From an optimization exercise on the open Yosys and OpenROAD flow, aimed at small area, a short achievable clock period and few clock cycles; shortcuts taken in it are not production practice.
The RTL was checked by simulation tests, not by an equivalence proof against the original design.
The series may have gaps, and a smaller design here may also do less where the tests do not look.
Power and IR drop assume default switching activity.

$ cat design/flow/run.sh
#!/bin/bash
# synth_recipe.tcl (not shown) runs the flow's synth.tcl, then flattens the netlist and writes it again
# the make line also repeats each setting of config.mk as NAME=value (left out here)
make -C /OpenROAD-flow-scripts/flow DESIGN_CONFIG=/design/flow/config.mk WORK_HOME=/design/flow/orfs CLKGATE_MAP_FILE= SYNTH_SCRIPT=/design/flow/synth_recipe.tcl finish
$ cat design/flow/config.mk
export PLATFORM = sky130hd
export DESIGN_NAME = Muliti_cycle_Cpu
export DESIGN_NICKNAME = Muliti_cycle_Cpu
export VERILOG_FILES = /design/flow/design.v
export SDC_FILE = /design/flow/constraint.sdc
export NUM_CORES = 4
export LEC_CHECK = 0
export CAP_MARGIN = 30
export CORE_MARGIN = 2
export CORE_UTILIZATION = 40
export SLEW_MARGIN = 30
$ cat design/flow/design.v
module mux2to1_32(
    input [31:0] a,
    input [31:0] b,
    input sel,
    output [31:0] o
    );
assign o = sel ? a : b;
endmodule
module mux4to1_32(
    input [31:0] a,
	 input [31:0] b,
	 input [31:0] c,
	 input [31:0] d,
    input [1:0] sel,
    output [31:0] o
    );
assign o = sel[1] ? (sel[0]? d: c) : (sel[0]? b: a) ;
endmodule
module mux4to1_5(
    input [5:0] a,
	 input [5:0] b,
	 input [5:0] c,
	 input [5:0] d,
    input [1:0] sel,
    output [5:0] o
    );
assign o = sel[1] ? (sel[0]? d: c) : (sel[0]? b: a) ;
endmodule
module Regs(
	clk, 
	rst,
	reg_R_addr_A,
	reg_R_addr_B,
	reg_W_addr,
	wdata,
	reg_we,
	rdata_A,
	rdata_B
);
	input clk, rst, reg_we;
	input [4:0] reg_R_addr_A, reg_R_addr_B, reg_W_addr;
	input [31:0] wdata;
	output [31:0] rdata_A, rdata_B;
	wire [31:0] register [0:31]; 
	genvar i;
	assign register[0] = 32'h00000000;
	assign rdata_A = (reg_R_addr_A == 0) ? 0 : register[reg_R_addr_A]; 
	assign rdata_B = (reg_R_addr_B == 0) ? 0 : register[reg_R_addr_B]; 
	generate
		for (i=1; i<32; i=i+1) begin : r
			reg [31:0] q;
			assign register[i] = q;
			always @(posedge clk or posedge rst) begin
				if (rst==1) 
					q <= 0;
				else if ((reg_W_addr == i) && (reg_we == 1))
					q <= wdata;
			end
		end
	endgenerate
endmodule
module alu(A, B, ALU_operation, res, zero, overflow );
	input signed [31:0] A, B;
	input [2:0] ALU_operation;
	output [31:0] res;
	output zero, overflow ;
	wire [31:0] res_and, res_or, res_add, res_sub, res_nor, res_slt, res_xor, res_srl;
	reg [31:0] res;
	parameter one = 32'h00000001, zero_0 = 32'h00000000;
	assign res_and = A&B;
	assign res_or = A|B;
	assign res_add = A+B;
	assign res_sub = A-B;
	assign res_nor=~(A | B);
	assign res_slt =(A < B) ? one : zero_0;
	assign res_xor = A^B;
	assign res_srl = B>>1;
	always @*
		case (ALU_operation)
			3'b000: res=res_and;
			3'b001: res=res_or;
			3'b010: res=res_add;
			3'b110: res=res_sub;
			3'b100: res=res_nor;
			3'b111: res=res_slt;
			3'b011: res=res_xor;
			3'b101: res=res_srl;
			default: res=res_add;
		endcase
	assign zero = (res==0)? 1: 0;
endmodule
module data_path(
    clk,
    reset, 
    MIO_ready,
    IorD, 
    IRWrite, 
    RegDst,
    RegWrite,
    MemtoReg,
    ALUSrcA, 
    ALUSrcB, 
    PCSource, 
    PCWrite, 
    PCWriteCond, 
    Beq,
    ALU_operation, 
    PC_Current, 
    data2CPU, 
    Inst_R, 
    data_out, 
    M_addr, 
    zero, 
    overflow 
); 
    input clk, reset; 
    input MIO_ready, IorD, IRWrite, RegWrite, ALUSrcA, PCWrite, PCWriteCond, Beq;
    input [1:0] RegDst, MemtoReg, ALUSrcB, PCSource; 
    input [2:0] ALU_operation;
    input [31:0] data2CPU; 
    output [31:0] Inst_R, M_addr, data_out, PC_Current;
    output zero, overflow; 
    reg [31:0] Inst_R, ALU_Out, MDR, PC_Current; 
    wire reset, rst, zero, overflow, IRWrite, MIO_ready, RegWrite, Beq, modificative;
    wire IorD, ALUSrcA, PCWrite, PCWriteCond; 
    wire [1:0] RegDst, MemtoReg, ALUSrcB, PCSource; 
    wire [31:0] Alu_A, Alu_B, res; 
    wire [31:0] w_reg_data,  rdata_A,  rdata_B,  data_out,  data2CPU, M_addr; 
    wire [2:0] ALU_operation; 
    wire [15:0] imm; 
    wire [4:0] reg_Rs_addr_A, reg_Rt_addr_B, reg_rd_addr, reg_Wt_addr; 
    assign rst = reset; 
    always @(posedge clk or posedge rst)begin
        if (rst) begin
            Inst_R<=0; 
            MDR<=0;
            ALU_Out<=0;
        end else begin
            if (IRWrite && MIO_ready) 
                Inst_R<=data2CPU; 
            else 
                Inst_R<=Inst_R; 
            if (MIO_ready) MDR<=data2CPU;
            ALU_Out<=res; 
        end 
    end 
    alu x_ALU(
        .A(Alu_A),
        .B(Alu_B),
        .ALU_operation(ALU_operation),
        .res(res),
        .zero(zero),
        .overflow(overflow)
    ); 
    Regs reg_files( 
        .clk(clk),
        .rst(rst),
        .reg_R_addr_A(reg_Rs_addr_A),
        .reg_R_addr_B(reg_Rt_addr_B),
        .reg_W_addr(reg_Wt_addr),
        .wdata(w_reg_data),
        .reg_we(RegWrite),
        .rdata_A(rdata_A),
        .rdata_B(rdata_B)
    ); 
    assign reg_Rs_addr_A=Inst_R[25:21];  
    assign reg_Rt_addr_B=Inst_R[20:16];  
    assign reg_rd_addr=Inst_R[15:11];  
    assign imm=Inst_R[15:0];  
    mux4to1_32 mux_w_reg_data(
        .a(ALU_Out),  
        .b(MDR),  
        .c({imm,16'h0000}),  
        .d(PC_Current),  
        .sel(MemtoReg),
        .o(w_reg_data)
    );
    mux4to1_5 mux_w_reg_addr(
        .a(reg_Rt_addr_B),  
        .b(reg_rd_addr),  
        .c(5'b11111),  
        .d(5'b00000),  
        .sel(RegDst),
        .o(reg_Wt_addr)
    );  
    mux2to1_32 mux_Alu_A(
        .a(rdata_A),
        .b(PC_Current),
        .sel(ALUSrcA),
        .o(Alu_A)
    );
    mux4to1_32 mux_Alu_B(
        .a(rdata_B),
        .b(32'h00000004),  
        .c({{16{imm[15]}},imm}),  
        .d({{14{imm[15]}},imm,2'b00}),  
        .sel(ALUSrcB),
        .o(Alu_B)
    );
    assign modificative=PCWrite||(PCWriteCond&&(~(zero||Beq)|(zero&&Beq)));
    always @(posedge clk or posedge reset)begin 
        if (reset==1)  
            PC_Current<=32'h00000000; 
        else if (modificative==1)begin 
            case(PCSource)
                2'b00: if (MIO_ready || !IRWrite) PC_Current <= res;  
                2'b01: PC_Current <= ALU_Out;  
                2'b10: PC_Current <= {PC_Current[31:28],Inst_R[25:0],2'b00};  
                2'b11: PC_Current <= ALU_Out;  
            endcase 
        end
    end 
    assign data_out=rdata_B; 
    mux2to1_32 mux_M_addr (
        .a(ALU_Out),
        .b(PC_Current),
        .sel(IorD),
        .o(M_addr)
    ); 
endmodule  
module ctrl(
    clk,
    reset,
    Inst_in,
    zero,
    overflow,
    MIO_ready,
    MemRead, 
    MemWrite, 
    ALU_operation,
    state_out, 
    CPU_MIO, 
    IorD, 
    IRWrite, 
    RegDst,
    RegWrite,
    MemtoReg,
    ALUSrcA, 
    ALUSrcB, 
    PCSource, 
    PCWrite, 
    PCWriteCond, 
    Beq
); 
    input clk,reset; 
    input zero,overflow,MIO_ready;
    input [31:0] Inst_in; 
    output [2:0] ALU_operation; 
    output CPU_MIO,MemRead,MemWrite,IorD,IRWrite,RegWrite,ALUSrcA,PCWrite,PCWriteCond,Beq;
    output [4:0] state_out; 
    output [1:0] RegDst,MemtoReg,ALUSrcB,PCSource; 
    wire [4:0] 	state_out; 
    wire reset,MIO_ready; 
    reg	CPU_MIO,MemRead,MemWrite,IorD,IRWrite,RegWrite,ALUSrcA,PCWrite,PCWriteCond,Beq; 
    reg [1:0] RegDst,MemtoReg,ALUSrcB,PCSource; 
    reg [2:0] ALU_operation; 
    reg [4:0] state; 
    parameter 
        IF = 5'b00000,
        ID = 5'b00001,
        EX_R = 5'b00010,
        EX_Mem =5'b00011,
        EX_I = 5'b00100,
        Lui_WB = 5'b00101,
        EX_beq = 5'b00110,
        EX_bne = 5'b00111,
        EX_jr = 5'b01000,
        EX_JAL = 5'b01001,
        EX_jalr = 5'b10000,
        Exe_J = 5'b01010,
        MEM_RD = 5'b01011,
        MEM_WD = 5'b01100,
        WB_R = 5'b01101,
        WB_I = 5'b01110,
        WB_LW = 5'b01111,
        Error = 5'b11111; 
    parameter 
        AND = 3'b000,
        OR = 3'b001,
        ADD = 3'b010,
        SUB = 3'b110,
        NOR = 3'b100,
        SLT = 3'b111,
        XOR =  3'b011,
        SRL = 3'b101; 
    assign state_out=state; 
    always @(posedge clk or posedge reset)
        if (reset==1) begin
            {PCWrite,PCWriteCond,IorD,MemRead,MemWrite,IRWrite,MemtoReg,PCSource,ALUSrcB,ALUSrcA,RegWrite,RegDst, CPU_MIO}<=17'h12821;  
            Beq<=0;
            ALU_operation<=ADD;
            state <= IF; 
        end else 
            case (state)
                IF: begin
                    if(MIO_ready)begin
                        {PCWrite,PCWriteCond,IorD,MemRead,MemWrite,IRWrite,MemtoReg,PCSource,ALUSrcB,ALUSrcA,RegWrite,RegDst, CPU_MIO}<=17'h00060;
                        ALU_operation<=ADD;
                        state <= ID; 
                    end 
                    else begin
                        state <=IF; {PCWrite,PCWriteCond,IorD,MemRead,MemWrite,IRWrite,MemtoReg,PCSource,ALUSrcB,ALUSrcA,RegWrite,RegDst, CPU_MIO}<=17'h12821;
                    end 
                end 
                ID: begin 
                    case (Inst_in[31:26])
                        6'b000000: begin 
                            {PCWrite,PCWriteCond,IorD,MemRead,MemWrite,IRWrite,MemtoReg,PCSource,ALUSrcB,ALUSrcA,RegWrite,RegDst, CPU_MIO}<=17'h00010;
                            state <= EX_R; 
                            case (Inst_in[5:0])
                                6'b100000: ALU_operation<=ADD;
                                6'b100010: ALU_operation<=SUB;
                                6'b100100: ALU_operation<=AND;
                                6'b100101: ALU_operation<=OR;
                                6'b100111: ALU_operation<=NOR;
                                6'b101010: ALU_operation<=SLT;
                                6'b000010: ALU_operation<=SRL;  
                                6'b100110: ALU_operation<=XOR; 
                                6'b001000: begin 
                                    {PCWrite,PCWriteCond,IorD,MemRead,MemWrite,IRWrite,MemtoReg,PCSource,ALUSrcB,ALUSrcA,RegWrite,RegDst, CPU_MIO}<=17'h10010;
                                    ALU_operation<=ADD; 
                                    state <= EX_jr; 
                                end 
                                6'b001001:begin
                                    {PCWrite,PCWriteCond,IorD,MemRead,MemWrite,IRWrite,MemtoReg,PCSource,ALUSrcB,ALUSrcA,RegWrite,RegDst, CPU_MIO}<=17'h00208;   
                                    ALU_operation<=ADD;
                                    state <=EX_jalr;
                                end
                                default: ALU_operation <= ADD; 
                            endcase
                        end 
                        6'b100011: begin  
                            {PCWrite,PCWriteCond,IorD,MemRead,MemWrite,IRWrite,MemtoReg,PCSource,ALUSrcB,ALUSrcA,RegWrite,RegDst, CPU_MIO}<=17'h00050;
                            ALU_operation<=ADD;
                            state <= EX_Mem; 
                        end 
                        6'b101011:begin  
                            {PCWrite,PCWriteCond,IorD,MemRead,MemWrite,IRWrite,MemtoReg,PCSource,ALUSrcB,ALUSrcA,RegWrite,RegDst, CPU_MIO}<=17'h00050;
                            ALU_operation<=ADD;
                            state <= EX_Mem; 
                        end 
                        6'b000010:begin  
                            {PCWrite,PCWriteCond,IorD,MemRead,MemWrite,IRWrite,MemtoReg,PCSource,ALUSrcB,ALUSrcA,RegWrite,RegDst, CPU_MIO}<=17'h10160;
                            state <= Exe_J; 
                        end 
                        6'b000011:begin  
                            {PCWrite,PCWriteCond,IorD,MemRead,MemWrite,IRWrite,MemtoReg,PCSource,ALUSrcB,ALUSrcA,RegWrite,RegDst, CPU_MIO}<=17'h1076c;
                            state <= EX_JAL; 
                        end 
                        6'b000100:begin  
                            {PCWrite,PCWriteCond,IorD,MemRead,MemWrite,IRWrite,MemtoReg,PCSource,ALUSrcB,ALUSrcA,RegWrite,RegDst, CPU_MIO}<=17'h08090;
                            Beq<=1;
                            ALU_operation<= SUB;
                            state <= EX_beq;
                        end 
                        6'b000101:begin  
                            {PCWrite,PCWriteCond,IorD,MemRead,MemWrite,IRWrite,MemtoReg,PCSource,ALUSrcB,ALUSrcA,RegWrite,RegDst, CPU_MIO}<=17'h08090;
                            Beq<=0;
                            ALU_operation<= SUB; 
                            state <= EX_bne; 
                        end 
                        6'b001000:begin  
                            {PCWrite,PCWriteCond,IorD,MemRead,MemWrite,IRWrite,MemtoReg,PCSource,ALUSrcB,ALUSrcA,RegWrite,RegDst, CPU_MIO}<=17'h00050;
                            ALU_operation <= ADD;
                            state <= EX_I; 
                        end 
                        6'b001100:begin  
                            {PCWrite,PCWriteCond,IorD,MemRead,MemWrite,IRWrite,MemtoReg,PCSource,ALUSrcB,ALUSrcA,RegWrite,RegDst, CPU_MIO}<=17'h00050;
                            ALU_operation <= AND;
                            state <= EX_I;
                        end
                        6'b001101:begin  
                            {PCWrite,PCWriteCond,IorD,MemRead,MemWrite,IRWrite,MemtoReg,PCSource,ALUSrcB,ALUSrcA,RegWrite,RegDst, CPU_MIO}<=17'h00050;
                            ALU_operation <= OR;
                            state <= EX_I;
                        end
                        6'b001110:begin  
                            {PCWrite,PCWriteCond,IorD,MemRead,MemWrite,IRWrite,MemtoReg,PCSource,ALUSrcB,ALUSrcA,RegWrite,RegDst, CPU_MIO}<=17'h00050;
                            ALU_operation <= XOR;
                            state <= EX_I;
                        end
                        6'b001010:begin  
                            {PCWrite,PCWriteCond,IorD,MemRead,MemWrite,IRWrite,MemtoReg,PCSource,ALUSrcB,ALUSrcA,RegWrite,RegDst, CPU_MIO}<=17'h00050;
                            ALU_operation <= SLT;
                            state <= EX_I; 
                        end 
                        6'b001111:begin  
                            {PCWrite,PCWriteCond,IorD,MemRead,MemWrite,IRWrite,MemtoReg,PCSource,ALUSrcB,ALUSrcA,RegWrite,RegDst, CPU_MIO}<=17'h00468;
                            state <= Lui_WB; 
                        end 
                        default: begin
                            {PCWrite,PCWriteCond,IorD,MemRead,MemWrite,IRWrite,MemtoReg,PCSource,ALUSrcB,ALUSrcA,RegWrite,RegDst, CPU_MIO}<=17'h12821;
                            state <= Error; 
                        end
                    endcase
                end  
                EX_jalr:begin
                    {PCWrite,PCWriteCond,IorD,MemRead,MemWrite,IRWrite,MemtoReg,PCSource,ALUSrcB,ALUSrcA,RegWrite,RegDst, CPU_MIO}<=17'h10018;
                    ALU_operation<=ADD; state <= EX_jr;
                end
                EX_Mem: begin
                    if (Inst_in[31:26]==6'b100011) begin
                        {PCWrite,PCWriteCond,IorD,MemRead,MemWrite,IRWrite,MemtoReg,PCSource,ALUSrcB,ALUSrcA,RegWrite,RegDst, CPU_MIO}<=17'h06051; 
                        state <= MEM_RD;
                    end else if (Inst_in[31:26]==6'b101011) begin 
                        {PCWrite,PCWriteCond,IorD,MemRead,MemWrite,IRWrite,MemtoReg,PCSource,ALUSrcB,ALUSrcA,RegWrite,RegDst, CPU_MIO}<=17'h05051; 
                        state <= MEM_WD; 
                    end 
                end 
                MEM_RD: begin
                    if (MIO_ready) begin
                        {PCWrite,PCWriteCond,IorD,MemRead,MemWrite,IRWrite,MemtoReg,PCSource,ALUSrcB,ALUSrcA,RegWrite,RegDst, CPU_MIO}<=17'h00208; state <= WB_LW; 
                    end else begin
                        state <=MEM_RD; 
                        {PCWrite,PCWriteCond,IorD,MemRead,MemWrite,IRWrite,MemtoReg,PCSource,ALUSrcB,ALUSrcA,RegWrite,RegDst, CPU_MIO}<=17'h06050; 
                    end 
                end 
                MEM_WD:begin
                    if(MIO_ready)begin
                        {PCWrite,PCWriteCond,IorD,MemRead,MemWrite,IRWrite,MemtoReg,PCSource,ALUSrcB,ALUSrcA,RegWrite,RegDst, CPU_MIO}<=17'h12821;
                        ALU_operation<=ADD;
                        state <= IF; 
                    end else begin 
                        state <=MEM_WD; 
                        {PCWrite,PCWriteCond,IorD,MemRead,MemWrite,IRWrite,MemtoReg,PCSource,ALUSrcB,ALUSrcA,RegWrite,RegDst, CPU_MIO}<=17'h05050; 
                    end 
                end 
                WB_LW:begin
                    {PCWrite,PCWriteCond,IorD,MemRead,MemWrite,IRWrite,MemtoReg,PCSource,ALUSrcB,ALUSrcA,RegWrite,RegDst, CPU_MIO}<=17'h12821;
                    ALU_operation<=ADD; state <=IF; end
                EX_R:begin
                    {PCWrite,PCWriteCond,IorD,MemRead,MemWrite,IRWrite,MemtoReg,PCSource,ALUSrcB,ALUSrcA,RegWrite,RegDst, CPU_MIO}<=17'h0001a; state <= WB_R; end
                EX_I:begin
                    {PCWrite,PCWriteCond,IorD,MemRead,MemWrite,IRWrite,MemtoReg,PCSource,ALUSrcB,ALUSrcA,RegWrite,RegDst, CPU_MIO}<=17'h00058; state <= WB_I; end
                WB_R:begin
                    {PCWrite,PCWriteCond,IorD,MemRead,MemWrite,IRWrite,MemtoReg,PCSource,ALUSrcB,ALUSrcA,RegWrite,RegDst, CPU_MIO}<=17'h12821;
                    ALU_operation<=ADD; state <= IF; end
                WB_I:begin
                    {PCWrite,PCWriteCond,IorD,MemRead,MemWrite,IRWrite,MemtoReg,PCSource,ALUSrcB,ALUSrcA,RegWrite,RegDst, CPU_MIO}<=17'h12821;
                    ALU_operation<=ADD; state <= IF; end
                Exe_J:begin
                    {PCWrite,PCWriteCond,IorD,MemRead,MemWrite,IRWrite,MemtoReg,PCSource,ALUSrcB,ALUSrcA,RegWrite,RegDst, CPU_MIO}<=17'h12821;
                    ALU_operation<=ADD; state <= IF; end
                EX_bne:begin
                    {PCWrite,PCWriteCond,IorD,MemRead,MemWrite,IRWrite,MemtoReg,PCSource,ALUSrcB,ALUSrcA,RegWrite,RegDst, CPU_MIO}<=17'h12821;
                    ALU_operation<=ADD; state <= IF; end
                EX_beq:begin
                    {PCWrite,PCWriteCond,IorD,MemRead,MemWrite,IRWrite,MemtoReg,PCSource,ALUSrcB,ALUSrcA,RegWrite,RegDst, CPU_MIO}<=17'h12821;
                    ALU_operation<=ADD; state <= IF; end
                EX_jr:begin
                    {PCWrite,PCWriteCond,IorD,MemRead,MemWrite,IRWrite,MemtoReg,PCSource,ALUSrcB,ALUSrcA,RegWrite,RegDst, CPU_MIO}<=17'h12821;
                    ALU_operation<=ADD; state <= IF; end
                EX_JAL:begin
                    {PCWrite,PCWriteCond,IorD,MemRead,MemWrite,IRWrite,MemtoReg,PCSource,ALUSrcB,ALUSrcA,RegWrite,RegDst, CPU_MIO}<=17'h12821;
                    ALU_operation<=ADD; state <= IF; end
                Lui_WB:begin
                    {PCWrite,PCWriteCond,IorD,MemRead,MemWrite,IRWrite,MemtoReg,PCSource,ALUSrcB,ALUSrcA,RegWrite,RegDst, CPU_MIO}<=17'h12821;
                    ALU_operation<=ADD; state <= IF; end
                Error: state <= Error; 
                default: begin 
                    {PCWrite,PCWriteCond,IorD,MemRead,MemWrite,IRWrite,MemtoReg,PCSource,ALUSrcB,ALUSrcA,RegWrite,RegDst, CPU_MIO}<=17'h12821;
                    Beq<=0;ALU_operation<=ADD;
                    state <= Error; 
                end 
            endcase 
endmodule 
module Muliti_cycle_Cpu(
    clk, 
    reset, 
    MIO_ready, 
    mem_w, 
    Addr_out, 
    data_out, 
    data_in 
); 
    input clk,reset,MIO_ready;
    output 	 mem_w; 
    output [31:0] Addr_out; 
    output [31:0] data_out; 
    input [31:0]  data_in; 
    wire [31:0] 	 Inst,Addr_out,PC_Current,data_in,data_out; 
    wire [4:0] 	 state; 
    wire [2:0] 	 ALU_operation; 
    wire [1:0] 	 RegDst,MemtoReg,ALUSrcB,PCSource; 
    wire 	 CPU_MIO,MemRead,MemWrite,IorD,IRWrite,RegWrite,ALUSrcA,PCWrite,PCWriteCond,Beq;
    wire 	 reset,MIO_ready, mem_w,zero,overflow; 
    ctrl x_ctrl(
        .clk(clk),
        .reset(reset),
        .Inst_in(Inst),
        .zero(zero),
        .overflow(overflow),
        .MIO_ready(MIO_ready),
        .MemRead(MemRead),
        .MemWrite(MemWrite),
        .ALU_operation(ALU_operation),
        .state_out(state),
        .CPU_MIO(CPU_MIO),
        .IorD(IorD),
        .IRWrite(IRWrite),
        .RegDst(RegDst),
        .RegWrite(RegWrite),
        .MemtoReg(MemtoReg),
        .ALUSrcA(ALUSrcA),
        .ALUSrcB(ALUSrcB),
        .PCSource(PCSource),
        .PCWrite(PCWrite),
        .PCWriteCond(PCWriteCond),
        .Beq(Beq)
    ); 
    data_path x_datapath(
        .clk(clk),
        .reset(reset),
        .MIO_ready(MIO_ready),
        .IorD(IorD),
        .IRWrite(IRWrite),
        .RegDst(RegDst),
        .RegWrite(RegWrite),
        .MemtoReg(MemtoReg),
        .ALUSrcA(ALUSrcA),
        .ALUSrcB(ALUSrcB),
        .PCSource(PCSource),
        .PCWrite(PCWrite),
        .PCWriteCond(PCWriteCond),
        .Beq(Beq), 
        .ALU_operation(ALU_operation),
        .PC_Current(PC_Current),
        .data2CPU(data_in),
        .Inst_R(Inst),
        .data_out(data_out),
        .M_addr(Addr_out),
        .zero(zero),
        .overflow(overflow)
    ); 
    assign mem_w=MemWrite&&(~MemRead);
endmodule 
$ cat design/flow/constraint.sdc
create_clock -name core_clock -period 12.0 [get_ports {clk}]
set_input_delay 2.4000 -clock core_clock [delete_from_list [all_inputs] [get_ports {clk}]]
set_output_delay 2.4000 -clock core_clock [all_outputs]
set_load 0.01 [all_outputs]
### Routed metal per tile, run 1

The bar under the picture is 100 µm long. 20 x 20 tiles, from white (low) to dark blue (high), scaled to the fullest tile. Values are wire area over tile area, all layers added.
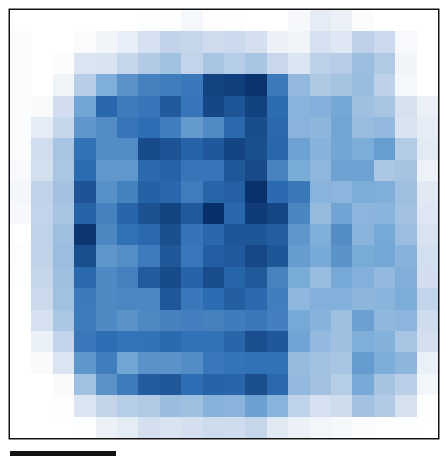
nearly empty tiles: 13%
densest ninth of the die: centre
tiles over half the peak: 43%
fullest tile: 0.92
Global Route Usage Sum: 0.419
post-DR wirelength/cell: 37.6 µm
aggregate routed wire length: 349 mm

### Routing congestion, run 1

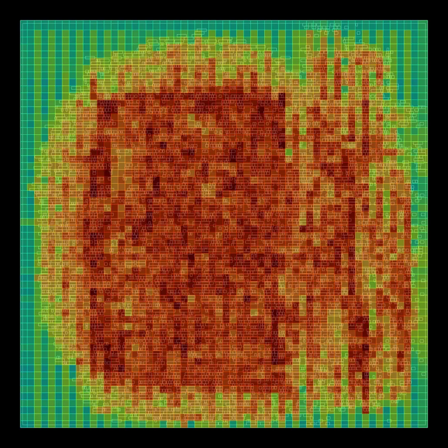
fraction of met3 tracks used by global routing: 0.185
utilization after layout: 0.455
met1 usage: 0.516
gr busiest metal: met2

### Register map, names as in the netlist, run 1

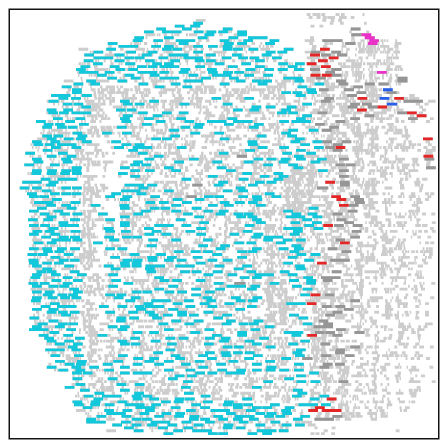
[cyan] x_datapath.reg_files.r.q | placed flops: 992
[red] x_datapath.MDR | placed flops: 32 | where: a vertical strip on the right
[blue] x_ctrl.ALU_operation | placed flops: 3
[magenta] x_ctrl.state | placed flops: 5 | where: upper right
not coloured: 113
power attributed to sequential cells: 0.00719 W
footprint of the flip-flops and latches: 28,700 µm²
fraction of standard cell area that is sequential: 0.398

==> flow_metrics.py, run 1 <==
metrics = {
    "power_and_ir_drop": {
        "power.density_cell_area_nw_per_um2": 268,
        "sw_frac_of_total": 0.472,
        "pwr.group.combinational_w": 0.00783,
        "combinationalPowerShare": 0.406,
        "maxPowerGroup": "combinational logic",
        "power_internal_w": 0.0102,
        "clockNetworkPower_w": 0.00428,
        "power_frac_clock": 0.222,
    },
    "synthesis": {
        "synth_commonest_cells": "1,274 x sky130_fd_sc_hd__nand2_1, 1,140 x sky130_fd_sc_hd__dfrtp_1, 1,091 x sky130_fd_sc_hd__o21ai_0",
        "synth_top_area_share": 0.448,
        "yosysMostFrequentCell": "sky130_fd_sc_hd__nand2_1",
        "async_reset_ff_frac": 1.00,
        "synth_cells": 7336,
        "synth_top_cell_by_area": "sky130_fd_sc_hd__dfrtp_1",
        "yosys_warnings": 7,
        "main_combinational_cell_family_by_area_after_synthesis": "compound AO/OA/AOI/OAI gates",
        "synth-simple-area-share": 0.181,
        "synth.top_cells.by_area": "sky130_fd_sc_hd__dfrtp_1 45%, sky130_fd_sc_hd__o21ai_0 8.6%, sky130_fd_sc_hd__nand2_1 7.5%",
        "synth_seq_cells": 1145,
        "ys_dominant_reg_cell": "sky130_fd_sc_hd__dfrtp_1",
        "muxShareOfSynthArea": 0.0457,
        "post_synth_num_cell_types": 89,
    },
    "final_layout": {
        "fin_area_um2": 72000,
        "largest_class": "multi-input gates",
        "mostFrequentLayoutCells": "1,248 x sky130_fd_sc_hd__nand2_1, 1,129 x sky130_fd_sc_hd__dfrtp_1, 1,075 x sky130_fd_sc_hd__o21ai_0",
        "bufAreaShareNonClock": 0.0393,
        "flip_flop_count_of_the_largest_register_all_copies_and_words_added": 992,
        "largest-register": "x_datapath.reg_files.r.q",
        "finish.net_count": 7258,
        "clockNetworkAreaShare": 0.0633,
        "post_route_cells_drive_above_1_share": 0.115,
    },
    "floorplan": {
        "floorplan_core_area_um2": 158000,
        "start_util": 0.402,
        "pin_count": 100,
        "die_w_um": 403,
    },
    "grt": {
        "grt_max_degree": 160,
        "grt_pass1_wl_mm": 482,
        "gr_ovfl_total": 0,
        "grt_antenna_before_repair": 23,
    },
    "detailed_routing": {
        "firstDrtPassIters": 12,
        "detailroute.wirelength.met3_mm": 52.6,
        "drt_drc_violations_left": 0,
        "wl_met1_mm": 126,
        "detail_route.vias_per_cell": 7.08,
    },
    "clocking": {
        "worst_setup_hold_path_clk_slew_ns": 0.06,
        "max-clock-path-buffers": 3,
        "cts_resized": 0,
        "cts.hold.buffers_added": 0,
    },
    "worst_setup_path": {
        "reg2reg_from": "x_datapath.Inst_R[18]",
        "type_of_element_launching_the_critical_path": "register",
        "worst-r2r-cell-count": 22,
        "cell_type_with_the_highest_occurrence_count_on_the_critical_path": "sky130_fd_sc_hd__buf_4",
        "rr_endpoint": "x_datapath.PC_Current[1]",
        "worstSetupEndpoint": "x_datapath.PC_Current[1]",
        "timing.critical_path.slowest_cell_delay_ns": 0.85,
        "setup.worst_path.class": "register to register",
        "critical_path_cell_count": 22,
        "slowest_stage": "sky130_fd_sc_hd__nor2_2",
    },
    "sta": {
        "fmaxAchievable_ghz": 0.0982,
        "totalNegativeSetupSlack_ns": 0,
        "fin_crit_sh": 0.848,
        "postLayoutSetupSlackWorst_ns": 1.82,
        "rsz0062_at_grt": "no",
        "max-slew-margin-rel": 0.222,
        "timing.final.hold_violations": 0,
    },
    "place": {
        "dp.final_hpwl_mm": 219,
        "placed_cells": 9043,
        "gpl.final_weighted_congestion": 1.04,
        "dpl_cell_area_um2": 67300,
    },
    "hold_path": {
        "holdPathStages": 2,
        "hold_path.class": "register to register",
    },
    "status": {
        "outcome": "no timing/DRC/antenna violations",
    },
}
Testbench counts for the RTL of run 1, summed over its fixed seeds: cycles 262,166.
### Pin placement, run 1

Pins as bars across the die edge, other pins in grey.
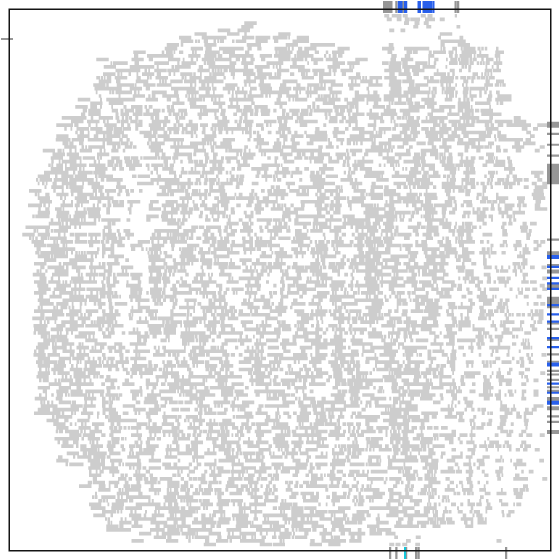

## Run 2: files that changed since run 1, shown whole
==> design/flow/design.v <==
module Regs(
    input         clk,
    input         clr,
    input  [4:0]  ra,
    input  [4:0]  rb,
    input  [4:0]  wa,
    input  [31:0] wdata,
    input         we,
    output [31:0] rdata_A,
    output [31:0] rdata_B
);
    wire [31:0] register [0:31];
    assign register[0] = 32'h00000000;
    assign rdata_A = register[ra];
    assign rdata_B = register[rb];
    wire [31:0] wd = clr ? 32'h00000000 : wdata;
    genvar i;
    generate
        for (i = 1; i < 32; i = i + 1) begin : r
            reg [31:0] q;
            assign register[i] = q;
            always @(posedge clk)
                if (clr || (we && wa == i))
                    q <= wd;
        end
    endgenerate
endmodule
module Muliti_cycle_Cpu(
    input         clk,
    input         reset,
    input         MIO_ready,
    output        mem_w,
    output [31:0] Addr_out,
    output [31:0] data_out,
    input  [31:0] data_in
);
    reg [31:2] pc;           
    reg [31:2] addr;         
    reg        rst_q;        
    reg        d_valid;
    reg [31:0] ir;           
    reg        e_valid;
    reg [31:0] e_a, e_b, e_x;    
    reg [4:0]  e_rd;
    reg        e_we, e_lw, e_sw, e_beq, e_bne;
    reg        e_add, e_sub, e_and, e_or, e_xor, e_nor, e_slt, e_srl;
    reg [31:0] res;          
    reg [4:0]  w_rd;
    reg        w_we, w_lw, w_sw;
    assign Addr_out = {addr, 2'b00};
    assign data_out = res;
    assign mem_w    = w_sw;
    wire w_mem = w_lw | w_sw;
    wire hold  = w_mem & ~MIO_ready;     
    wire [31:0] wdata = w_lw ? data_in : res;
    wire        wr_en = w_we & ~hold;
    wire [5:0] op = ir[31:26];
    wire [5:0] fn = ir[5:0];
    wire [4:0] rs = ir[25:21];
    wire [4:0] rt = ir[20:16];
    wire [4:0] rd = ir[15:11];
    wire is_r    = (op == 6'b000000);
    wire is_jr   = is_r & ~fn[5] & fn[3];
    wire is_srl  = is_r & ~fn[5] & ~fn[3];
    wire is_rslt = is_r & fn[5] & fn[3];
    wire is_rlog = is_r & fn[5] & ~fn[3] & fn[2];
    wire is_rar  = is_r & fn[5] & ~fn[3] & ~fn[2];
    wire is_j    = (op[5:1] == 5'b00001) & ~op[0];
    wire is_jal  = (op[5:1] == 5'b00001) & op[0];
    wire is_br   = (op[5:1] == 5'b00010);
    wire is_imm  = ~op[5] & op[3];       
    wire is_lui  = is_imm & (op[2:0] == 3'b111);
    wire is_ilog = is_imm & op[2] & ~is_lui;
    wire is_mem  = op[5];
    wire is_lw   = is_mem & ~op[3];
    wire is_sw   = is_mem & op[3];
    wire uses_rt = is_r | is_br | is_sw;
    wire [4:0] dst = is_r ? rd : is_jal ? 5'd31 : rt;
    wire writes = (is_r & ~is_jr) | is_imm | is_lw | is_jal;
    wire d_we = writes & (dst != 5'd0);
    wire [1:0] lsel = is_r ? fn[1:0] : op[1:0];
    wire [31:0] rf_a, rf_b;
    wire [31:0] alu_out;
    wire fwdE_a = e_valid & e_we & (e_rd == rs);
    wire fwdE_b = e_valid & e_we & (e_rd == rt);
    wire fwdW_a = w_we & (w_rd == rs);
    wire fwdW_b = w_we & (w_rd == rt);
    wire [31:0] rs_val = fwdE_a ? alu_out : fwdW_a ? wdata : rf_a;
    wire [31:0] rt_val = fwdE_b ? alu_out : fwdW_b ? wdata : rf_b;
    wire haz_lu = e_valid & e_lw & ((e_rd == rs) | (uses_rt & (e_rd == rt))) & e_we;
    wire haz_jr = is_jr & ((e_valid & e_we & (e_rd == rs)) | (w_lw & w_we & (w_rd == rs)));
    wire d_go   = d_valid & ~haz_lu & ~haz_jr;
    wire [29:0] se30 = {{14{ir[15]}}, ir[15:0]};
    wire [31:2] br_tgt = pc + se30;
    wire [31:2] j_tgt  = {pc[31:28], ir[25:0]};
    wire [31:0] bx  = e_sub | e_slt ? ~e_b : e_b;
    wire [32:0] sum = {1'b0, e_a} + {1'b0, bx} + {32'b0, e_sub | e_slt};
    wire lt  = (e_a[31] ^ e_b[31]) ? e_a[31] : sum[31];
    wire eq  = (e_a == e_b);
    wire e_taken = e_valid & ((e_beq & eq) | (e_bne & ~eq));
    assign alu_out = ({32{e_add | e_sub}} & sum[31:0])
                   | ({32{e_and}} & (e_a & e_b))
                   | ({32{e_or }} & (e_a | e_b))
                   | ({32{e_xor}} & (e_a ^ e_b))
                   | ({32{e_nor}} & ~(e_a | e_b))
                   | ({32{e_slt}} & {31'b0, lt})
                   | ({32{e_srl}} & {1'b0, e_b[31:1]});
    wire d_redir  = d_go & (is_j | is_jal | is_jr);
    wire d_accept = ~d_valid | d_go;
    wire fetch_ok = ~w_mem & MIO_ready & d_accept;
    reg [31:2] pc_next;
    always @* begin
        if (e_taken)       pc_next = e_x[31:2];
        else if (d_redir)  pc_next = is_jr ? rs_val[31:2] : j_tgt;
        else if (fetch_ok) pc_next = pc + 30'd1;
        else               pc_next = pc;
    end
    always @(posedge clk) rst_q <= reset;
    Regs rf(
        .clk(clk), .clr(rst_q),
        .ra(rs), .rb(rt),
        .wa(w_rd), .wdata(wdata), .we(wr_en),
        .rdata_A(rf_a), .rdata_B(rf_b)
    );
    always @(posedge clk or posedge reset) begin
        if (reset) begin
            pc <= 30'd0;
            addr <= 30'd0;
            d_valid <= 1'b0;
            e_valid <= 1'b0;
            w_we <= 1'b0;
            w_lw <= 1'b0;
            w_sw <= 1'b0;
        end else if (!hold) begin
            pc   <= pc_next;
            addr <= (e_valid & (e_lw | e_sw)) ? sum[31:2] : pc_next;
            if (e_taken)
                d_valid <= 1'b0;
            else if (d_valid & ~d_go)
                d_valid <= 1'b1;
            else
                d_valid <= fetch_ok & ~d_redir;
            e_valid <= d_go & ~e_taken & ~is_j & ~is_jr;
            w_we <= e_valid & e_we;
            w_lw <= e_valid & e_lw;
            w_sw <= e_valid & e_sw;
        end
    end
    always @(posedge clk) begin
        if (!hold) begin
            if (d_accept & fetch_ok)
                ir <= data_in;
            e_a <= is_jal ? {pc, 2'b00} : is_lui ? 32'd0 : rs_val;
            e_b <= is_lui ? {ir[15:0], 16'd0}
                 : (is_imm | is_mem) ? {{16{ir[15]}}, ir[15:0]}
                 : is_jal ? 32'd0 : rt_val;
            e_x <= is_br ? {br_tgt, 2'b00} : rt_val;
            e_rd <= dst;
            e_we <= d_we;
            e_lw <= is_lw;
            e_sw <= is_sw;
            e_beq <= is_br & ~op[0];
            e_bne <= is_br & op[0];
            e_add <= is_rar & ~fn[1] | is_imm & (op[2:0] == 3'b000) | is_jal | is_mem;
            e_sub <= is_rar & fn[1];
            e_slt <= is_rslt | is_imm & (op[2:0] == 3'b010);
            e_and <= (is_rlog | is_ilog) & (lsel == 2'b00);
            e_or  <= (is_rlog | is_ilog) & (lsel == 2'b01) | is_lui;
            e_xor <= (is_rlog | is_ilog) & (lsel == 2'b10);
            e_nor <= is_rlog & (lsel == 2'b11);
            e_srl <= is_srl;
            res  <= e_sw ? e_x : alu_out;
            w_rd <= e_rd;
        end
    end
endmodule
### Pin placement, run 2

Pins as bars across the die edge, other pins in grey.
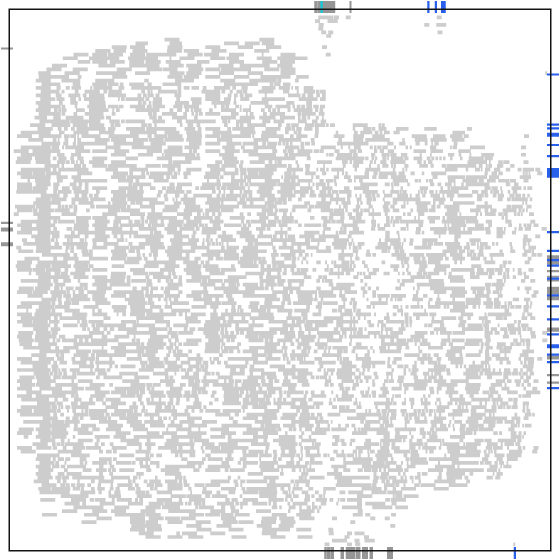
[blue] Addr_out | pins: 32 | direction: output | edge: 26 right, 5 top, 1 bottom
[cyan] reset | pins: 1 | direction: input | edge: top
all pins by edge: 45 right, 28 bottom, 21 top, 6 left
chip width: 396 µm
die height: 396 µm
number of buffers inserted by port buffering: 97

==> flow_metrics.py, run 2 <==
metrics = {
    "worst_setup_path": {
        "type_of_element_launching_the_critical_path": "input port",
        "slowest_stage": "sky130_fd_sc_hd__o21bai_4",
        "worstSetupEndpoint": "rf.r[3].q[8]",
        "rr_endpoint": "addr[30]",
        "timing.critical_path.slowest_cell_delay_ns": 0.74,
        "worst-r2r-cell-count": 11,
        "setup.worst_path.class": "input port to register",
        "reg2reg_from": "ir[21]",
    },
    "detailed_routing": {
        "routed_wire_length_per_instance_um": 43.1,
        "drt_drc_violations_left": 0,
        "wl_met1_mm": 104,
    },
    "final_layout": {
        "flip_flop_count_of_the_largest_register_all_copies_and_words_added": 992,
        "bufAreaShareNonClock": 0.0362,
        "seq_area_frac": 0.525,
        "finish.net_count": 5326,
        "clockNetworkAreaShare": 0.0627,
        "area.sequential_um2": 36900,
        "post_route_cells_drive_above_1_share": 0.114,
    },
    "grt": {
        "grt_max_degree": 91,
        "grt_pass1_wl_mm": 422,
    },
    "floorplan": {
        "floorplan_core_area_um2": 152000,
        "pin_count": 100,
    },
    "power_and_ir_drop": {
        "clockNetworkPower_w": 0.00428,
        "sw_frac_of_total": 0.428,
        "power_internal_w": 0.0112,
        "maxPowerGroup": "combinational logic",
        "combinationalPowerShare": 0.394,
    },
    "clocking": {
        "cts.hold.buffers_added": 0,
        "cts_resized": 0,
    },
    "synthesis": {
        "synth.top_cells.by_area": "sky130_fd_sc_hd__edfxtp_1 57%, sky130_fd_sc_hd__a22oi_1 9.1%, sky130_fd_sc_hd__dfrtp_1 2.6%",
        "synth_commonest_cells": "1,175 x sky130_fd_sc_hd__edfxtp_1, 741 x sky130_fd_sc_hd__a22oi_1, 375 x sky130_fd_sc_hd__nand2_1",
        "synth_top_area_share": 0.575,
        "ys_dominant_reg_cell": "sky130_fd_sc_hd__edfxtp_1",
        "synth-simple-area-share": 0.112,
        "yosysMostFrequentCell": "sky130_fd_sc_hd__edfxtp_1",
        "main_combinational_cell_family_by_area_after_synthesis": "compound AO/OA/AOI/OAI gates",
    },
    "status": {
        "outcome": "no timing/DRC/antenna violations",
    },
    "place": {
        "gpl.final_weighted_congestion": 0.993,
        "dp.final_hpwl_mm": 194,
        "placed_cells": 7055,
        "dpl_cell_area_um2": 65700,
    },
    "sta": {
        "max-slew-margin-rel": 0.187,
        "fin_crit_sh": 0.465,
        "totalNegativeSetupSlack_ns": 0,
        "postLayoutSetupSlackWorst_ns": 6.42,
    },
    "hold_path": {
        "hold_path.class": "register to register",
    },
}
Testbench counts for the RTL of run 2, summed over its fixed seeds: cycles 103,445.
### Routing congestion, run 2

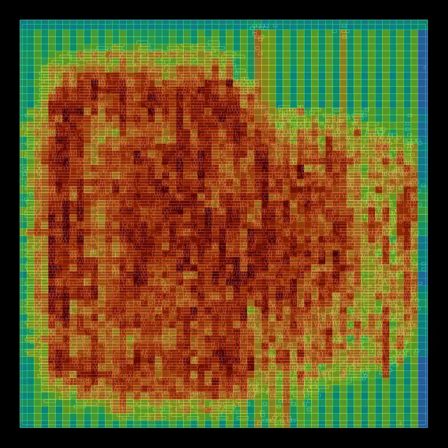
Global Route Usage Sum: 0.389
utilization after layout: 0.462
met1 usage: 0.472

### Routed metal per tile, run 2

The bar under the picture is 100 µm long. 40 x 40 tiles, from white (low) to dark blue (high), scaled to the fullest tile. Values are wire area over tile area, all layers added.
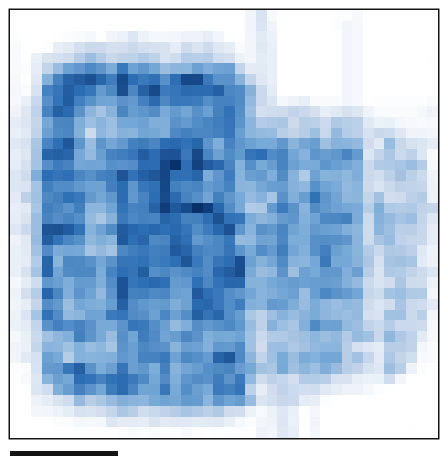

## Run 3: files that changed since run 2, shown whole
removed: design/flow/run.sh
==> design/flow/design.v <==
module Regs(
    input         clk,
    input         clr,
    input  [4:0]  ra,
    input  [4:0]  rb,
    input  [4:0]  wa,
    input  [31:0] wdata,
    input         we,
    output [31:0] rdata_A,
    output [31:0] rdata_B
);
    wire [31:0] register [0:31];
    assign register[0] = 32'h00000000;
    assign rdata_A = register[ra];
    assign rdata_B = register[rb];
    wire [31:0] wd = clr ? 32'h00000000 : wdata;
    genvar i;
    generate
        for (i = 1; i < 32; i = i + 1) begin : r
            reg [31:0] q;
            wire sel = clr | (we & (wa == i));
            assign register[i] = q;
            always @(posedge clk)
                q <= q ^ ({32{sel}} & (q ^ wd));
        end
    endgenerate
endmodule
module Muliti_cycle_Cpu(
    input         clk,
    input         reset,
    input         MIO_ready,
    output        mem_w,
    output [31:0] Addr_out,
    output [31:0] data_out,
    input  [31:0] data_in
);
    reg [31:2] pc;           
    reg [31:2] addr;         
    reg        rst_q;        
    reg        d_valid;
    reg [31:0] ir;           
    reg        e_valid;
    reg [31:0] e_a, e_b, e_x;    
    reg [4:0]  e_rd, e_rs, e_rt;
    reg        e_ra, e_rb, e_rx;      
    reg        e_we, e_lw, e_sw, e_beq, e_bne;
    reg        e_add, e_sub, e_and, e_or, e_xor, e_nor, e_slt, e_srl;
    reg [31:0] res;          
    reg [4:0]  w_rd;
    reg        w_we, w_lw, w_sw;
    assign Addr_out = {addr, 2'b00};
    assign data_out = res;
    assign mem_w    = w_sw;
    wire stall = w_lw | w_sw;            
    wire ready = MIO_ready;
    wire [5:0] op = ir[31:26];
    wire [5:0] fn = ir[5:0];
    wire [4:0] rs = ir[25:21];
    wire [4:0] rt = ir[20:16];
    wire [4:0] rd = ir[15:11];
    wire is_r    = (op == 6'b000000);
    wire is_jr   = is_r & ~fn[5] & fn[3];
    wire is_srl  = is_r & ~fn[5] & ~fn[3];
    wire is_rslt = is_r & fn[5] & fn[3];
    wire is_rlog = is_r & fn[5] & ~fn[3] & fn[2];
    wire is_rar  = is_r & fn[5] & ~fn[3] & ~fn[2];
    wire is_jal  = (op[5:1] == 5'b00001) & op[0];    
    wire is_br   = (op[5:1] == 5'b00010);
    wire is_imm  = ~op[5] & op[3];       
    wire is_lui  = is_imm & (op[2:0] == 3'b111);
    wire is_ilog = is_imm & op[2] & ~is_lui;
    wire is_mem  = op[5];
    wire is_lw   = is_mem & ~op[3];
    wire is_sw   = is_mem & op[3];
    wire [4:0] dst = is_r ? rd : is_jal ? 5'd31 : rt;
    wire writes = (is_r & ~is_jr) | is_imm | is_lw | is_jal;
    wire d_we = writes & (dst != 5'd0);
    wire a_reg = ~is_jal & ~is_lui & (rs != 5'd0);      
    wire b_reg = (is_r | is_br) & (rt != 5'd0);         
    wire x_reg = is_sw & (rt != 5'd0);                  
    wire [1:0] lsel = is_r ? fn[1:0] : op[1:0];
    wire [31:0] rf_a, rf_b;
    wire [31:0] alu_out;
    wire e_fw   = e_valid & e_we & ~e_lw;      
    wire fwdE_a = e_fw & (e_rd == rs);
    wire fwdE_b = e_fw & (e_rd == rt);
    wire fwdW_a = w_we & (w_rd == rs);
    wire fwdW_b = w_we & (w_rd == rt);
    wire [31:0] rs_old = fwdW_a ? res : rf_a;
    wire [31:0] rt_old = fwdW_b ? res : rf_b;
    wire haz_jr = is_jr & e_valid & e_we & e_lw & (e_rd == rs);
    wire d_go   = d_valid & ~haz_jr & ~stall;
    wire [29:0] se30 = {{14{ir[15]}}, ir[15:0]};
    wire [31:2] br_tgt = pc + se30;           
    wire [31:0] a_oth = is_jal ? {pc[31:28], ir[25:0], 2'b00} : is_lui ? 32'd0 : rs_old;
    wire [31:0] b_oth = b_reg ? rt_old
                      : is_lui ? {ir[15:0], 16'd0}
                      : (is_imm | is_mem) ? {{16{ir[15]}}, ir[15:0]}
                      : 32'd0;
    wire [31:0] x_oth = is_br ? {br_tgt, 2'b00} : rt_old;
    wire [31:0] a_nxt = (fwdE_a & a_reg) ? alu_out : a_oth;
    wire [31:0] b_nxt = (fwdE_b & b_reg) ? alu_out : b_oth;
    wire [31:0] x_nxt = (fwdE_b & ~is_br) ? alu_out : x_oth;
    wire [31:0] s_add = e_a + e_b;
    wire [31:0] s_sub = e_a - e_b;
    wire lt  = (e_a[31] ^ e_b[31]) ? e_a[31] : s_sub[31];
    wire eq  = (e_a == e_b);
    wire e_taken = e_valid & ~stall & ((e_beq & eq) | (e_bne & ~eq));
    assign alu_out = ({32{e_add}} & s_add)
                   | ({32{e_sub}} & s_sub)
                   | ({32{e_and}} & (e_a & e_b))
                   | ({32{e_or }} & (e_a | e_b))
                   | ({32{e_xor}} & (e_a ^ e_b))
                   | ({32{e_nor}} & ~(e_a | e_b))
                   | ({32{e_slt}} & {31'b0, lt})
                   | ({32{e_srl}} & {1'b0, e_b[31:1]});
    wire d_redir  = d_go & is_jr;
    wire d_accept = ~d_valid | d_go;
    wire fetch_ok = ready & d_accept & ~stall;
    wire [31:2] pc_inc = pc + 30'd1;
    wire [31:2] jr_tgt = (fwdE_a & ~e_lw) ? alu_out[31:2] : rs_old[31:2];
    wire [31:2] pc_redir = e_taken ? e_x[31:2] : jr_tgt;
    wire f_jmp = (data_in[31:27] == 5'b00001);
    wire f_jal = f_jmp & data_in[26];
    wire [31:2] f_tgt = {pc_inc[31:28], data_in[25:0]};
    wire        redir = e_taken | d_redir;
    wire        adv   = d_accept & ~stall;       
    wire [31:2] pc_nrdy = redir ? pc_redir : pc;
    wire [31:2] pc_rdy  = redir ? pc_redir : adv ? (f_jmp ? f_tgt : pc_inc) : pc;
    wire [31:2] pc_next = ready ? pc_rdy : pc_nrdy;
    always @(posedge clk) rst_q <= reset;
    Regs rf(
        .clk(clk), .clr(rst_q),
        .ra(rs), .rb(rt),
        .wa(w_rd), .wdata(res), .we(w_we),
        .rdata_A(rf_a), .rdata_B(rf_b)
    );
    always @(posedge clk or posedge reset) begin
        if (reset) begin
            pc <= 30'd0;
            addr <= 30'd0;
            d_valid <= 1'b0;
            e_valid <= 1'b0;
            w_we <= 1'b0;
            w_lw <= 1'b0;
            w_sw <= 1'b0;
        end else if (stall) begin
            if (ready) addr <= pc;
            w_lw <= w_lw & ~ready;
            w_sw <= w_sw & ~ready;
            w_we <= w_lw & ready & (w_rd != 5'd0);
        end else begin
            pc   <= pc_next;
            addr <= (e_valid & (e_lw | e_sw)) ? s_add[31:2] : pc_next;
            if (e_taken)
                d_valid <= 1'b0;
            else if (d_valid & ~d_go)
                d_valid <= 1'b1;
            else
                d_valid <= fetch_ok & ~d_redir & ~(f_jmp & ~f_jal);
            e_valid <= d_go & ~e_taken & ~is_jr;
            w_we <= e_valid & e_we & ~e_lw;
            w_lw <= e_valid & e_lw;
            w_sw <= e_valid & e_sw;
        end
    end
    always @(posedge clk) begin
        if (stall) begin
            if (w_lw) begin
                res <= data_in;
                if (e_ra && e_rs == w_rd) e_a <= data_in;
                if (e_rb && e_rt == w_rd) e_b <= data_in;
                if (e_rx && e_rt == w_rd) e_x <= data_in;
            end
        end else begin
            if (d_accept)
                ir <= f_jal ? {data_in[31:26], pc_inc[27:2]} : data_in;
            e_a <= a_nxt;
            e_b <= b_nxt;
            e_x <= x_nxt;
            e_rd <= dst;
            e_rs <= rs;
            e_rt <= rt;
            e_ra <= a_reg;
            e_rb <= b_reg;
            e_rx <= x_reg;
            e_we <= d_we;
            e_lw <= is_lw;
            e_sw <= is_sw;
            e_beq <= is_br & ~op[0];
            e_bne <= is_br & op[0];
            e_add <= is_rar & ~fn[1] | is_imm & (op[2:0] == 3'b000) | is_jal | is_mem;
            e_sub <= is_rar & fn[1];
            e_slt <= is_rslt | is_imm & (op[2:0] == 3'b010);
            e_and <= (is_rlog | is_ilog) & (lsel == 2'b00);
            e_or  <= (is_rlog | is_ilog) & (lsel == 2'b01) | is_lui;
            e_xor <= (is_rlog | is_ilog) & (lsel == 2'b10);
            e_nor <= is_rlog & (lsel == 2'b11);
            e_srl <= is_srl;
            res  <= e_sw ? e_x : alu_out;
            w_rd <= e_rd;
        end
    end
endmodule
==> design/flow/flow/run.sh <==
#!/bin/bash
# Layout with the standard flow (standard.sh), changing only how it is made:
# timing repair aims for 8 ns of setup slack (the SDC and clock period are
# unchanged), the clock tree uses larger sink clusters without dummy loads, and
# the port buffers are buf_2 cells.
set -uo pipefail
CTS="-sink_clustering_enable -repair_clock_nets -dont_use_dummy_load -sink_clustering_size 24 -sink_clustering_max_diameter 80"
bash standard.sh SETUP_SLACK_MARGIN=8 "CTS_ARGS=$CTS" "BUFFER_PORTS_ARGS=-buffer_cell sky130_fd_sc_hd__buf_2" finish > standard_make.log 2>&1
exit $?
==> design/flow/standard.sh <==
#!/bin/bash
# synth_recipe.tcl (not shown) runs the flow's synth.tcl, then flattens the netlist and writes it again
# the make line also repeats each setting of config.mk as NAME=value (left out here)
make -C /OpenROAD-flow-scripts/flow DESIGN_CONFIG=/design/flow/config.mk WORK_HOME=/design/flow/orfs CLKGATE_MAP_FILE= SYNTH_SCRIPT=/design/flow/synth_recipe.tcl "${@:-finish}"
==> design/flow/config.mk <==
export PLATFORM = sky130hd
export DESIGN_NAME = Muliti_cycle_Cpu
export DESIGN_NICKNAME = Muliti_cycle_Cpu
export VERILOG_FILES = /design/flow/design.v
export SDC_FILE = /design/flow/constraint.sdc
export NUM_CORES = 4
export LEC_CHECK = 0
export CAP_MARGIN = 30
export CORE_MARGIN = 2
export CORE_UTILIZATION = 55
export SLEW_MARGIN = 30
### Routed metal per tile, run 3

The bar under the picture is 100 µm long. 35 x 35 tiles, from white (low) to dark blue (high), scaled to the fullest tile. Values are wire area over tile area, all layers added.
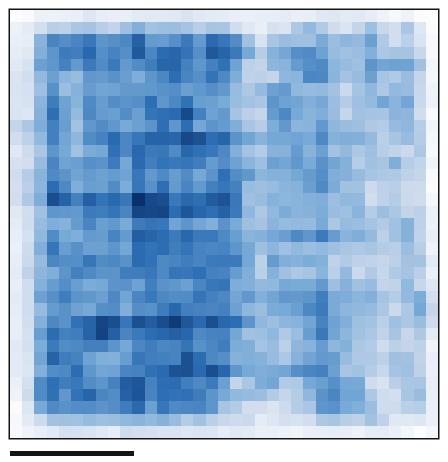
Global Route Usage Sum: 0.526
via count: 59,500
aggregate routed wire length: 326 mm

### Pin placement, run 3

Pins as bars across the die edge, other pins in grey.
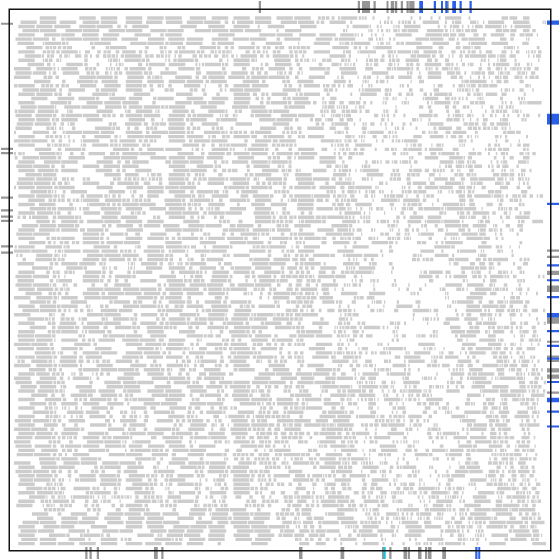
[blue] Addr_out | pins: 32 | direction: output | edge: 21 right, 9 top, 2 bottom
[cyan] reset | pins: 1 | direction: input | edge: bottom
chip width: 346 µm
die height: 346 µm

==> flow_metrics.py, run 3 <==
metrics = {
    "status": {
        "outcome": "no timing/DRC/antenna violations",
    },
    "grt": {
        "grt_pass1_wl_mm": 438,
        "grt-busiest-layer": "met2",
        "grt_max_degree": 67,
        "groute.layer.met3.usage": 0.235,
        "grt_antenna_before_repair": 13,
        "met1_usage": 0.625,
        "gr_ovfl_total": 0,
    },
    "final_layout": {
        "mostFrequentLayoutCells": "1,188 x sky130_fd_sc_hd__edfxtp_1, 824 x sky130_fd_sc_hd__a22oi_1, 462 x sky130_fd_sc_hd__nand2_1",
        "clockNetworkAreaShare": 0.0235,
        "bufAreaShareNonClock": 0.0438,
        "largest_class": "sequential cells",
        "post_route_cells_drive_above_1_share": 0.146,
        "area.sequential_um2": 37300,
    },
    "floorplan": {
        "floorplan_core_area_um2": 116000,
    },
    "place": {
        "placed_cells": 7047,
        "dp.final_hpwl_mm": 196,
        "buffer_ports.inserted": 97,
        "gpl.final_weighted_congestion": 1.03,
    },
    "synthesis": {
        "synth_top_area_share": 0.553,
        "synth.top_cells.by_area": "sky130_fd_sc_hd__edfxtp_1 55%, sky130_fd_sc_hd__a22oi_1 9.6%, sky130_fd_sc_hd__nand2_1 2.7%",
        "main_combinational_cell_family_by_area_after_synthesis": "compound AO/OA/AOI/OAI gates",
        "synth_commonest_cells": "1,188 x sky130_fd_sc_hd__edfxtp_1, 827 x sky130_fd_sc_hd__a22oi_1, 469 x sky130_fd_sc_hd__nand2_1",
        "synth_cells": 5620,
        "async_reset_ff_frac": 0.0518,
        "yosys_warnings": 2,
        "synth_seq_cells": 1254,
    },
    "power_and_ir_drop": {
        "combinationalPowerShare": 0.546,
        "power_frac_clock": 0.109,
        "clockNetworkPower_w": 0.00243,
        "power.density_cell_area_nw_per_um2": 310,
    },
    "worst_setup_path": {
        "rr_endpoint": "e_b[1]",
        "setup.worst_path.class": "register to register",
        "type_of_element_launching_the_critical_path": "register",
        "worst-r2r-cell-count": 11,
        "cell_type_with_the_highest_occurrence_count_on_the_critical_path": "sky130_fd_sc_hd__a21oi_1",
        "reg2reg_from": "ir[16]",
        "worstSetupEndpoint": "e_b[1]",
    },
    "clocking": {
        "worst_setup_hold_path_clk_slew_ns": 0.10,
        "max-clock-path-buffers": 3,
        "cts.hold.buffers_added": 0,
        "cts_resized": 170,
    },
    "detailed_routing": {
        "detail_route.vias_per_cell": 8.23,
        "detailroute.wirelength.met3_mm": 57.1,
        "firstDrtPassIters": 13,
        "routed_wire_length_per_instance_um": 45.1,
    },
    "sta": {
        "rsz0062_at_grt": "yes",
    },
}
Testbench counts for the RTL of run 3, summed over its fixed seeds: cycles 102,062.
### PDN straps and rails, run 3

Pins as bars on the die edge. Tap cells in grey.
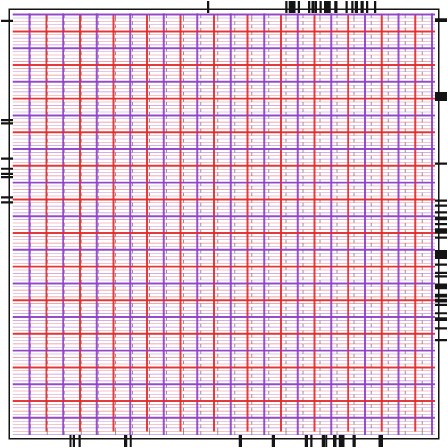

## Run 4: files that changed since run 3, shown whole
==> design/flow/design.v <==
module Regs(
    input         clk,
    input         clr,
    input  [4:0]  ra,
    input  [4:0]  rb,
    input  [4:0]  wa,
    input  [31:0] wdata,
    input         we,
    output [31:0] rdata_A,
    output [31:0] rdata_B
);
    wire [31:0] register [0:31];
    assign register[0] = 32'h00000000;
    assign rdata_A = register[ra];
    assign rdata_B = register[rb];
    wire [31:0] wd = clr ? 32'h00000000 : wdata;
    genvar i;
    generate
        for (i = 1; i < 32; i = i + 1) begin : r
            reg [31:0] q;
            wire sel = clr | (we & (wa == i));
            assign register[i] = q;
            always @(posedge clk)
                if (sel) q <= wd;
        end
    endgenerate
endmodule
module Muliti_cycle_Cpu(
    input         clk,
    input         reset,
    input         MIO_ready,
    output        mem_w,
    output [31:0] Addr_out,
    output [31:0] data_out,
    input  [31:0] data_in
);
    reg [31:2] pc;           
    reg [31:2] addr;         
    reg        rst_q;        
    reg        d_valid;
    reg [31:0] ir;           
    reg        d_pred;       
    reg        e_valid;
    reg [31:0] e_a, e_b, e_x;    
    reg [4:0]  e_rd;
    reg        e_la, e_lb, e_lx;      
    reg        e_we, e_lw, e_sw, e_beq, e_bne, e_pred;
    reg        e_add, e_sub, e_and, e_or, e_xor, e_nor, e_slt, e_srl;
    reg [31:0] res;          
    reg [31:0] dout;         
    reg [4:0]  w_rd;
    reg        w_we, w_lw, w_sw;
    reg        w_mem;        
    assign Addr_out = {addr, 2'b00};
    assign data_out = dout;
    assign mem_w    = w_sw;
    wire stall = w_mem;                  
    wire ready = MIO_ready;
    wire [5:0] op = ir[31:26];
    wire [5:0] fn = ir[5:0];
    wire [4:0] rs = ir[25:21];
    wire [4:0] rt = ir[20:16];
    wire [4:0] rd = ir[15:11];
    wire is_r    = (op == 6'b000000);
    wire is_jr   = is_r & ~fn[5] & fn[3];
    wire is_srl  = is_r & ~fn[5] & ~fn[3];
    wire is_rslt = is_r & fn[5] & fn[3];
    wire is_rlog = is_r & fn[5] & ~fn[3] & fn[2];
    wire is_rar  = is_r & fn[5] & ~fn[3] & ~fn[2];
    wire is_jal  = (op[5:1] == 5'b00001) & op[0];    
    wire is_br   = (op[5:1] == 5'b00010);
    wire is_imm  = ~op[5] & op[3];       
    wire is_lui  = is_imm & (op[2:0] == 3'b111);
    wire is_ilog = is_imm & op[2] & ~is_lui;
    wire is_mem  = op[5];
    wire is_lw   = is_mem & ~op[3];
    wire is_sw   = is_mem & op[3];
    wire [4:0] dst = is_r ? rd : is_jal ? 5'd31 : rt;
    wire writes = (is_r & ~is_jr) | is_imm | is_lw | is_jal;
    wire d_we = writes & (dst != 5'd0);
    wire a_reg = ~is_jal & ~is_lui & (rs != 5'd0);      
    wire b_reg = (is_r | is_br) & (rt != 5'd0);         
    wire x_reg = is_sw & (rt != 5'd0);                  
    wire [1:0] lsel = is_r ? fn[1:0] : op[1:0];
    wire [31:0] rf_a, rf_b;
    wire [31:0] alu_out;
    wire fwdE_a = e_valid & e_we & (e_rd == rs);
    wire fwdE_b = e_valid & e_we & (e_rd == rt);
    wire fwdW_a = w_we & (w_rd == rs);
    wire fwdW_b = w_we & (w_rd == rt);
    wire [31:0] rs_old = fwdW_a ? res : rf_a;
    wire [31:0] rt_old = fwdW_b ? res : rf_b;
    wire haz_jr = is_jr & e_valid & e_we & e_lw & (e_rd == rs);
    wire d_go   = d_valid & ~haz_jr & ~stall;
    wire [29:0] se30 = {{14{ir[15]}}, ir[15:0]};
    wire [31:2] br_tgt = pc + (se30 ^ {30{d_pred}}) + {29'd0, d_pred};
    wire [31:0] a_oth = is_jal ? {pc[31:28], ir[25:0], 2'b00} : is_lui ? 32'd0 : rs_old;
    wire [31:0] b_oth = b_reg ? rt_old
                      : is_lui ? {ir[15:0], 16'd0}
                      : (is_imm | is_mem) ? {{16{ir[15]}}, ir[15:0]}
                      : 32'd0;
    wire [31:0] x_oth = is_br ? {br_tgt, 2'b00} : rt_old;
    wire [31:0] a_nxt = (fwdE_a & ~e_lw & a_reg) ? alu_out : a_oth;
    wire [31:0] b_nxt = (fwdE_b & ~e_lw & b_reg) ? alu_out : b_oth;
    wire [31:0] x_nxt = (fwdE_b & ~e_lw & ~is_br) ? alu_out : x_oth;
    wire [31:0] s_add = e_a + e_b;
    wire [31:0] s_sub = e_a - e_b;
    wire lt  = (e_a[31] ^ e_b[31]) ? e_a[31] : s_sub[31];
    wire eq  = (e_a == e_b);
    wire e_taken = e_valid & ~stall & (((e_beq & eq) | (e_bne & ~eq)) ^ e_pred);
    assign alu_out = ({32{e_add}} & s_add)
                   | ({32{e_sub}} & s_sub)
                   | ({32{e_and}} & (e_a & e_b))
                   | ({32{e_or }} & (e_a | e_b))
                   | ({32{e_xor}} & (e_a ^ e_b))
                   | ({32{e_nor}} & ~(e_a | e_b))
                   | ({32{e_slt}} & {31'b0, lt})
                   | ({32{e_srl}} & {1'b0, e_b[31:1]});
    wire d_redir  = d_go & is_jr;
    wire d_accept = ~d_valid | d_go;
    wire fetch_ok = ready & d_accept & ~stall;
    wire [31:2] pc_inc = pc + 30'd1;
    wire [31:2] jr_tgt = (fwdE_a & ~e_lw) ? alu_out[31:2] : rs_old[31:2];
    wire [31:2] pc_redir = e_taken ? e_x[31:2] : jr_tgt;
    wire f_jmp = (data_in[31:27] == 5'b00001);
    wire f_jal = f_jmp & data_in[26];
    wire [6:0]  f_lo7 = {1'b0, pc_inc[7:2]} + {1'b0, data_in[5:0]};
    wire f_bpred = (data_in[31:27] == 5'b00010) & (&data_in[15:5]) & f_lo7[6];
    wire [31:2] f_tgt = f_jmp ? {pc_inc[31:28], data_in[25:0]} : {pc_inc[31:8], f_lo7[5:0]};
    wire f_redir = f_jmp | f_bpred;
    wire        redir = e_taken | d_redir;
    wire        adv   = d_accept & ~stall;       
    wire [31:2] pc_nrdy = redir ? pc_redir : pc;
    wire s_red = redir;
    wire s_ft  = ~redir & adv & f_redir;
    wire s_inc = ~redir & adv & ~f_redir;
    wire s_hld = ~redir & ~adv;
    wire [31:2] pc_rdy = ({30{s_red}} & pc_redir) | ({30{s_ft}} & f_tgt)
                       | ({30{s_inc}} & pc_inc) | ({30{s_hld}} & pc);
    wire [31:2] pc_next = ready ? pc_rdy : pc_nrdy;
    always @(posedge clk) rst_q <= reset;
    Regs rf(
        .clk(clk), .clr(rst_q),
        .ra(rs), .rb(rt),
        .wa(w_rd), .wdata(res), .we(w_we),
        .rdata_A(rf_a), .rdata_B(rf_b)
    );
    always @(posedge clk or posedge reset) begin
        if (reset) begin
            pc <= 30'd0;
            addr <= 30'd0;
            d_valid <= 1'b0;
            e_valid <= 1'b0;
            w_we <= 1'b0;
            w_lw <= 1'b0;
            w_sw <= 1'b0;
            w_mem <= 1'b0;
        end else if (stall) begin
            if (ready) addr <= pc;
            w_lw <= w_lw & ~ready;
            w_sw <= w_sw & ~ready;
            w_mem <= ~ready;
            w_we <= w_lw & ready & (w_rd != 5'd0);
        end else begin
            pc   <= pc_next;
            addr <= (e_valid & (e_lw | e_sw)) ? s_add[31:2] : pc_next;
            if (e_taken)
                d_valid <= 1'b0;
            else if (d_valid & ~d_go)
                d_valid <= 1'b1;
            else
                d_valid <= fetch_ok & ~d_redir & ~(f_jmp & ~f_jal);
            e_valid <= d_go & ~e_taken & ~is_jr;
            w_we <= e_valid & e_we & ~e_lw;
            w_lw <= e_valid & e_lw;
            w_sw <= e_valid & e_sw;
            w_mem <= e_valid & (e_lw | e_sw);
        end
    end
    always @(posedge clk) begin
        if (stall) begin
            if (w_lw) begin
                res <= data_in;
                if (e_la) e_a <= data_in;
                if (e_lb) e_b <= data_in;
                if (e_lx) e_x <= data_in;
            end
        end else begin
            if (d_accept) begin
                ir <= f_jal ? {data_in[31:26], pc_inc[27:2]} : data_in;
                d_pred <= f_bpred;
            end
            e_a <= a_nxt;
            e_b <= b_nxt;
            e_x <= x_nxt;
            e_rd <= dst;
            e_la <= e_lw & fwdE_a & a_reg;
            e_lb <= e_lw & fwdE_b & b_reg;
            e_lx <= e_lw & fwdE_b & x_reg;
            e_we <= d_we;
            e_lw <= is_lw;
            e_sw <= is_sw;
            e_beq <= is_br & ~op[0];
            e_bne <= is_br & op[0];
            e_pred <= is_br & d_pred;
            e_add <= is_rar & ~fn[1] | is_imm & (op[2:0] == 3'b000) | is_jal | is_mem;
            e_sub <= is_rar & fn[1];
            e_slt <= is_rslt | is_imm & (op[2:0] == 3'b010);
            e_and <= (is_rlog | is_ilog) & (lsel == 2'b00);
            e_or  <= (is_rlog | is_ilog) & (lsel == 2'b01) | is_lui;
            e_xor <= (is_rlog | is_ilog) & (lsel == 2'b10);
            e_nor <= is_rlog & (lsel == 2'b11);
            e_srl <= is_srl;
            res  <= e_sw ? e_x : alu_out;
            if (e_sw) dout <= e_x;
            w_rd <= e_rd;
        end
    end
endmodule
==> design/flow/flow/run.sh <==
#!/bin/bash
# Layout with the standard flow (standard.sh), changing only how it is made:
# timing repair aims for 8 ns of setup slack on the worst 10% of endpoints (the
# SDC and clock period are unchanged), the clock tree uses larger sink clusters
# without dummy loads, and the port buffers are buf_2 cells.
set -uo pipefail
CTS="-sink_clustering_enable -repair_clock_nets -dont_use_dummy_load -sink_clustering_size 24 -sink_clustering_max_diameter 80"
bash standard.sh SETUP_SLACK_MARGIN=8 TNS_END_PERCENT=10 "CTS_ARGS=$CTS" "BUFFER_PORTS_ARGS=-buffer_cell sky130_fd_sc_hd__buf_2" finish > standard_make.log 2>&1
exit $?
### PDN straps and rails, run 4

Pins as bars on the die edge. Tap cells in grey.
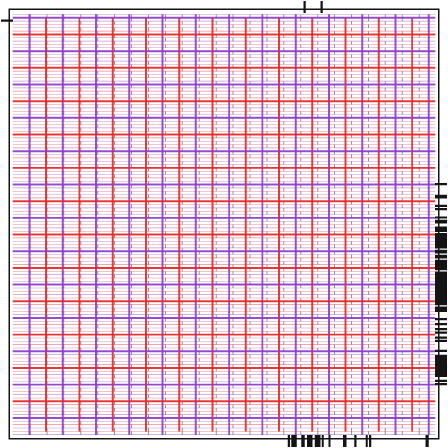
[purple] VSS
[red] VDD
signal pins: 100
tap cells: 1,536
die height: 349 µm
chip width: 349 µm
Floorplan Core Area: 118,000 µm²
worst IR drop on VDD: 0.224 mV

### Register map, names as in the netlist, run 4

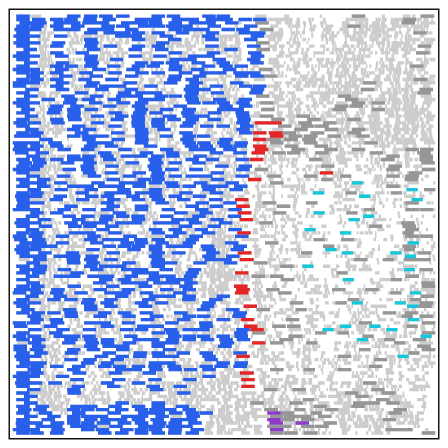
[purple] w_rd | placed flops: 5
[cyan] addr | placed flops: 30
[blue] rf.r.q | placed flops: 992
[red] res | placed flops: 32
footprint of the flip-flops and latches: 38,100 µm²
power attributed to sequential cells: 0.00779 W
utilization after layout: 0.621

==> flow_metrics.py, run 4 <==
metrics = {
    "status": {
        "outcome": "no timing/DRC/antenna violations",
    },
    "clocking": {
        "cts.hold.buffers_added": 0,
        "cts_resized": 161,
        "worst_setup_hold_path_clk_slew_ns": 0.10,
    },
    "floorplan": {
        "start_util": 0.555,
        "pin_count": 100,
    },
    "grt": {
        "grt_max_degree": 64,
        "grt_pass1_wl_mm": 459,
        "groute.layer.met3.usage": 0.265,
        "grt-busiest-layer": "met2",
        "gr_ovfl_total": 0,
        "track_usage": 0.551,
    },
    "worst_setup_path": {
        "slowest_stage": "sky130_fd_sc_hd__edfxtp_1",
        "timing.critical_path.slowest_cell_delay_ns": 0.63,
        "worstSetupEndpoint": "e_b[9]",
        "setup.worst_path.class": "register to register",
        "worst-r2r-cell-count": 12,
        "rr_endpoint": "e_b[9]",
    },
    "sta": {
        "max-slew-margin-rel": 0.194,
        "postLayoutSetupSlackWorst_ns": 7.44,
        "fmaxAchievable_ghz": 0.219,
        "rsz0062_at_grt": "yes",
        "timing.final.hold_violations": 0,
    },
    "detailed_routing": {
        "vias": 60900,
        "firstDrtPassIters": 14,
        "routed_wire_length_per_instance_um": 47.2,
        "wl_met1_mm": 106,
        "detail_route.vias_per_cell": 8.35,
        "detailroute.wirelength.met3_mm": 60.9,
    },
    "synthesis": {
        "ys_dominant_reg_cell": "sky130_fd_sc_hd__edfxtp_1",
        "main_combinational_cell_family_by_area_after_synthesis": "compound AO/OA/AOI/OAI gates",
        "synth.top_cells.by_area": "sky130_fd_sc_hd__edfxtp_1 56%, sky130_fd_sc_hd__a22oi_1 9.4%, sky130_fd_sc_hd__ha_1 2.7%",
        "synth_top_cell_by_area": "sky130_fd_sc_hd__edfxtp_1",
        "synth_top_area_share": 0.556,
        "post_synth_num_cell_types": 100,
        "async_reset_ff_frac": 0.0516,
        "yosys_warnings": 2,
    },
    "final_layout": {
        "finish.net_count": 5927,
        "largest_class": "sequential cells",
        "clockNetworkAreaShare": 0.0256,
        "post_route_cells_drive_above_1_share": 0.161,
        "seq_area_frac": 0.519,
        "mostFrequentLayoutCells": "1,212 x sky130_fd_sc_hd__edfxtp_1, 812 x sky130_fd_sc_hd__a22oi_1, 454 x sky130_fd_sc_hd__nand2_1",
        "largest-register": "rf.r.q",
    },
    "place": {
        "dp.final_hpwl_mm": 205,
        "gpl.final_weighted_congestion": 1.11,
        "buffer_ports.inserted": 97,
        "dpl_cell_area_um2": 68700,
    },
    "power_and_ir_drop": {
        "power.density_cell_area_nw_per_um2": 307,
        "power_frac_clock": 0.115,
        "maxPowerGroup": "combinational logic",
        "combinationalPowerShare": 0.539,
        "clockNetworkPower_w": 0.00259,
        "sw_frac_of_total": 0.495,
    },
    "hold_path": {
        "hold_path.class": "register to register",
    },
}
Testbench counts for the RTL of run 4, summed over its fixed seeds: cycles 96,068.
### Pin placement, run 4

Pins as bars across the die edge, other pins in grey.
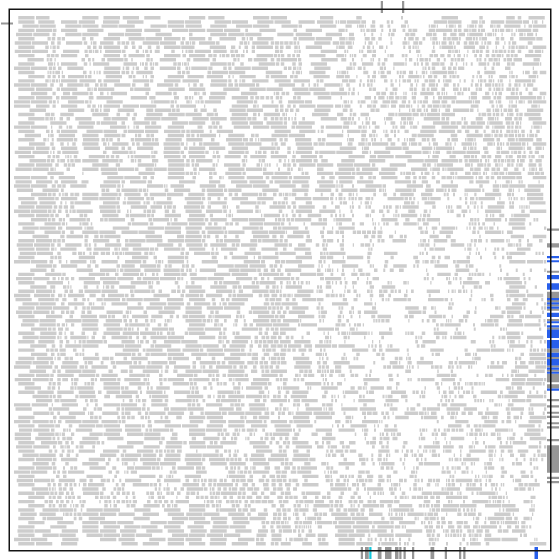

==> run 5: changes to the inputs <==
--- a/design/flow/design.v
+++ b/design/flow/design.v
@@ -1,29 +1,39 @@
 module Regs(
     input         clk,
     input         clr,
-    input  [4:0]  ra,
-    input  [4:0]  rb,
+    input  [3:0]  ra_hi,
+    input  [7:0]  ra_lo,
+    input  [3:0]  rb_hi,
+    input  [7:0]  rb_lo,
     input  [4:0]  wa,
     input  [31:0] wdata,
     input         we,
     output [31:0] rdata_A,
     output [31:0] rdata_B
 );
-    wire [31:0] register [0:31];
-    assign register[0] = 32'h00000000;
-    assign rdata_A = register[ra];
-    assign rdata_B = register[rb];
     wire [31:0] wd = clr ? 32'h00000000 : wdata;
+    wire [31:0] ta [1:31];
+    wire [31:0] tb [1:31];
     genvar i;
     generate
         for (i = 1; i < 32; i = i + 1) begin : r
             reg [31:0] q;
             wire sel = clr | (we & (wa == i));
-            assign register[i] = q;
             always @(posedge clk)
                 if (sel) q <= wd;
+            wire sa = ra_hi[i / 8] & ra_lo[i % 8];
+            wire sb = rb_hi[i / 8] & rb_lo[i % 8];
+            if (i == 1) begin : f
+                assign ta[i] = {32{sa}} & q;
+                assign tb[i] = {32{sb}} & q;
+            end else begin : n
+                assign ta[i] = ta[i-1] | ({32{sa}} & q);
+                assign tb[i] = tb[i-1] | ({32{sb}} & q);
+            end
         end
     endgenerate
+    assign rdata_A = ta[31];
+    assign rdata_B = tb[31];
 endmodule
 module Muliti_cycle_Cpu(
     input         clk,
@@ -39,6 +49,8 @@
     reg        rst_q;        
     reg        d_valid;
     reg [31:0] ir;           
+    reg [3:0]  rs_hi, rt_hi;     
+    reg [7:0]  rs_lo, rt_lo;     
     reg        d_pred;       
     reg        e_valid;
     reg [31:0] e_a, e_b, e_x;    
@@ -141,7 +153,7 @@
     always @(posedge clk) rst_q <= reset;
     Regs rf(
         .clk(clk), .clr(rst_q),
-        .ra(rs), .rb(rt),
+        .ra_hi(rs_hi), .ra_lo(rs_lo), .rb_hi(rt_hi), .rb_lo(rt_lo),
         .wa(w_rd), .wdata(res), .we(w_we),
         .rdata_A(rf_a), .rdata_B(rf_b)
     );
@@ -188,6 +200,10 @@
         end else begin
             if (d_accept) begin
                 ir <= f_jal ? {data_in[31:26], pc_inc[27:2]} : data_in;
+                rs_hi <= 4'b0001 << data_in[25:24];
+                rs_lo <= 8'b00000001 << data_in[23:21];
+                rt_hi <= 4'b0001 << data_in[20:19];
+                rt_lo <= 8'b00000001 << data_in[18:16];
                 d_pred <= f_bpred;
             end
             e_a <= a_nxt;
==> design/flow/flow/run.sh (replaced) <==
#!/bin/bash
# Layout with the standard flow (standard.sh), changing only how it is made:
# timing repair aims for 8 ns of setup slack (the SDC and clock period are
# unchanged), the clock tree uses larger sink clusters without dummy loads, and
# the port buffers are buf_2 cells.
set -uo pipefail
CTS="-sink_clustering_enable -repair_clock_nets -dont_use_dummy_load -sink_clustering_size 24 -sink_clustering_max_diameter 80"
bash standard.sh SETUP_SLACK_MARGIN=8 "CTS_ARGS=$CTS" "BUFFER_PORTS_ARGS=-buffer_cell sky130_fd_sc_hd__buf_2" finish > standard_make.log 2>&1
exit $?
### Pin placement, run 5

Pins as bars across the die edge, other pins in grey.
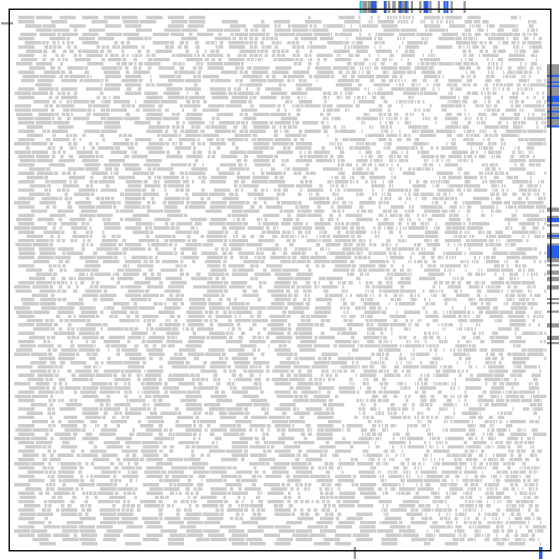
[blue] Addr_out | pins: 32 | direction: output | edge: 19 right, 11 top, 2 bottom
[cyan] reset | pins: 1 | direction: input | edge: top
all pins by edge: 63 right, 33 top, 3 bottom, 1 left
die height: 349 µm
chip width: 349 µm

==> flow_metrics.py, run 5 <==
metrics = {
    "grt": {
        "gr_ovfl_total": 0,
        "groute.layer.met3.usage": 0.271,
        "track_usage": 0.554,
        "grt-busiest-layer": "met2",
        "grt_antenna_before_repair": 34,
        "met1_usage": 0.633,
        "grt_max_degree": 67,
        "grt_pass1_wl_mm": 458,
    },
    "detailed_routing": {
        "routed_wire_length_per_instance_um": 49.4,
        "firstDrtPassIters": 10,
        "drt_drc_violations_left": 0,
        "detailroute.wirelength.met3_mm": 61.0,
        "route.final.wire_length_mm": 344,
        "detail_route.vias_per_cell": 8.53,
        "vias": 59500,
        "wl_met1_mm": 105,
    },
    "final_layout": {
        "flops_and_latches": 1303,
        "bufAreaShareNonClock": 0.0415,
        "flip_flop_count_of_the_largest_register_all_copies_and_words_added": 992,
        "clockNetworkAreaShare": 0.0243,
        "comb.multi_input.count": 3500,
        "post_route_cells_drive_above_1_share": 0.154,
        "finish.net_count": 5572,
        "most_common_cell_after_layout_fill_and_taps_aside": "sky130_fd_sc_hd__edfxtp_1",
        "layout.core_utilization": 0.611,
        "area.sequential_um2": 38800,
        "seq_area_frac": 0.538,
        "num-nonclk-inverters": 144,
        "fin_area_um2": 72100,
        "largest-register": "rf.r.q",
        "largest_class": "sequential cells",
        "mostFrequentLayoutCells": "1,236 x sky130_fd_sc_hd__edfxtp_1, 531 x sky130_fd_sc_hd__a22oi_1, 298 x sky130_fd_sc_hd__nand2_1",
    },
    "synthesis": {
        "synth_top_cell_by_area": "sky130_fd_sc_hd__edfxtp_1",
        "yosysMostFrequentCell": "sky130_fd_sc_hd__edfxtp_1",
        "synth.top_cells.by_area": "sky130_fd_sc_hd__edfxtp_1 57%, sky130_fd_sc_hd__a22oi_1 6.1%, sky130_fd_sc_hd__a221oi_1 3.3%",
        "post_synth_instance_area_um2": 65400,
        "synth_seq_cells": 1303,
        "proportion_of_synthesized_chip_area_in_sequential_cells": 0.593,
        "ys_dominant_reg_cell": "sky130_fd_sc_hd__edfxtp_1",
        "yosys_warnings": 2,
        "synth_commonest_cells": "1,236 x sky130_fd_sc_hd__edfxtp_1, 531 x sky130_fd_sc_hd__a22oi_1, 338 x sky130_fd_sc_hd__clkbuf_1",
        "synth-simple-area-share": 0.0904,
        "post_synth_num_cell_types": 100,
        "number_of_enable_type_register_cells_in_the_synthesized_netlist": 1236,
        "synth_cells": 5368,
        "muxShareOfSynthArea": 0.0191,
        "main_combinational_cell_family_by_area_after_synthesis": "compound AO/OA/AOI/OAI gates",
        "synth_top_area_share": 0.567,
        "async_reset_ff_frac": 0.0507,
    },
    "sta": {
        "postLayoutSetupSlackWorst_ns": 7.58,
        "timing.final.hold_violations": 0,
        "rsz0062_at_grt": "yes",
        "max-slew-margin-rel": 0.164,
        "fmaxAchievable_ghz": 0.226,
        "totalNegativeSetupSlack_ns": 0,
        "fin_crit_sh": 0.368,
    },
    "clocking": {
        "cts_resized": 120,
        "cts.hold.buffers_added": 0,
        "max-clock-path-buffers": 3,
        "worst_setup_hold_path_clk_slew_ns": 0.11,
        "ctsRootBufferMaster": "sky130_fd_sc_hd__clkbuf_16",
    },
    "power_and_ir_drop": {
        "sequentialPower_w": 0.00797,
        "power_internal_w": 0.0115,
        "sw_frac_of_total": 0.491,
        "clockNetworkPower_w": 0.00256,
        "power.density_cell_area_nw_per_um2": 312,
        "maxPowerGroup": "combinational logic",
        "power_frac_clock": 0.114,
        "pwr.group.combinational_w": 0.0120,
        "combinationalPowerShare": 0.533,
    },
    "worst_setup_path": {
        "worstSetupEndpoint": "e_x[31]",
        "worst-r2r-cell-count": 17,
        "slowest_stage": "sky130_fd_sc_hd__ha_1",
        "type_of_element_launching_the_critical_path": "register",
        "critical_path_cell_count": 17,
        "r2r_setup_slack_ns": 7.58,
        "setup.worst_path.start": "e_a[18]",
        "reg2reg_from": "e_a[18]",
        "timing.critical_path.slowest_cell_delay_ns": 0.48,
        "rr_endpoint": "e_x[31]",
        "cell_type_with_the_highest_occurrence_count_on_the_critical_path": "sky130_fd_sc_hd__inv_1",
        "setup.worst_path.class": "register to register",
    },
    "place": {
        "placed_cells": 6790,
        "dp.final_hpwl_mm": 212,
        "gpl.final_weighted_congestion": 1.04,
        "buffer_ports.inserted": 97,
        "dpl_cell_area_um2": 68400,
    },
    "status": {
        "outcome": "no timing/DRC/antenna violations",
    },
    "floorplan": {
        "pin_count": 100,
        "floorplan_core_area_um2": 118000,
        "start_util": 0.554,
    },
    "hold_path": {
        "hold_path.class": "register to register",
        "holdPathStages": 0,
    },
}
Testbench counts for the RTL of run 5, summed over its fixed seeds: cycles 96,068.
### PDN straps and rails, run 5

Pins as bars on the die edge. Tap cells in grey.
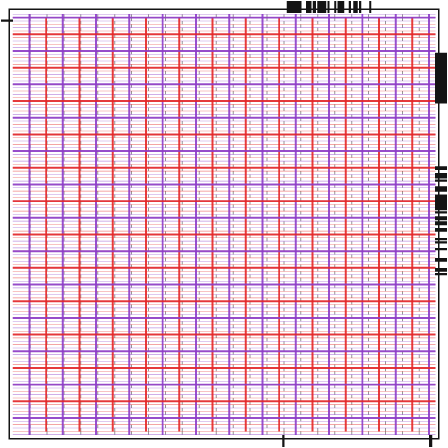
[red] VDD
[purple] VSS
rows: 126
met5 straps: 25
met1 rails: 127
worst IR drop on VDD: 0.216 mV

### Routed metal per tile, run 5

The bar under the picture is 100 µm long. 35 x 35 tiles, from white (low) to dark blue (high), scaled to the fullest tile. Values are wire area over tile area, all layers added.
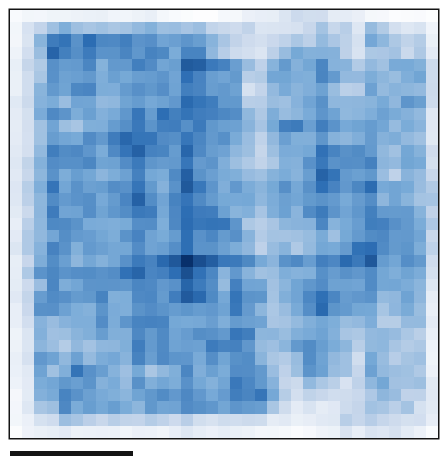

==> run 6: changes to the inputs <==
==> design/flow/flow/run.sh (replaced) <==
#!/bin/bash
# Layout with the standard flow (standard.sh), changing only how it is made:
# timing repair aims for 8.5 ns of setup slack (the SDC and clock period are
# unchanged), the clock tree uses larger sink clusters without dummy loads, and
# the port buffers are buf_2 cells.
set -uo pipefail
CTS="-sink_clustering_enable -repair_clock_nets -dont_use_dummy_load -sink_clustering_size 24 -sink_clustering_max_diameter 80"
bash standard.sh SETUP_SLACK_MARGIN=8.5 "CTS_ARGS=$CTS" "BUFFER_PORTS_ARGS=-buffer_cell sky130_fd_sc_hd__buf_2" finish > standard_make.log 2>&1
exit $?
### Routed metal per tile, run 6

The bar under the picture is 100 µm long. 35 x 35 tiles, from white (low) to dark blue (high), scaled to the fullest tile. Values are wire area over tile area, all layers added.
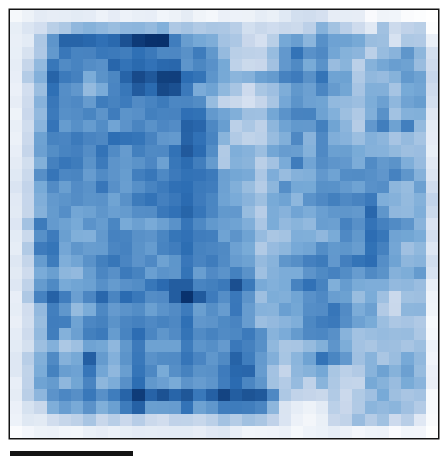
tiles over half the peak: 54%
emptiest ninth of the die: lower right
densest ninth of the die: centre
mean over tiles: 0.56
fullest tile: 1.2
post-DR wirelength/cell: 48.4 µm
Global Route Usage Sum: 0.552
via count: 60,800
aggregate routed wire length: 348 mm

### Routing congestion, run 6

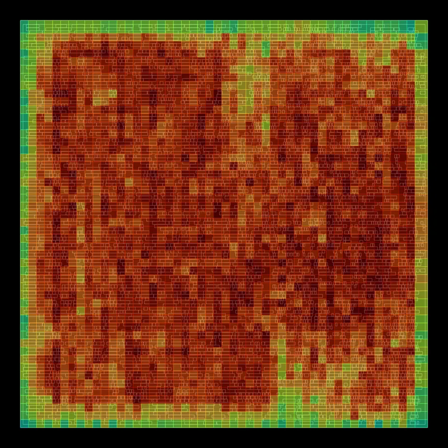
fraction of met3 tracks used by global routing: 0.278
met2 Track Usage GR: 0.767
utilization after layout: 0.647
met1 usage: 0.629

==> flow_metrics.py, run 6 <==
metrics = {
    "final_layout": {
        "fin_area_um2": 76400,
        "largest-register": "rf.r.q",
        "most_common_cell_after_layout_fill_and_taps_aside": "sky130_fd_sc_hd__edfxtp_1",
        "largest_class": "sequential cells",
        "clockNetworkAreaShare": 0.0233,
        "flip_flop_count_of_the_largest_register_all_copies_and_words_added": 992,
        "finish.net_count": 5787,
        "num-nonclk-inverters": 144,
        "flops_and_latches": 1303,
    },
    "synthesis": {
        "ys_dominant_reg_cell": "sky130_fd_sc_hd__edfxtp_1",
        "async_reset_ff_frac": 0.0507,
        "synth_commonest_cells": "1,236 x sky130_fd_sc_hd__edfxtp_1, 531 x sky130_fd_sc_hd__a22oi_1, 338 x sky130_fd_sc_hd__clkbuf_1",
        "number_of_enable_type_register_cells_in_the_synthesized_netlist": 1236,
        "synth_cells": 5368,
        "synth_top_area_share": 0.567,
        "main_combinational_cell_family_by_area_after_synthesis": "compound AO/OA/AOI/OAI gates",
    },
    "place": {
        "placed_cells": 6785,
        "dp.final_hpwl_mm": 207,
        "gpl.final_weighted_congestion": 1.06,
    },
    "power_and_ir_drop": {
        "sw_frac_of_total": 0.480,
        "power.density_cell_area_nw_per_um2": 316,
        "pwr.group.combinational_w": 0.0136,
        "sequentialPower_w": 0.00795,
        "maxPowerGroup": "combinational logic",
        "peakVddDrop_mv": 0.180,
    },
    "detailed_routing": {
        "detail_route.vias_per_cell": 8.47,
        "wl_met1_mm": 105,
        "detailroute.wirelength.met3_mm": 63.2,
    },
    "sta": {
        "postLayoutSetupSlackWorst_ns": 7.60,
        "timing.final.hold_violations": 0,
        "max-slew-margin-rel": 0.178,
        "rsz0062_at_grt": "yes",
        "totalNegativeSetupSlack_ns": 0,
    },
    "clocking": {
        "ctsRootBufferMaster": "sky130_fd_sc_hd__clkbuf_16",
        "cts_resized": 472,
        "cts.hold.buffers_added": 0,
        "worst_setup_hold_path_clk_slew_ns": 0.10,
    },
    "floorplan": {
        "floorplan_core_area_um2": 118000,
        "die_w_um": 349,
        "dieHeight_um": 349,
        "pin_count": 100,
    },
    "status": {
        "outcome": "no timing/DRC/antenna violations",
    },
    "grt": {
        "grt-busiest-layer": "met2",
        "gr_ovfl_total": 0,
    },
    "worst_setup_path": {
        "r2r_setup_slack_ns": 7.60,
        "type_of_element_launching_the_critical_path": "register",
        "worst-r2r-cell-count": 15,
        "worstSetupEndpoint": "e_b[31]",
    },
    "hold_path": {
        "hold_path.class": "register to register",
    },
}
### Register map, names as in the netlist, run 6

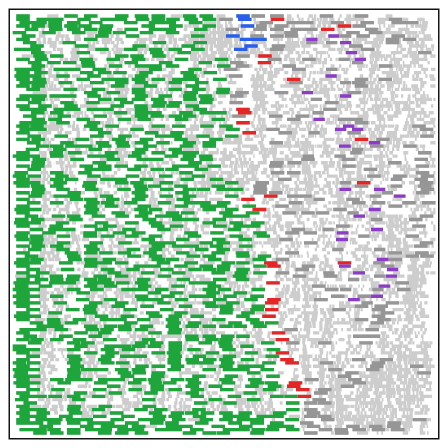

==> run 7: changes to the inputs <==
--- a/design/flow/design.v
+++ b/design/flow/design.v
@@ -55,7 +55,8 @@
     reg        e_valid;
     reg [31:0] e_a, e_b, e_x;    
     reg [4:0]  e_rd;
-    reg        e_la, e_lb, e_lx;      
+    reg        e_la, e_lb;            
+    reg        e_fx;                  
     reg        e_we, e_lw, e_sw, e_beq, e_bne, e_pred;
     reg        e_add, e_sub, e_and, e_or, e_xor, e_nor, e_slt, e_srl;
     reg [31:0] res;          
@@ -114,7 +115,6 @@
     wire [31:0] x_oth = is_br ? {br_tgt, 2'b00} : rt_old;
     wire [31:0] a_nxt = (fwdE_a & ~e_lw & a_reg) ? alu_out : a_oth;
     wire [31:0] b_nxt = (fwdE_b & ~e_lw & b_reg) ? alu_out : b_oth;
-    wire [31:0] x_nxt = (fwdE_b & ~e_lw & ~is_br) ? alu_out : x_oth;
     wire [31:0] s_add = e_a + e_b;
     wire [31:0] s_sub = e_a - e_b;
     wire lt  = (e_a[31] ^ e_b[31]) ? e_a[31] : s_sub[31];
@@ -195,7 +195,6 @@
                 res <= data_in;
                 if (e_la) e_a <= data_in;
                 if (e_lb) e_b <= data_in;
-                if (e_lx) e_x <= data_in;
             end
         end else begin
             if (d_accept) begin
@@ -208,11 +207,11 @@
             end
             e_a <= a_nxt;
             e_b <= b_nxt;
-            e_x <= x_nxt;
+            e_x <= x_oth;
             e_rd <= dst;
             e_la <= e_lw & fwdE_a & a_reg;
             e_lb <= e_lw & fwdE_b & b_reg;
-            e_lx <= e_lw & fwdE_b & x_reg;
+            e_fx <= fwdE_b & x_reg;
             e_we <= d_we;
             e_lw <= is_lw;
             e_sw <= is_sw;
@@ -227,8 +226,8 @@
             e_xor <= (is_rlog | is_ilog) & (lsel == 2'b10);
             e_nor <= is_rlog & (lsel == 2'b11);
             e_srl <= is_srl;
-            res  <= e_sw ? e_x : alu_out;
-            if (e_sw) dout <= e_x;
+            res  <= alu_out;
+            if (e_sw) dout <= e_fx ? res : e_x;
             w_rd <= e_rd;
         end
     end
==> design/flow/flow/run.sh (replaced) <==
#!/bin/bash
# Layout with the standard flow (standard.sh), changing only how it is made:
# timing repair aims for 8 ns of setup slack (the SDC and clock period are
# unchanged), the clock tree uses larger sink clusters without dummy loads, and
# the port buffers are buf_2 cells.
set -uo pipefail
CTS="-sink_clustering_enable -repair_clock_nets -dont_use_dummy_load -sink_clustering_size 24 -sink_clustering_max_diameter 80"
bash standard.sh SETUP_SLACK_MARGIN=8 "CTS_ARGS=$CTS" "BUFFER_PORTS_ARGS=-buffer_cell sky130_fd_sc_hd__buf_2" finish > standard_make.log 2>&1
exit $?
### Register map, names as in the netlist, run 7

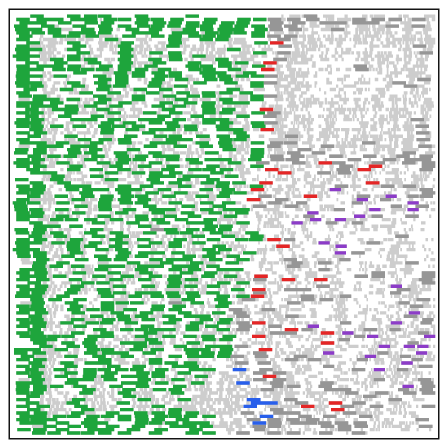
[purple] addr | placed flops: 30
[green] rf.r.q | placed flops: 992
[red] res | placed flops: 32
[blue] rt_lo | placed flops: 8 | where: bottom centre
not coloured: 241
fraction of standard cell area that is sequential: 0.538
power attributed to sequential cells: 0.00788 W
footprint of the flip-flops and latches: 38,800 µm²

==> flow_metrics.py, run 7 <==
metrics = {
    "final_layout": {
        "fin_area_um2": 72100,
        "mostFrequentLayoutCells": "1,236 x sky130_fd_sc_hd__edfxtp_1, 467 x sky130_fd_sc_hd__a22oi_1, 274 x sky130_fd_sc_hd__nor2_1",
        "multi_input_area_um2": 26100,
        "finish.net_count": 5556,
        "bufAreaShareNonClock": 0.0396,
        "comb.multi_input.count": 3478,
        "flops_and_latches": 1303,
        "final.signal_buffer_count": 379,
        "num-clock-buffers": 73,
        "largest-register": "rf.r.q",
        "flip_flop_count_of_the_largest_register_all_copies_and_words_added": 992,
        "n_antenna_cell": 25,
        "most_common_cell_after_layout_fill_and_taps_aside": "sky130_fd_sc_hd__edfxtp_1",
        "num-nonclk-inverters": 151,
        "largest_class": "sequential cells",
        "layout.core_utilization": 0.611,
        "post_route_cells_drive_above_1_share": 0.160,
        "clockNetworkAreaShare": 0.0253,
    },
    "power_and_ir_drop": {
        "power_internal_w": 0.0115,
        "power.net_switching_w": 0.0115,
        "sw_frac_of_total": 0.500,
        "pwr.group.combinational_w": 0.0126,
        "seq_power_share": 0.342,
        "maxPowerGroup": "combinational logic",
        "report.power.total_w": 0.0230,
        "power.density_cell_area_nw_per_um2": 320,
        "combinationalPowerShare": 0.545,
        "power_frac_clock": 0.113,
        "clockNetworkPower_w": 0.00260,
    },
    "synthesis": {
        "synth_seq_cells": 1303,
        "synth_top_cell_by_area": "sky130_fd_sc_hd__edfxtp_1",
        "number_of_enable_type_register_cells_in_the_synthesized_netlist": 1236,
        "synth.top_cells.by_area": "sky130_fd_sc_hd__edfxtp_1 57%, sky130_fd_sc_hd__a22oi_1 5.4%, sky130_fd_sc_hd__a22o_1 3.4%",
        "async_reset_ff_frac": 0.0507,
        "synth_top_area_share": 0.567,
        "main_combinational_cell_family_by_area_after_synthesis": "compound AO/OA/AOI/OAI gates",
        "synth-simple-area-share": 0.0897,
        "synth_commonest_cells": "1,236 x sky130_fd_sc_hd__edfxtp_1, 470 x sky130_fd_sc_hd__a22oi_1, 357 x sky130_fd_sc_hd__clkbuf_1",
        "yosysMostFrequentCell": "sky130_fd_sc_hd__edfxtp_1",
        "post_synth_instance_area_um2": 65500,
        "post_synth_num_cell_types": 97,
        "ys_dominant_reg_cell": "sky130_fd_sc_hd__edfxtp_1",
        "proportion_of_synthesized_chip_area_in_sequential_cells": 0.592,
        "yosys_warnings": 2,
        "muxShareOfSynthArea": 0.0204,
        "synth-compound-area-share": 0.220,
        "synth_cells": 5372,
    },
    "worst_setup_path": {
        "critical_path_cell_count": 10,
        "timing.critical_path.slowest_cell_delay_ns": 0.71,
        "setup.worst_path.class": "register to register",
        "cp_cell_sequence": "and2_2 > buf_4 > a22oi_1 > nand3_1 > nor3_1 > a31oi_2 > o21ai_0 > a21oi_1 > o21ai_0 > nand2_1",
        "reg2reg_from": "rt_hi[3]",
        "setup.worst_path.start": "rt_hi[3]",
        "rr_endpoint": "e_b[10]",
        "r2r_setup_slack_ns": 7.64,
        "cell_type_with_the_highest_occurrence_count_on_the_critical_path": "sky130_fd_sc_hd__o21ai_0",
        "worst-r2r-cell-count": 10,
        "slowest_stage": "sky130_fd_sc_hd__buf_4",
        "type_of_element_launching_the_critical_path": "register",
        "worstSetupEndpoint": "e_b[10]",
    },
    "grt": {
        "gr-usage-met2": 0.747,
        "grt_max_degree": 67,
        "grt_pass1_wl_mm": 454,
        "track_usage": 0.548,
        "met1_usage": 0.625,
        "gr_ovfl_total": 0,
        "grt_antenna_before_repair": 28,
        "grt-busiest-layer": "met2",
        "groute.layer.met3.usage": 0.284,
    },
    "clocking": {
        "max-clock-path-buffers": 3,
        "worst_setup_hold_path_clk_slew_ns": 0.08,
        "cts_made_buffers": 73,
        "cts.hold.buffers_added": 0,
        "insertion_delay_ns": 0.73,
        "ctsRootBufferMaster": "sky130_fd_sc_hd__clkbuf_16",
        "cts_resized": 135,
        "tritoncts_clock_tree": "yes",
    },
    "sta": {
        "totalNegativeSetupSlack_ns": 0,
        "fin_crit_sh": 0.363,
        "post-route-min-period_ns": 4.36,
        "fmaxAchievable_ghz": 0.229,
        "timing.final.hold_violations": 0,
        "max-slew-margin-rel": 0.218,
        "postLayoutSetupSlackWorst_ns": 7.64,
        "hold_ws_ns": 0.507,
        "rsz0062_at_grt": "yes",
    },
    "detailed_routing": {
        "firstDrtPassIters": 13,
        "drt_drc_violations_left": 0,
        "detailroute.wirelength.met3_mm": 61.5,
        "wl_met1_mm": 105,
        "routed-wl-met2_mm": 135,
        "route.final.wire_length_mm": 343,
        "vias": 59400,
        "routed_wire_length_per_instance_um": 49.3,
        "detail_route.vias_per_cell": 8.55,
    },
    "place": {
        "dp.final_hpwl_mm": 206,
        "dpl_cell_area_um2": 68100,
        "placed_cells": 6756,
        "gpl.final_weighted_congestion": 1.06,
        "buffer_ports.inserted": 97,
    },
    "hold_path": {
        "holdCritStartpoint": "w_sw",
        "holdPathStages": 1,
        "hold_path.class": "register to register",
    },
    "job": {
        "drv.max_cap_violation_count": 0,
    },
    "status": {
        "outcome": "no timing/DRC/antenna violations",
    },
    "floorplan": {
        "pin_count": 100,
        "die_w_um": 349,
        "start_util": 0.555,
        "row_cnt": 126,
        "floorplan_core_area_um2": 118000,
    },
}
Testbench counts for the RTL of run 7, summed over its fixed seeds: cycles 96,068.
### PDN straps and rails, run 7

Pins as bars on the die edge. Tap cells in grey.
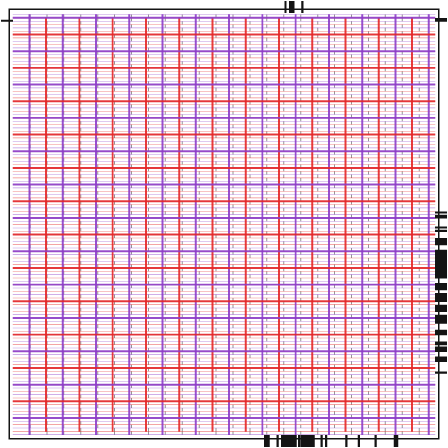
die height: 349 µm
worst IR drop on VDD: 0.266 mV

### Pin placement, run 7

Pins as bars across the die edge, other pins in grey.
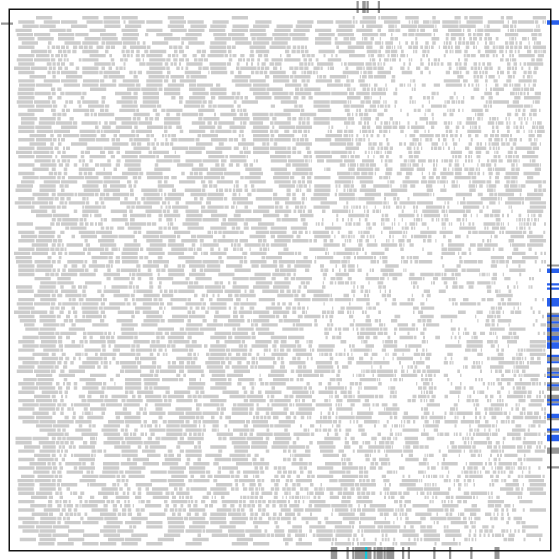

==> run 8: changes to the inputs <==
--- a/design/flow/design.v
+++ b/design/flow/design.v
@@ -1,10 +1,8 @@
 module Regs(
     input         clk,
     input         clr,
-    input  [3:0]  ra_hi,
-    input  [7:0]  ra_lo,
-    input  [3:0]  rb_hi,
-    input  [7:0]  rb_lo,
+    input  [31:1] ra,
+    input  [31:1] rb,
     input  [4:0]  wa,
     input  [31:0] wdata,
     input         we,
@@ -21,8 +19,8 @@
             wire sel = clr | (we & (wa == i));
             always @(posedge clk)
                 if (sel) q <= wd;
-            wire sa = ra_hi[i / 8] & ra_lo[i % 8];
-            wire sb = rb_hi[i / 8] & rb_lo[i % 8];
+            wire sa = ra[i];
+            wire sb = rb[i];
             if (i == 1) begin : f
                 assign ta[i] = {32{sa}} & q;
                 assign tb[i] = {32{sb}} & q;
@@ -49,14 +47,12 @@
     reg        rst_q;        
     reg        d_valid;
     reg [31:0] ir;           
-    reg [3:0]  rs_hi, rt_hi;     
-    reg [7:0]  rs_lo, rt_lo;     
+    reg [31:1] rs_oh, rt_oh;     
     reg        d_pred;       
     reg        e_valid;
     reg [31:0] e_a, e_b, e_x;    
     reg [4:0]  e_rd;
-    reg        e_la, e_lb;            
-    reg        e_fx;                  
+    reg        e_la, e_lb, e_lx;      
     reg        e_we, e_lw, e_sw, e_beq, e_bne, e_pred;
     reg        e_add, e_sub, e_and, e_or, e_xor, e_nor, e_slt, e_srl;
     reg [31:0] res;          
@@ -115,6 +111,7 @@
     wire [31:0] x_oth = is_br ? {br_tgt, 2'b00} : rt_old;
     wire [31:0] a_nxt = (fwdE_a & ~e_lw & a_reg) ? alu_out : a_oth;
     wire [31:0] b_nxt = (fwdE_b & ~e_lw & b_reg) ? alu_out : b_oth;
+    wire [31:0] x_nxt = (fwdE_b & ~e_lw & ~is_br) ? alu_out : x_oth;
     wire [31:0] s_add = e_a + e_b;
     wire [31:0] s_sub = e_a - e_b;
     wire lt  = (e_a[31] ^ e_b[31]) ? e_a[31] : s_sub[31];
@@ -150,10 +147,14 @@
     wire [31:2] pc_rdy = ({30{s_red}} & pc_redir) | ({30{s_ft}} & f_tgt)
                        | ({30{s_inc}} & pc_inc) | ({30{s_hld}} & pc);
     wire [31:2] pc_next = ready ? pc_rdy : pc_nrdy;
+    function [31:1] oh31(input [4:0] n);
+        integer k;
+        for (k = 1; k < 32; k = k + 1) oh31[k] = (n == k);
+    endfunction
     always @(posedge clk) rst_q <= reset;
     Regs rf(
         .clk(clk), .clr(rst_q),
-        .ra_hi(rs_hi), .ra_lo(rs_lo), .rb_hi(rt_hi), .rb_lo(rt_lo),
+        .ra(rs_oh), .rb(rt_oh),
         .wa(w_rd), .wdata(res), .we(w_we),
         .rdata_A(rf_a), .rdata_B(rf_b)
     );
@@ -195,23 +196,22 @@
                 res <= data_in;
                 if (e_la) e_a <= data_in;
                 if (e_lb) e_b <= data_in;
+                if (e_lx) e_x <= data_in;
             end
         end else begin
             if (d_accept) begin
                 ir <= f_jal ? {data_in[31:26], pc_inc[27:2]} : data_in;
-                rs_hi <= 4'b0001 << data_in[25:24];
-                rs_lo <= 8'b00000001 << data_in[23:21];
-                rt_hi <= 4'b0001 << data_in[20:19];
-                rt_lo <= 8'b00000001 << data_in[18:16];
+                rs_oh <= oh31(data_in[25:21]);
+                rt_oh <= oh31(data_in[20:16]);
                 d_pred <= f_bpred;
             end
             e_a <= a_nxt;
             e_b <= b_nxt;
-            e_x <= x_oth;
+            e_x <= x_nxt;
             e_rd <= dst;
             e_la <= e_lw & fwdE_a & a_reg;
             e_lb <= e_lw & fwdE_b & b_reg;
-            e_fx <= fwdE_b & x_reg;
+            e_lx <= e_lw & fwdE_b & x_reg;
             e_we <= d_we;
             e_lw <= is_lw;
             e_sw <= is_sw;
@@ -226,8 +226,8 @@
             e_xor <= (is_rlog | is_ilog) & (lsel == 2'b10);
             e_nor <= is_rlog & (lsel == 2'b11);
             e_srl <= is_srl;
-            res  <= alu_out;
-            if (e_sw) dout <= e_fx ? res : e_x;
+            res  <= e_sw ? e_x : alu_out;
+            if (e_sw) dout <= e_x;
             w_rd <= e_rd;
         end
     end
### Pin placement, run 8

Pins as bars across the die edge, other pins in grey.
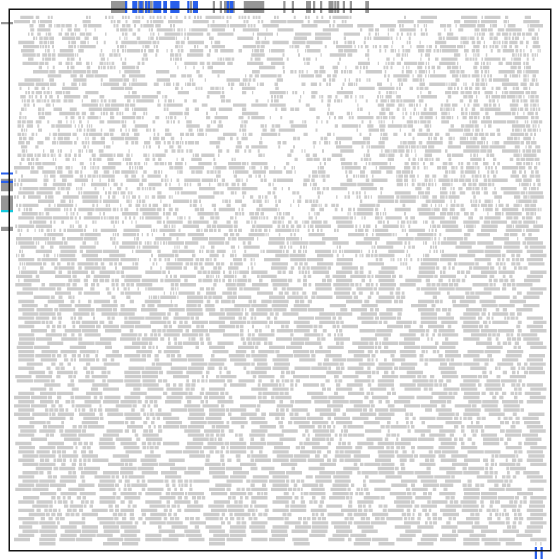
die height: 352 µm
chip width: 352 µm

### Routing congestion, run 8

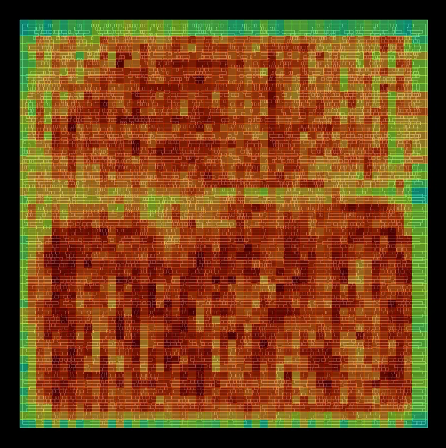
met1 usage: 0.697
met2 Track Usage GR: 0.674
Global Route Usage Sum: 0.532
post-DR wirelength/cell: 47.1 µm

==> flow_metrics.py, run 8 <==
metrics = {
    "status": {
        "outcome": "no timing/DRC/antenna violations",
    },
    "place": {
        "buffer_ports.inserted": 97,
        "gpl.final_weighted_congestion": 1.10,
        "placed_cells": 6938,
        "dpl_cell_area_um2": 69500,
        "dp.final_hpwl_mm": 200,
    },
    "detailed_routing": {
        "vias": 59800,
        "route.final.wire_length_mm": 336,
        "firstDrtPassIters": 13,
        "detailroute.wirelength.met3_mm": 67.8,
        "drt_drc_violations_left": 0,
        "detail_route.vias_per_cell": 8.40,
        "routed-wl-met2_mm": 125,
        "wl_met1_mm": 114,
    },
    "final_layout": {
        "comb.multi_input.count": 3553,
        "area.sequential_um2": 39900,
        "seq_area_frac": 0.544,
        "num-clock-buffers": 75,
        "clockNetworkAreaShare": 0.0256,
        "largest_class": "sequential cells",
        "fin_area_um2": 73400,
        "n_antenna_cell": 33,
        "most_common_cell_after_layout_fill_and_taps_aside": "sky130_fd_sc_hd__edfxtp_1",
        "flops_and_latches": 1341,
        "post_route_cells_drive_above_1_share": 0.144,
        "final.signal_buffer_count": 376,
        "largest-register": "rf.r.q",
        "mostFrequentLayoutCells": "1,274 x sky130_fd_sc_hd__edfxtp_1, 432 x sky130_fd_sc_hd__a22oi_1, 320 x sky130_fd_sc_hd__nand2_1",
        "multi_input_area_um2": 26200,
        "num-nonclk-inverters": 136,
        "flip_flop_count_of_the_largest_register_all_copies_and_words_added": 992,
        "layout.core_utilization": 0.612,
    },
    "power_and_ir_drop": {
        "combinationalPowerShare": 0.542,
        "power_internal_w": 0.0117,
        "power.density_cell_area_nw_per_um2": 322,
        "seq_power_share": 0.346,
        "report.power.total_w": 0.0237,
        "clockNetworkPower_w": 0.00265,
        "sequentialPower_w": 0.00820,
        "power_frac_clock": 0.112,
        "power.net_switching_w": 0.0120,
        "peakVddDrop_mv": 0.284,
    },
    "worst_setup_path": {
        "r2r_setup_slack_ns": 7.59,
        "timing.critical_path.slowest_cell_delay_ns": 0.46,
        "rr_endpoint": "addr[31]",
        "reg2reg_from": "e_a[6]",
        "critical_path_cell_count": 18,
        "crit_path_max_fanout": 6,
        "worstSetupEndpoint": "addr[31]",
        "worst-r2r-cell-count": 18,
        "setup.worst_path.start": "e_a[6]",
        "cp_cell_sequence": "ha_4 > or3_4 > a2111oi_4 > or3_4 > o2111a_2 > o21a_4 > a31oi_4 > a31oi_4 > nor2_1 > nor2_1 > o21bai_2 > fa_2 > a22oi_2 > nand2_1 > a21oi_2 > o31ai_4 > a221o_1 > a41o_1",
        "setup.worst_path.class": "register to register",
    },
    "synthesis": {
        "muxShareOfSynthArea": 0.0165,
        "post_synth_instance_area_um2": 66500,
        "synth_seq_cells": 1341,
        "ys_dominant_reg_cell": "sky130_fd_sc_hd__edfxtp_1",
        "synth-simple-area-share": 0.0871,
        "yosysMostFrequentCell": "sky130_fd_sc_hd__edfxtp_1",
        "proportion_of_synthesized_chip_area_in_sequential_cells": 0.601,
        "post_synth_num_cell_types": 102,
        "number_of_enable_type_register_cells_in_the_synthesized_netlist": 1274,
        "yosys_warnings": 2,
        "synth.top_cells.by_area": "sky130_fd_sc_hd__edfxtp_1 58%, sky130_fd_sc_hd__a22oi_1 4.9%, sky130_fd_sc_hd__a221oi_1 3.9%",
        "synth_top_cell_by_area": "sky130_fd_sc_hd__edfxtp_1",
        "async_reset_ff_frac": 0.0492,
        "main_combinational_cell_family_by_area_after_synthesis": "compound AO/OA/AOI/OAI gates",
        "synth_top_area_share": 0.576,
        "synth-compound-area-share": 0.223,
    },
    "clocking": {
        "worst_setup_hold_path_clk_slew_ns": 0.10,
        "cts_resized": 123,
        "tritoncts_clock_tree": "yes",
        "ctsRootBufferMaster": "sky130_fd_sc_hd__clkbuf_16",
        "max-clock-path-buffers": 3,
        "cts.hold.buffers_added": 0,
        "cts_made_buffers": 75,
        "insertion_delay_ns": 0.75,
    },
    "job": {
        "drv.max_cap_violation_count": 0,
    },
    "floorplan": {
        "row_cnt": 127,
        "start_util": 0.554,
        "floorplan_core_area_um2": 120000,
        "pin_count": 100,
    },
    "sta": {
        "timing.final.hold_violations": 0,
        "hold_ws_ns": 0.537,
        "totalNegativeSetupSlack_ns": 0,
        "postLayoutSetupSlackWorst_ns": 7.59,
        "fin_crit_sh": 0.367,
        "post-route-min-period_ns": 4.41,
        "fmaxAchievable_ghz": 0.227,
        "max-slew-margin-rel": 0.155,
        "rsz0062_at_grt": "yes",
    },
    "grt": {
        "grt-busiest-layer": "met1",
        "groute.layer.met3.usage": 0.291,
        "gr_ovfl_total": 0,
        "grt_pass1_wl_mm": 446,
        "grt_antenna_before_repair": 16,
        "grt_max_degree": 72,
    },
    "hold_path": {
        "hold_path.class": "register to register",
        "holdCritStartpoint": "e_rd[0]",
        "holdPathStages": 0,
        "holdPathEnd": "w_rd[0]",
    },
}
Testbench counts for the RTL of run 8, summed over its fixed seeds: cycles 96,068.

-- what the ideal ports hide --
Ports are ideal in the flow. The routed layouts listed here were re-timed in OpenROAD.
Step 1 sets driving cells, clkbuf_16 on the clock port and buf_2 on the other inputs (assumed; they add their load-dependent delay and slew).
Step 2 times the ports against the registers' clock, not the clock port: input delays grow and output delays shrink by t, the midpoint of the rising clock arrivals with the driver on.
Three values: ideal, step 1, step 2; two values: the first two.
run | t (ns) | slack for setup (ns) | hold WS [ns] | worst setup path at the end | cell pins on the clock port's net
run 1 | 0.889 | 1.820 / 1.820 / 1.820 | 0.501 / 0.501 / 0.501 | register to register | 1
run 2 | 0.865 | 6.419 / 6.448 / 5.605 | 0.496 / 0.496 / 0.496 | input to register | 1
run 3 | 0.746 | 7.665 / 7.665 / 7.420 | 0.559 / 0.559 / 0.559 | input to register | 1
run 4 | 0.765 | 7.442 / 7.442 / 7.070 | 0.452 / 0.452 / 0.452 | input to register | 1
run 5 | 0.783 | 7.581 / 7.581 / 7.085 | 0.535 / 0.535 / 0.535 | input to register | 1
run 6 | 0.772 | 7.602 / 7.597 / 6.825 | 0.546 / 0.546 / 0.546 | input to register | 1
run 7 | 0.751 | 7.642 / 7.642 / 6.963 | 0.507 / 0.507 / 0.507 | input to register | 1
run 8 | 0.773 | 7.594 / 7.594 / 7.149 | 0.537 / 0.537 / 0.537 | input to register | 1
After both steps every run listed still meets setup and hold. The setup slack of run 2, which loses most, moves by +0.029 ns with the drivers and by -0.814 ns with both steps.
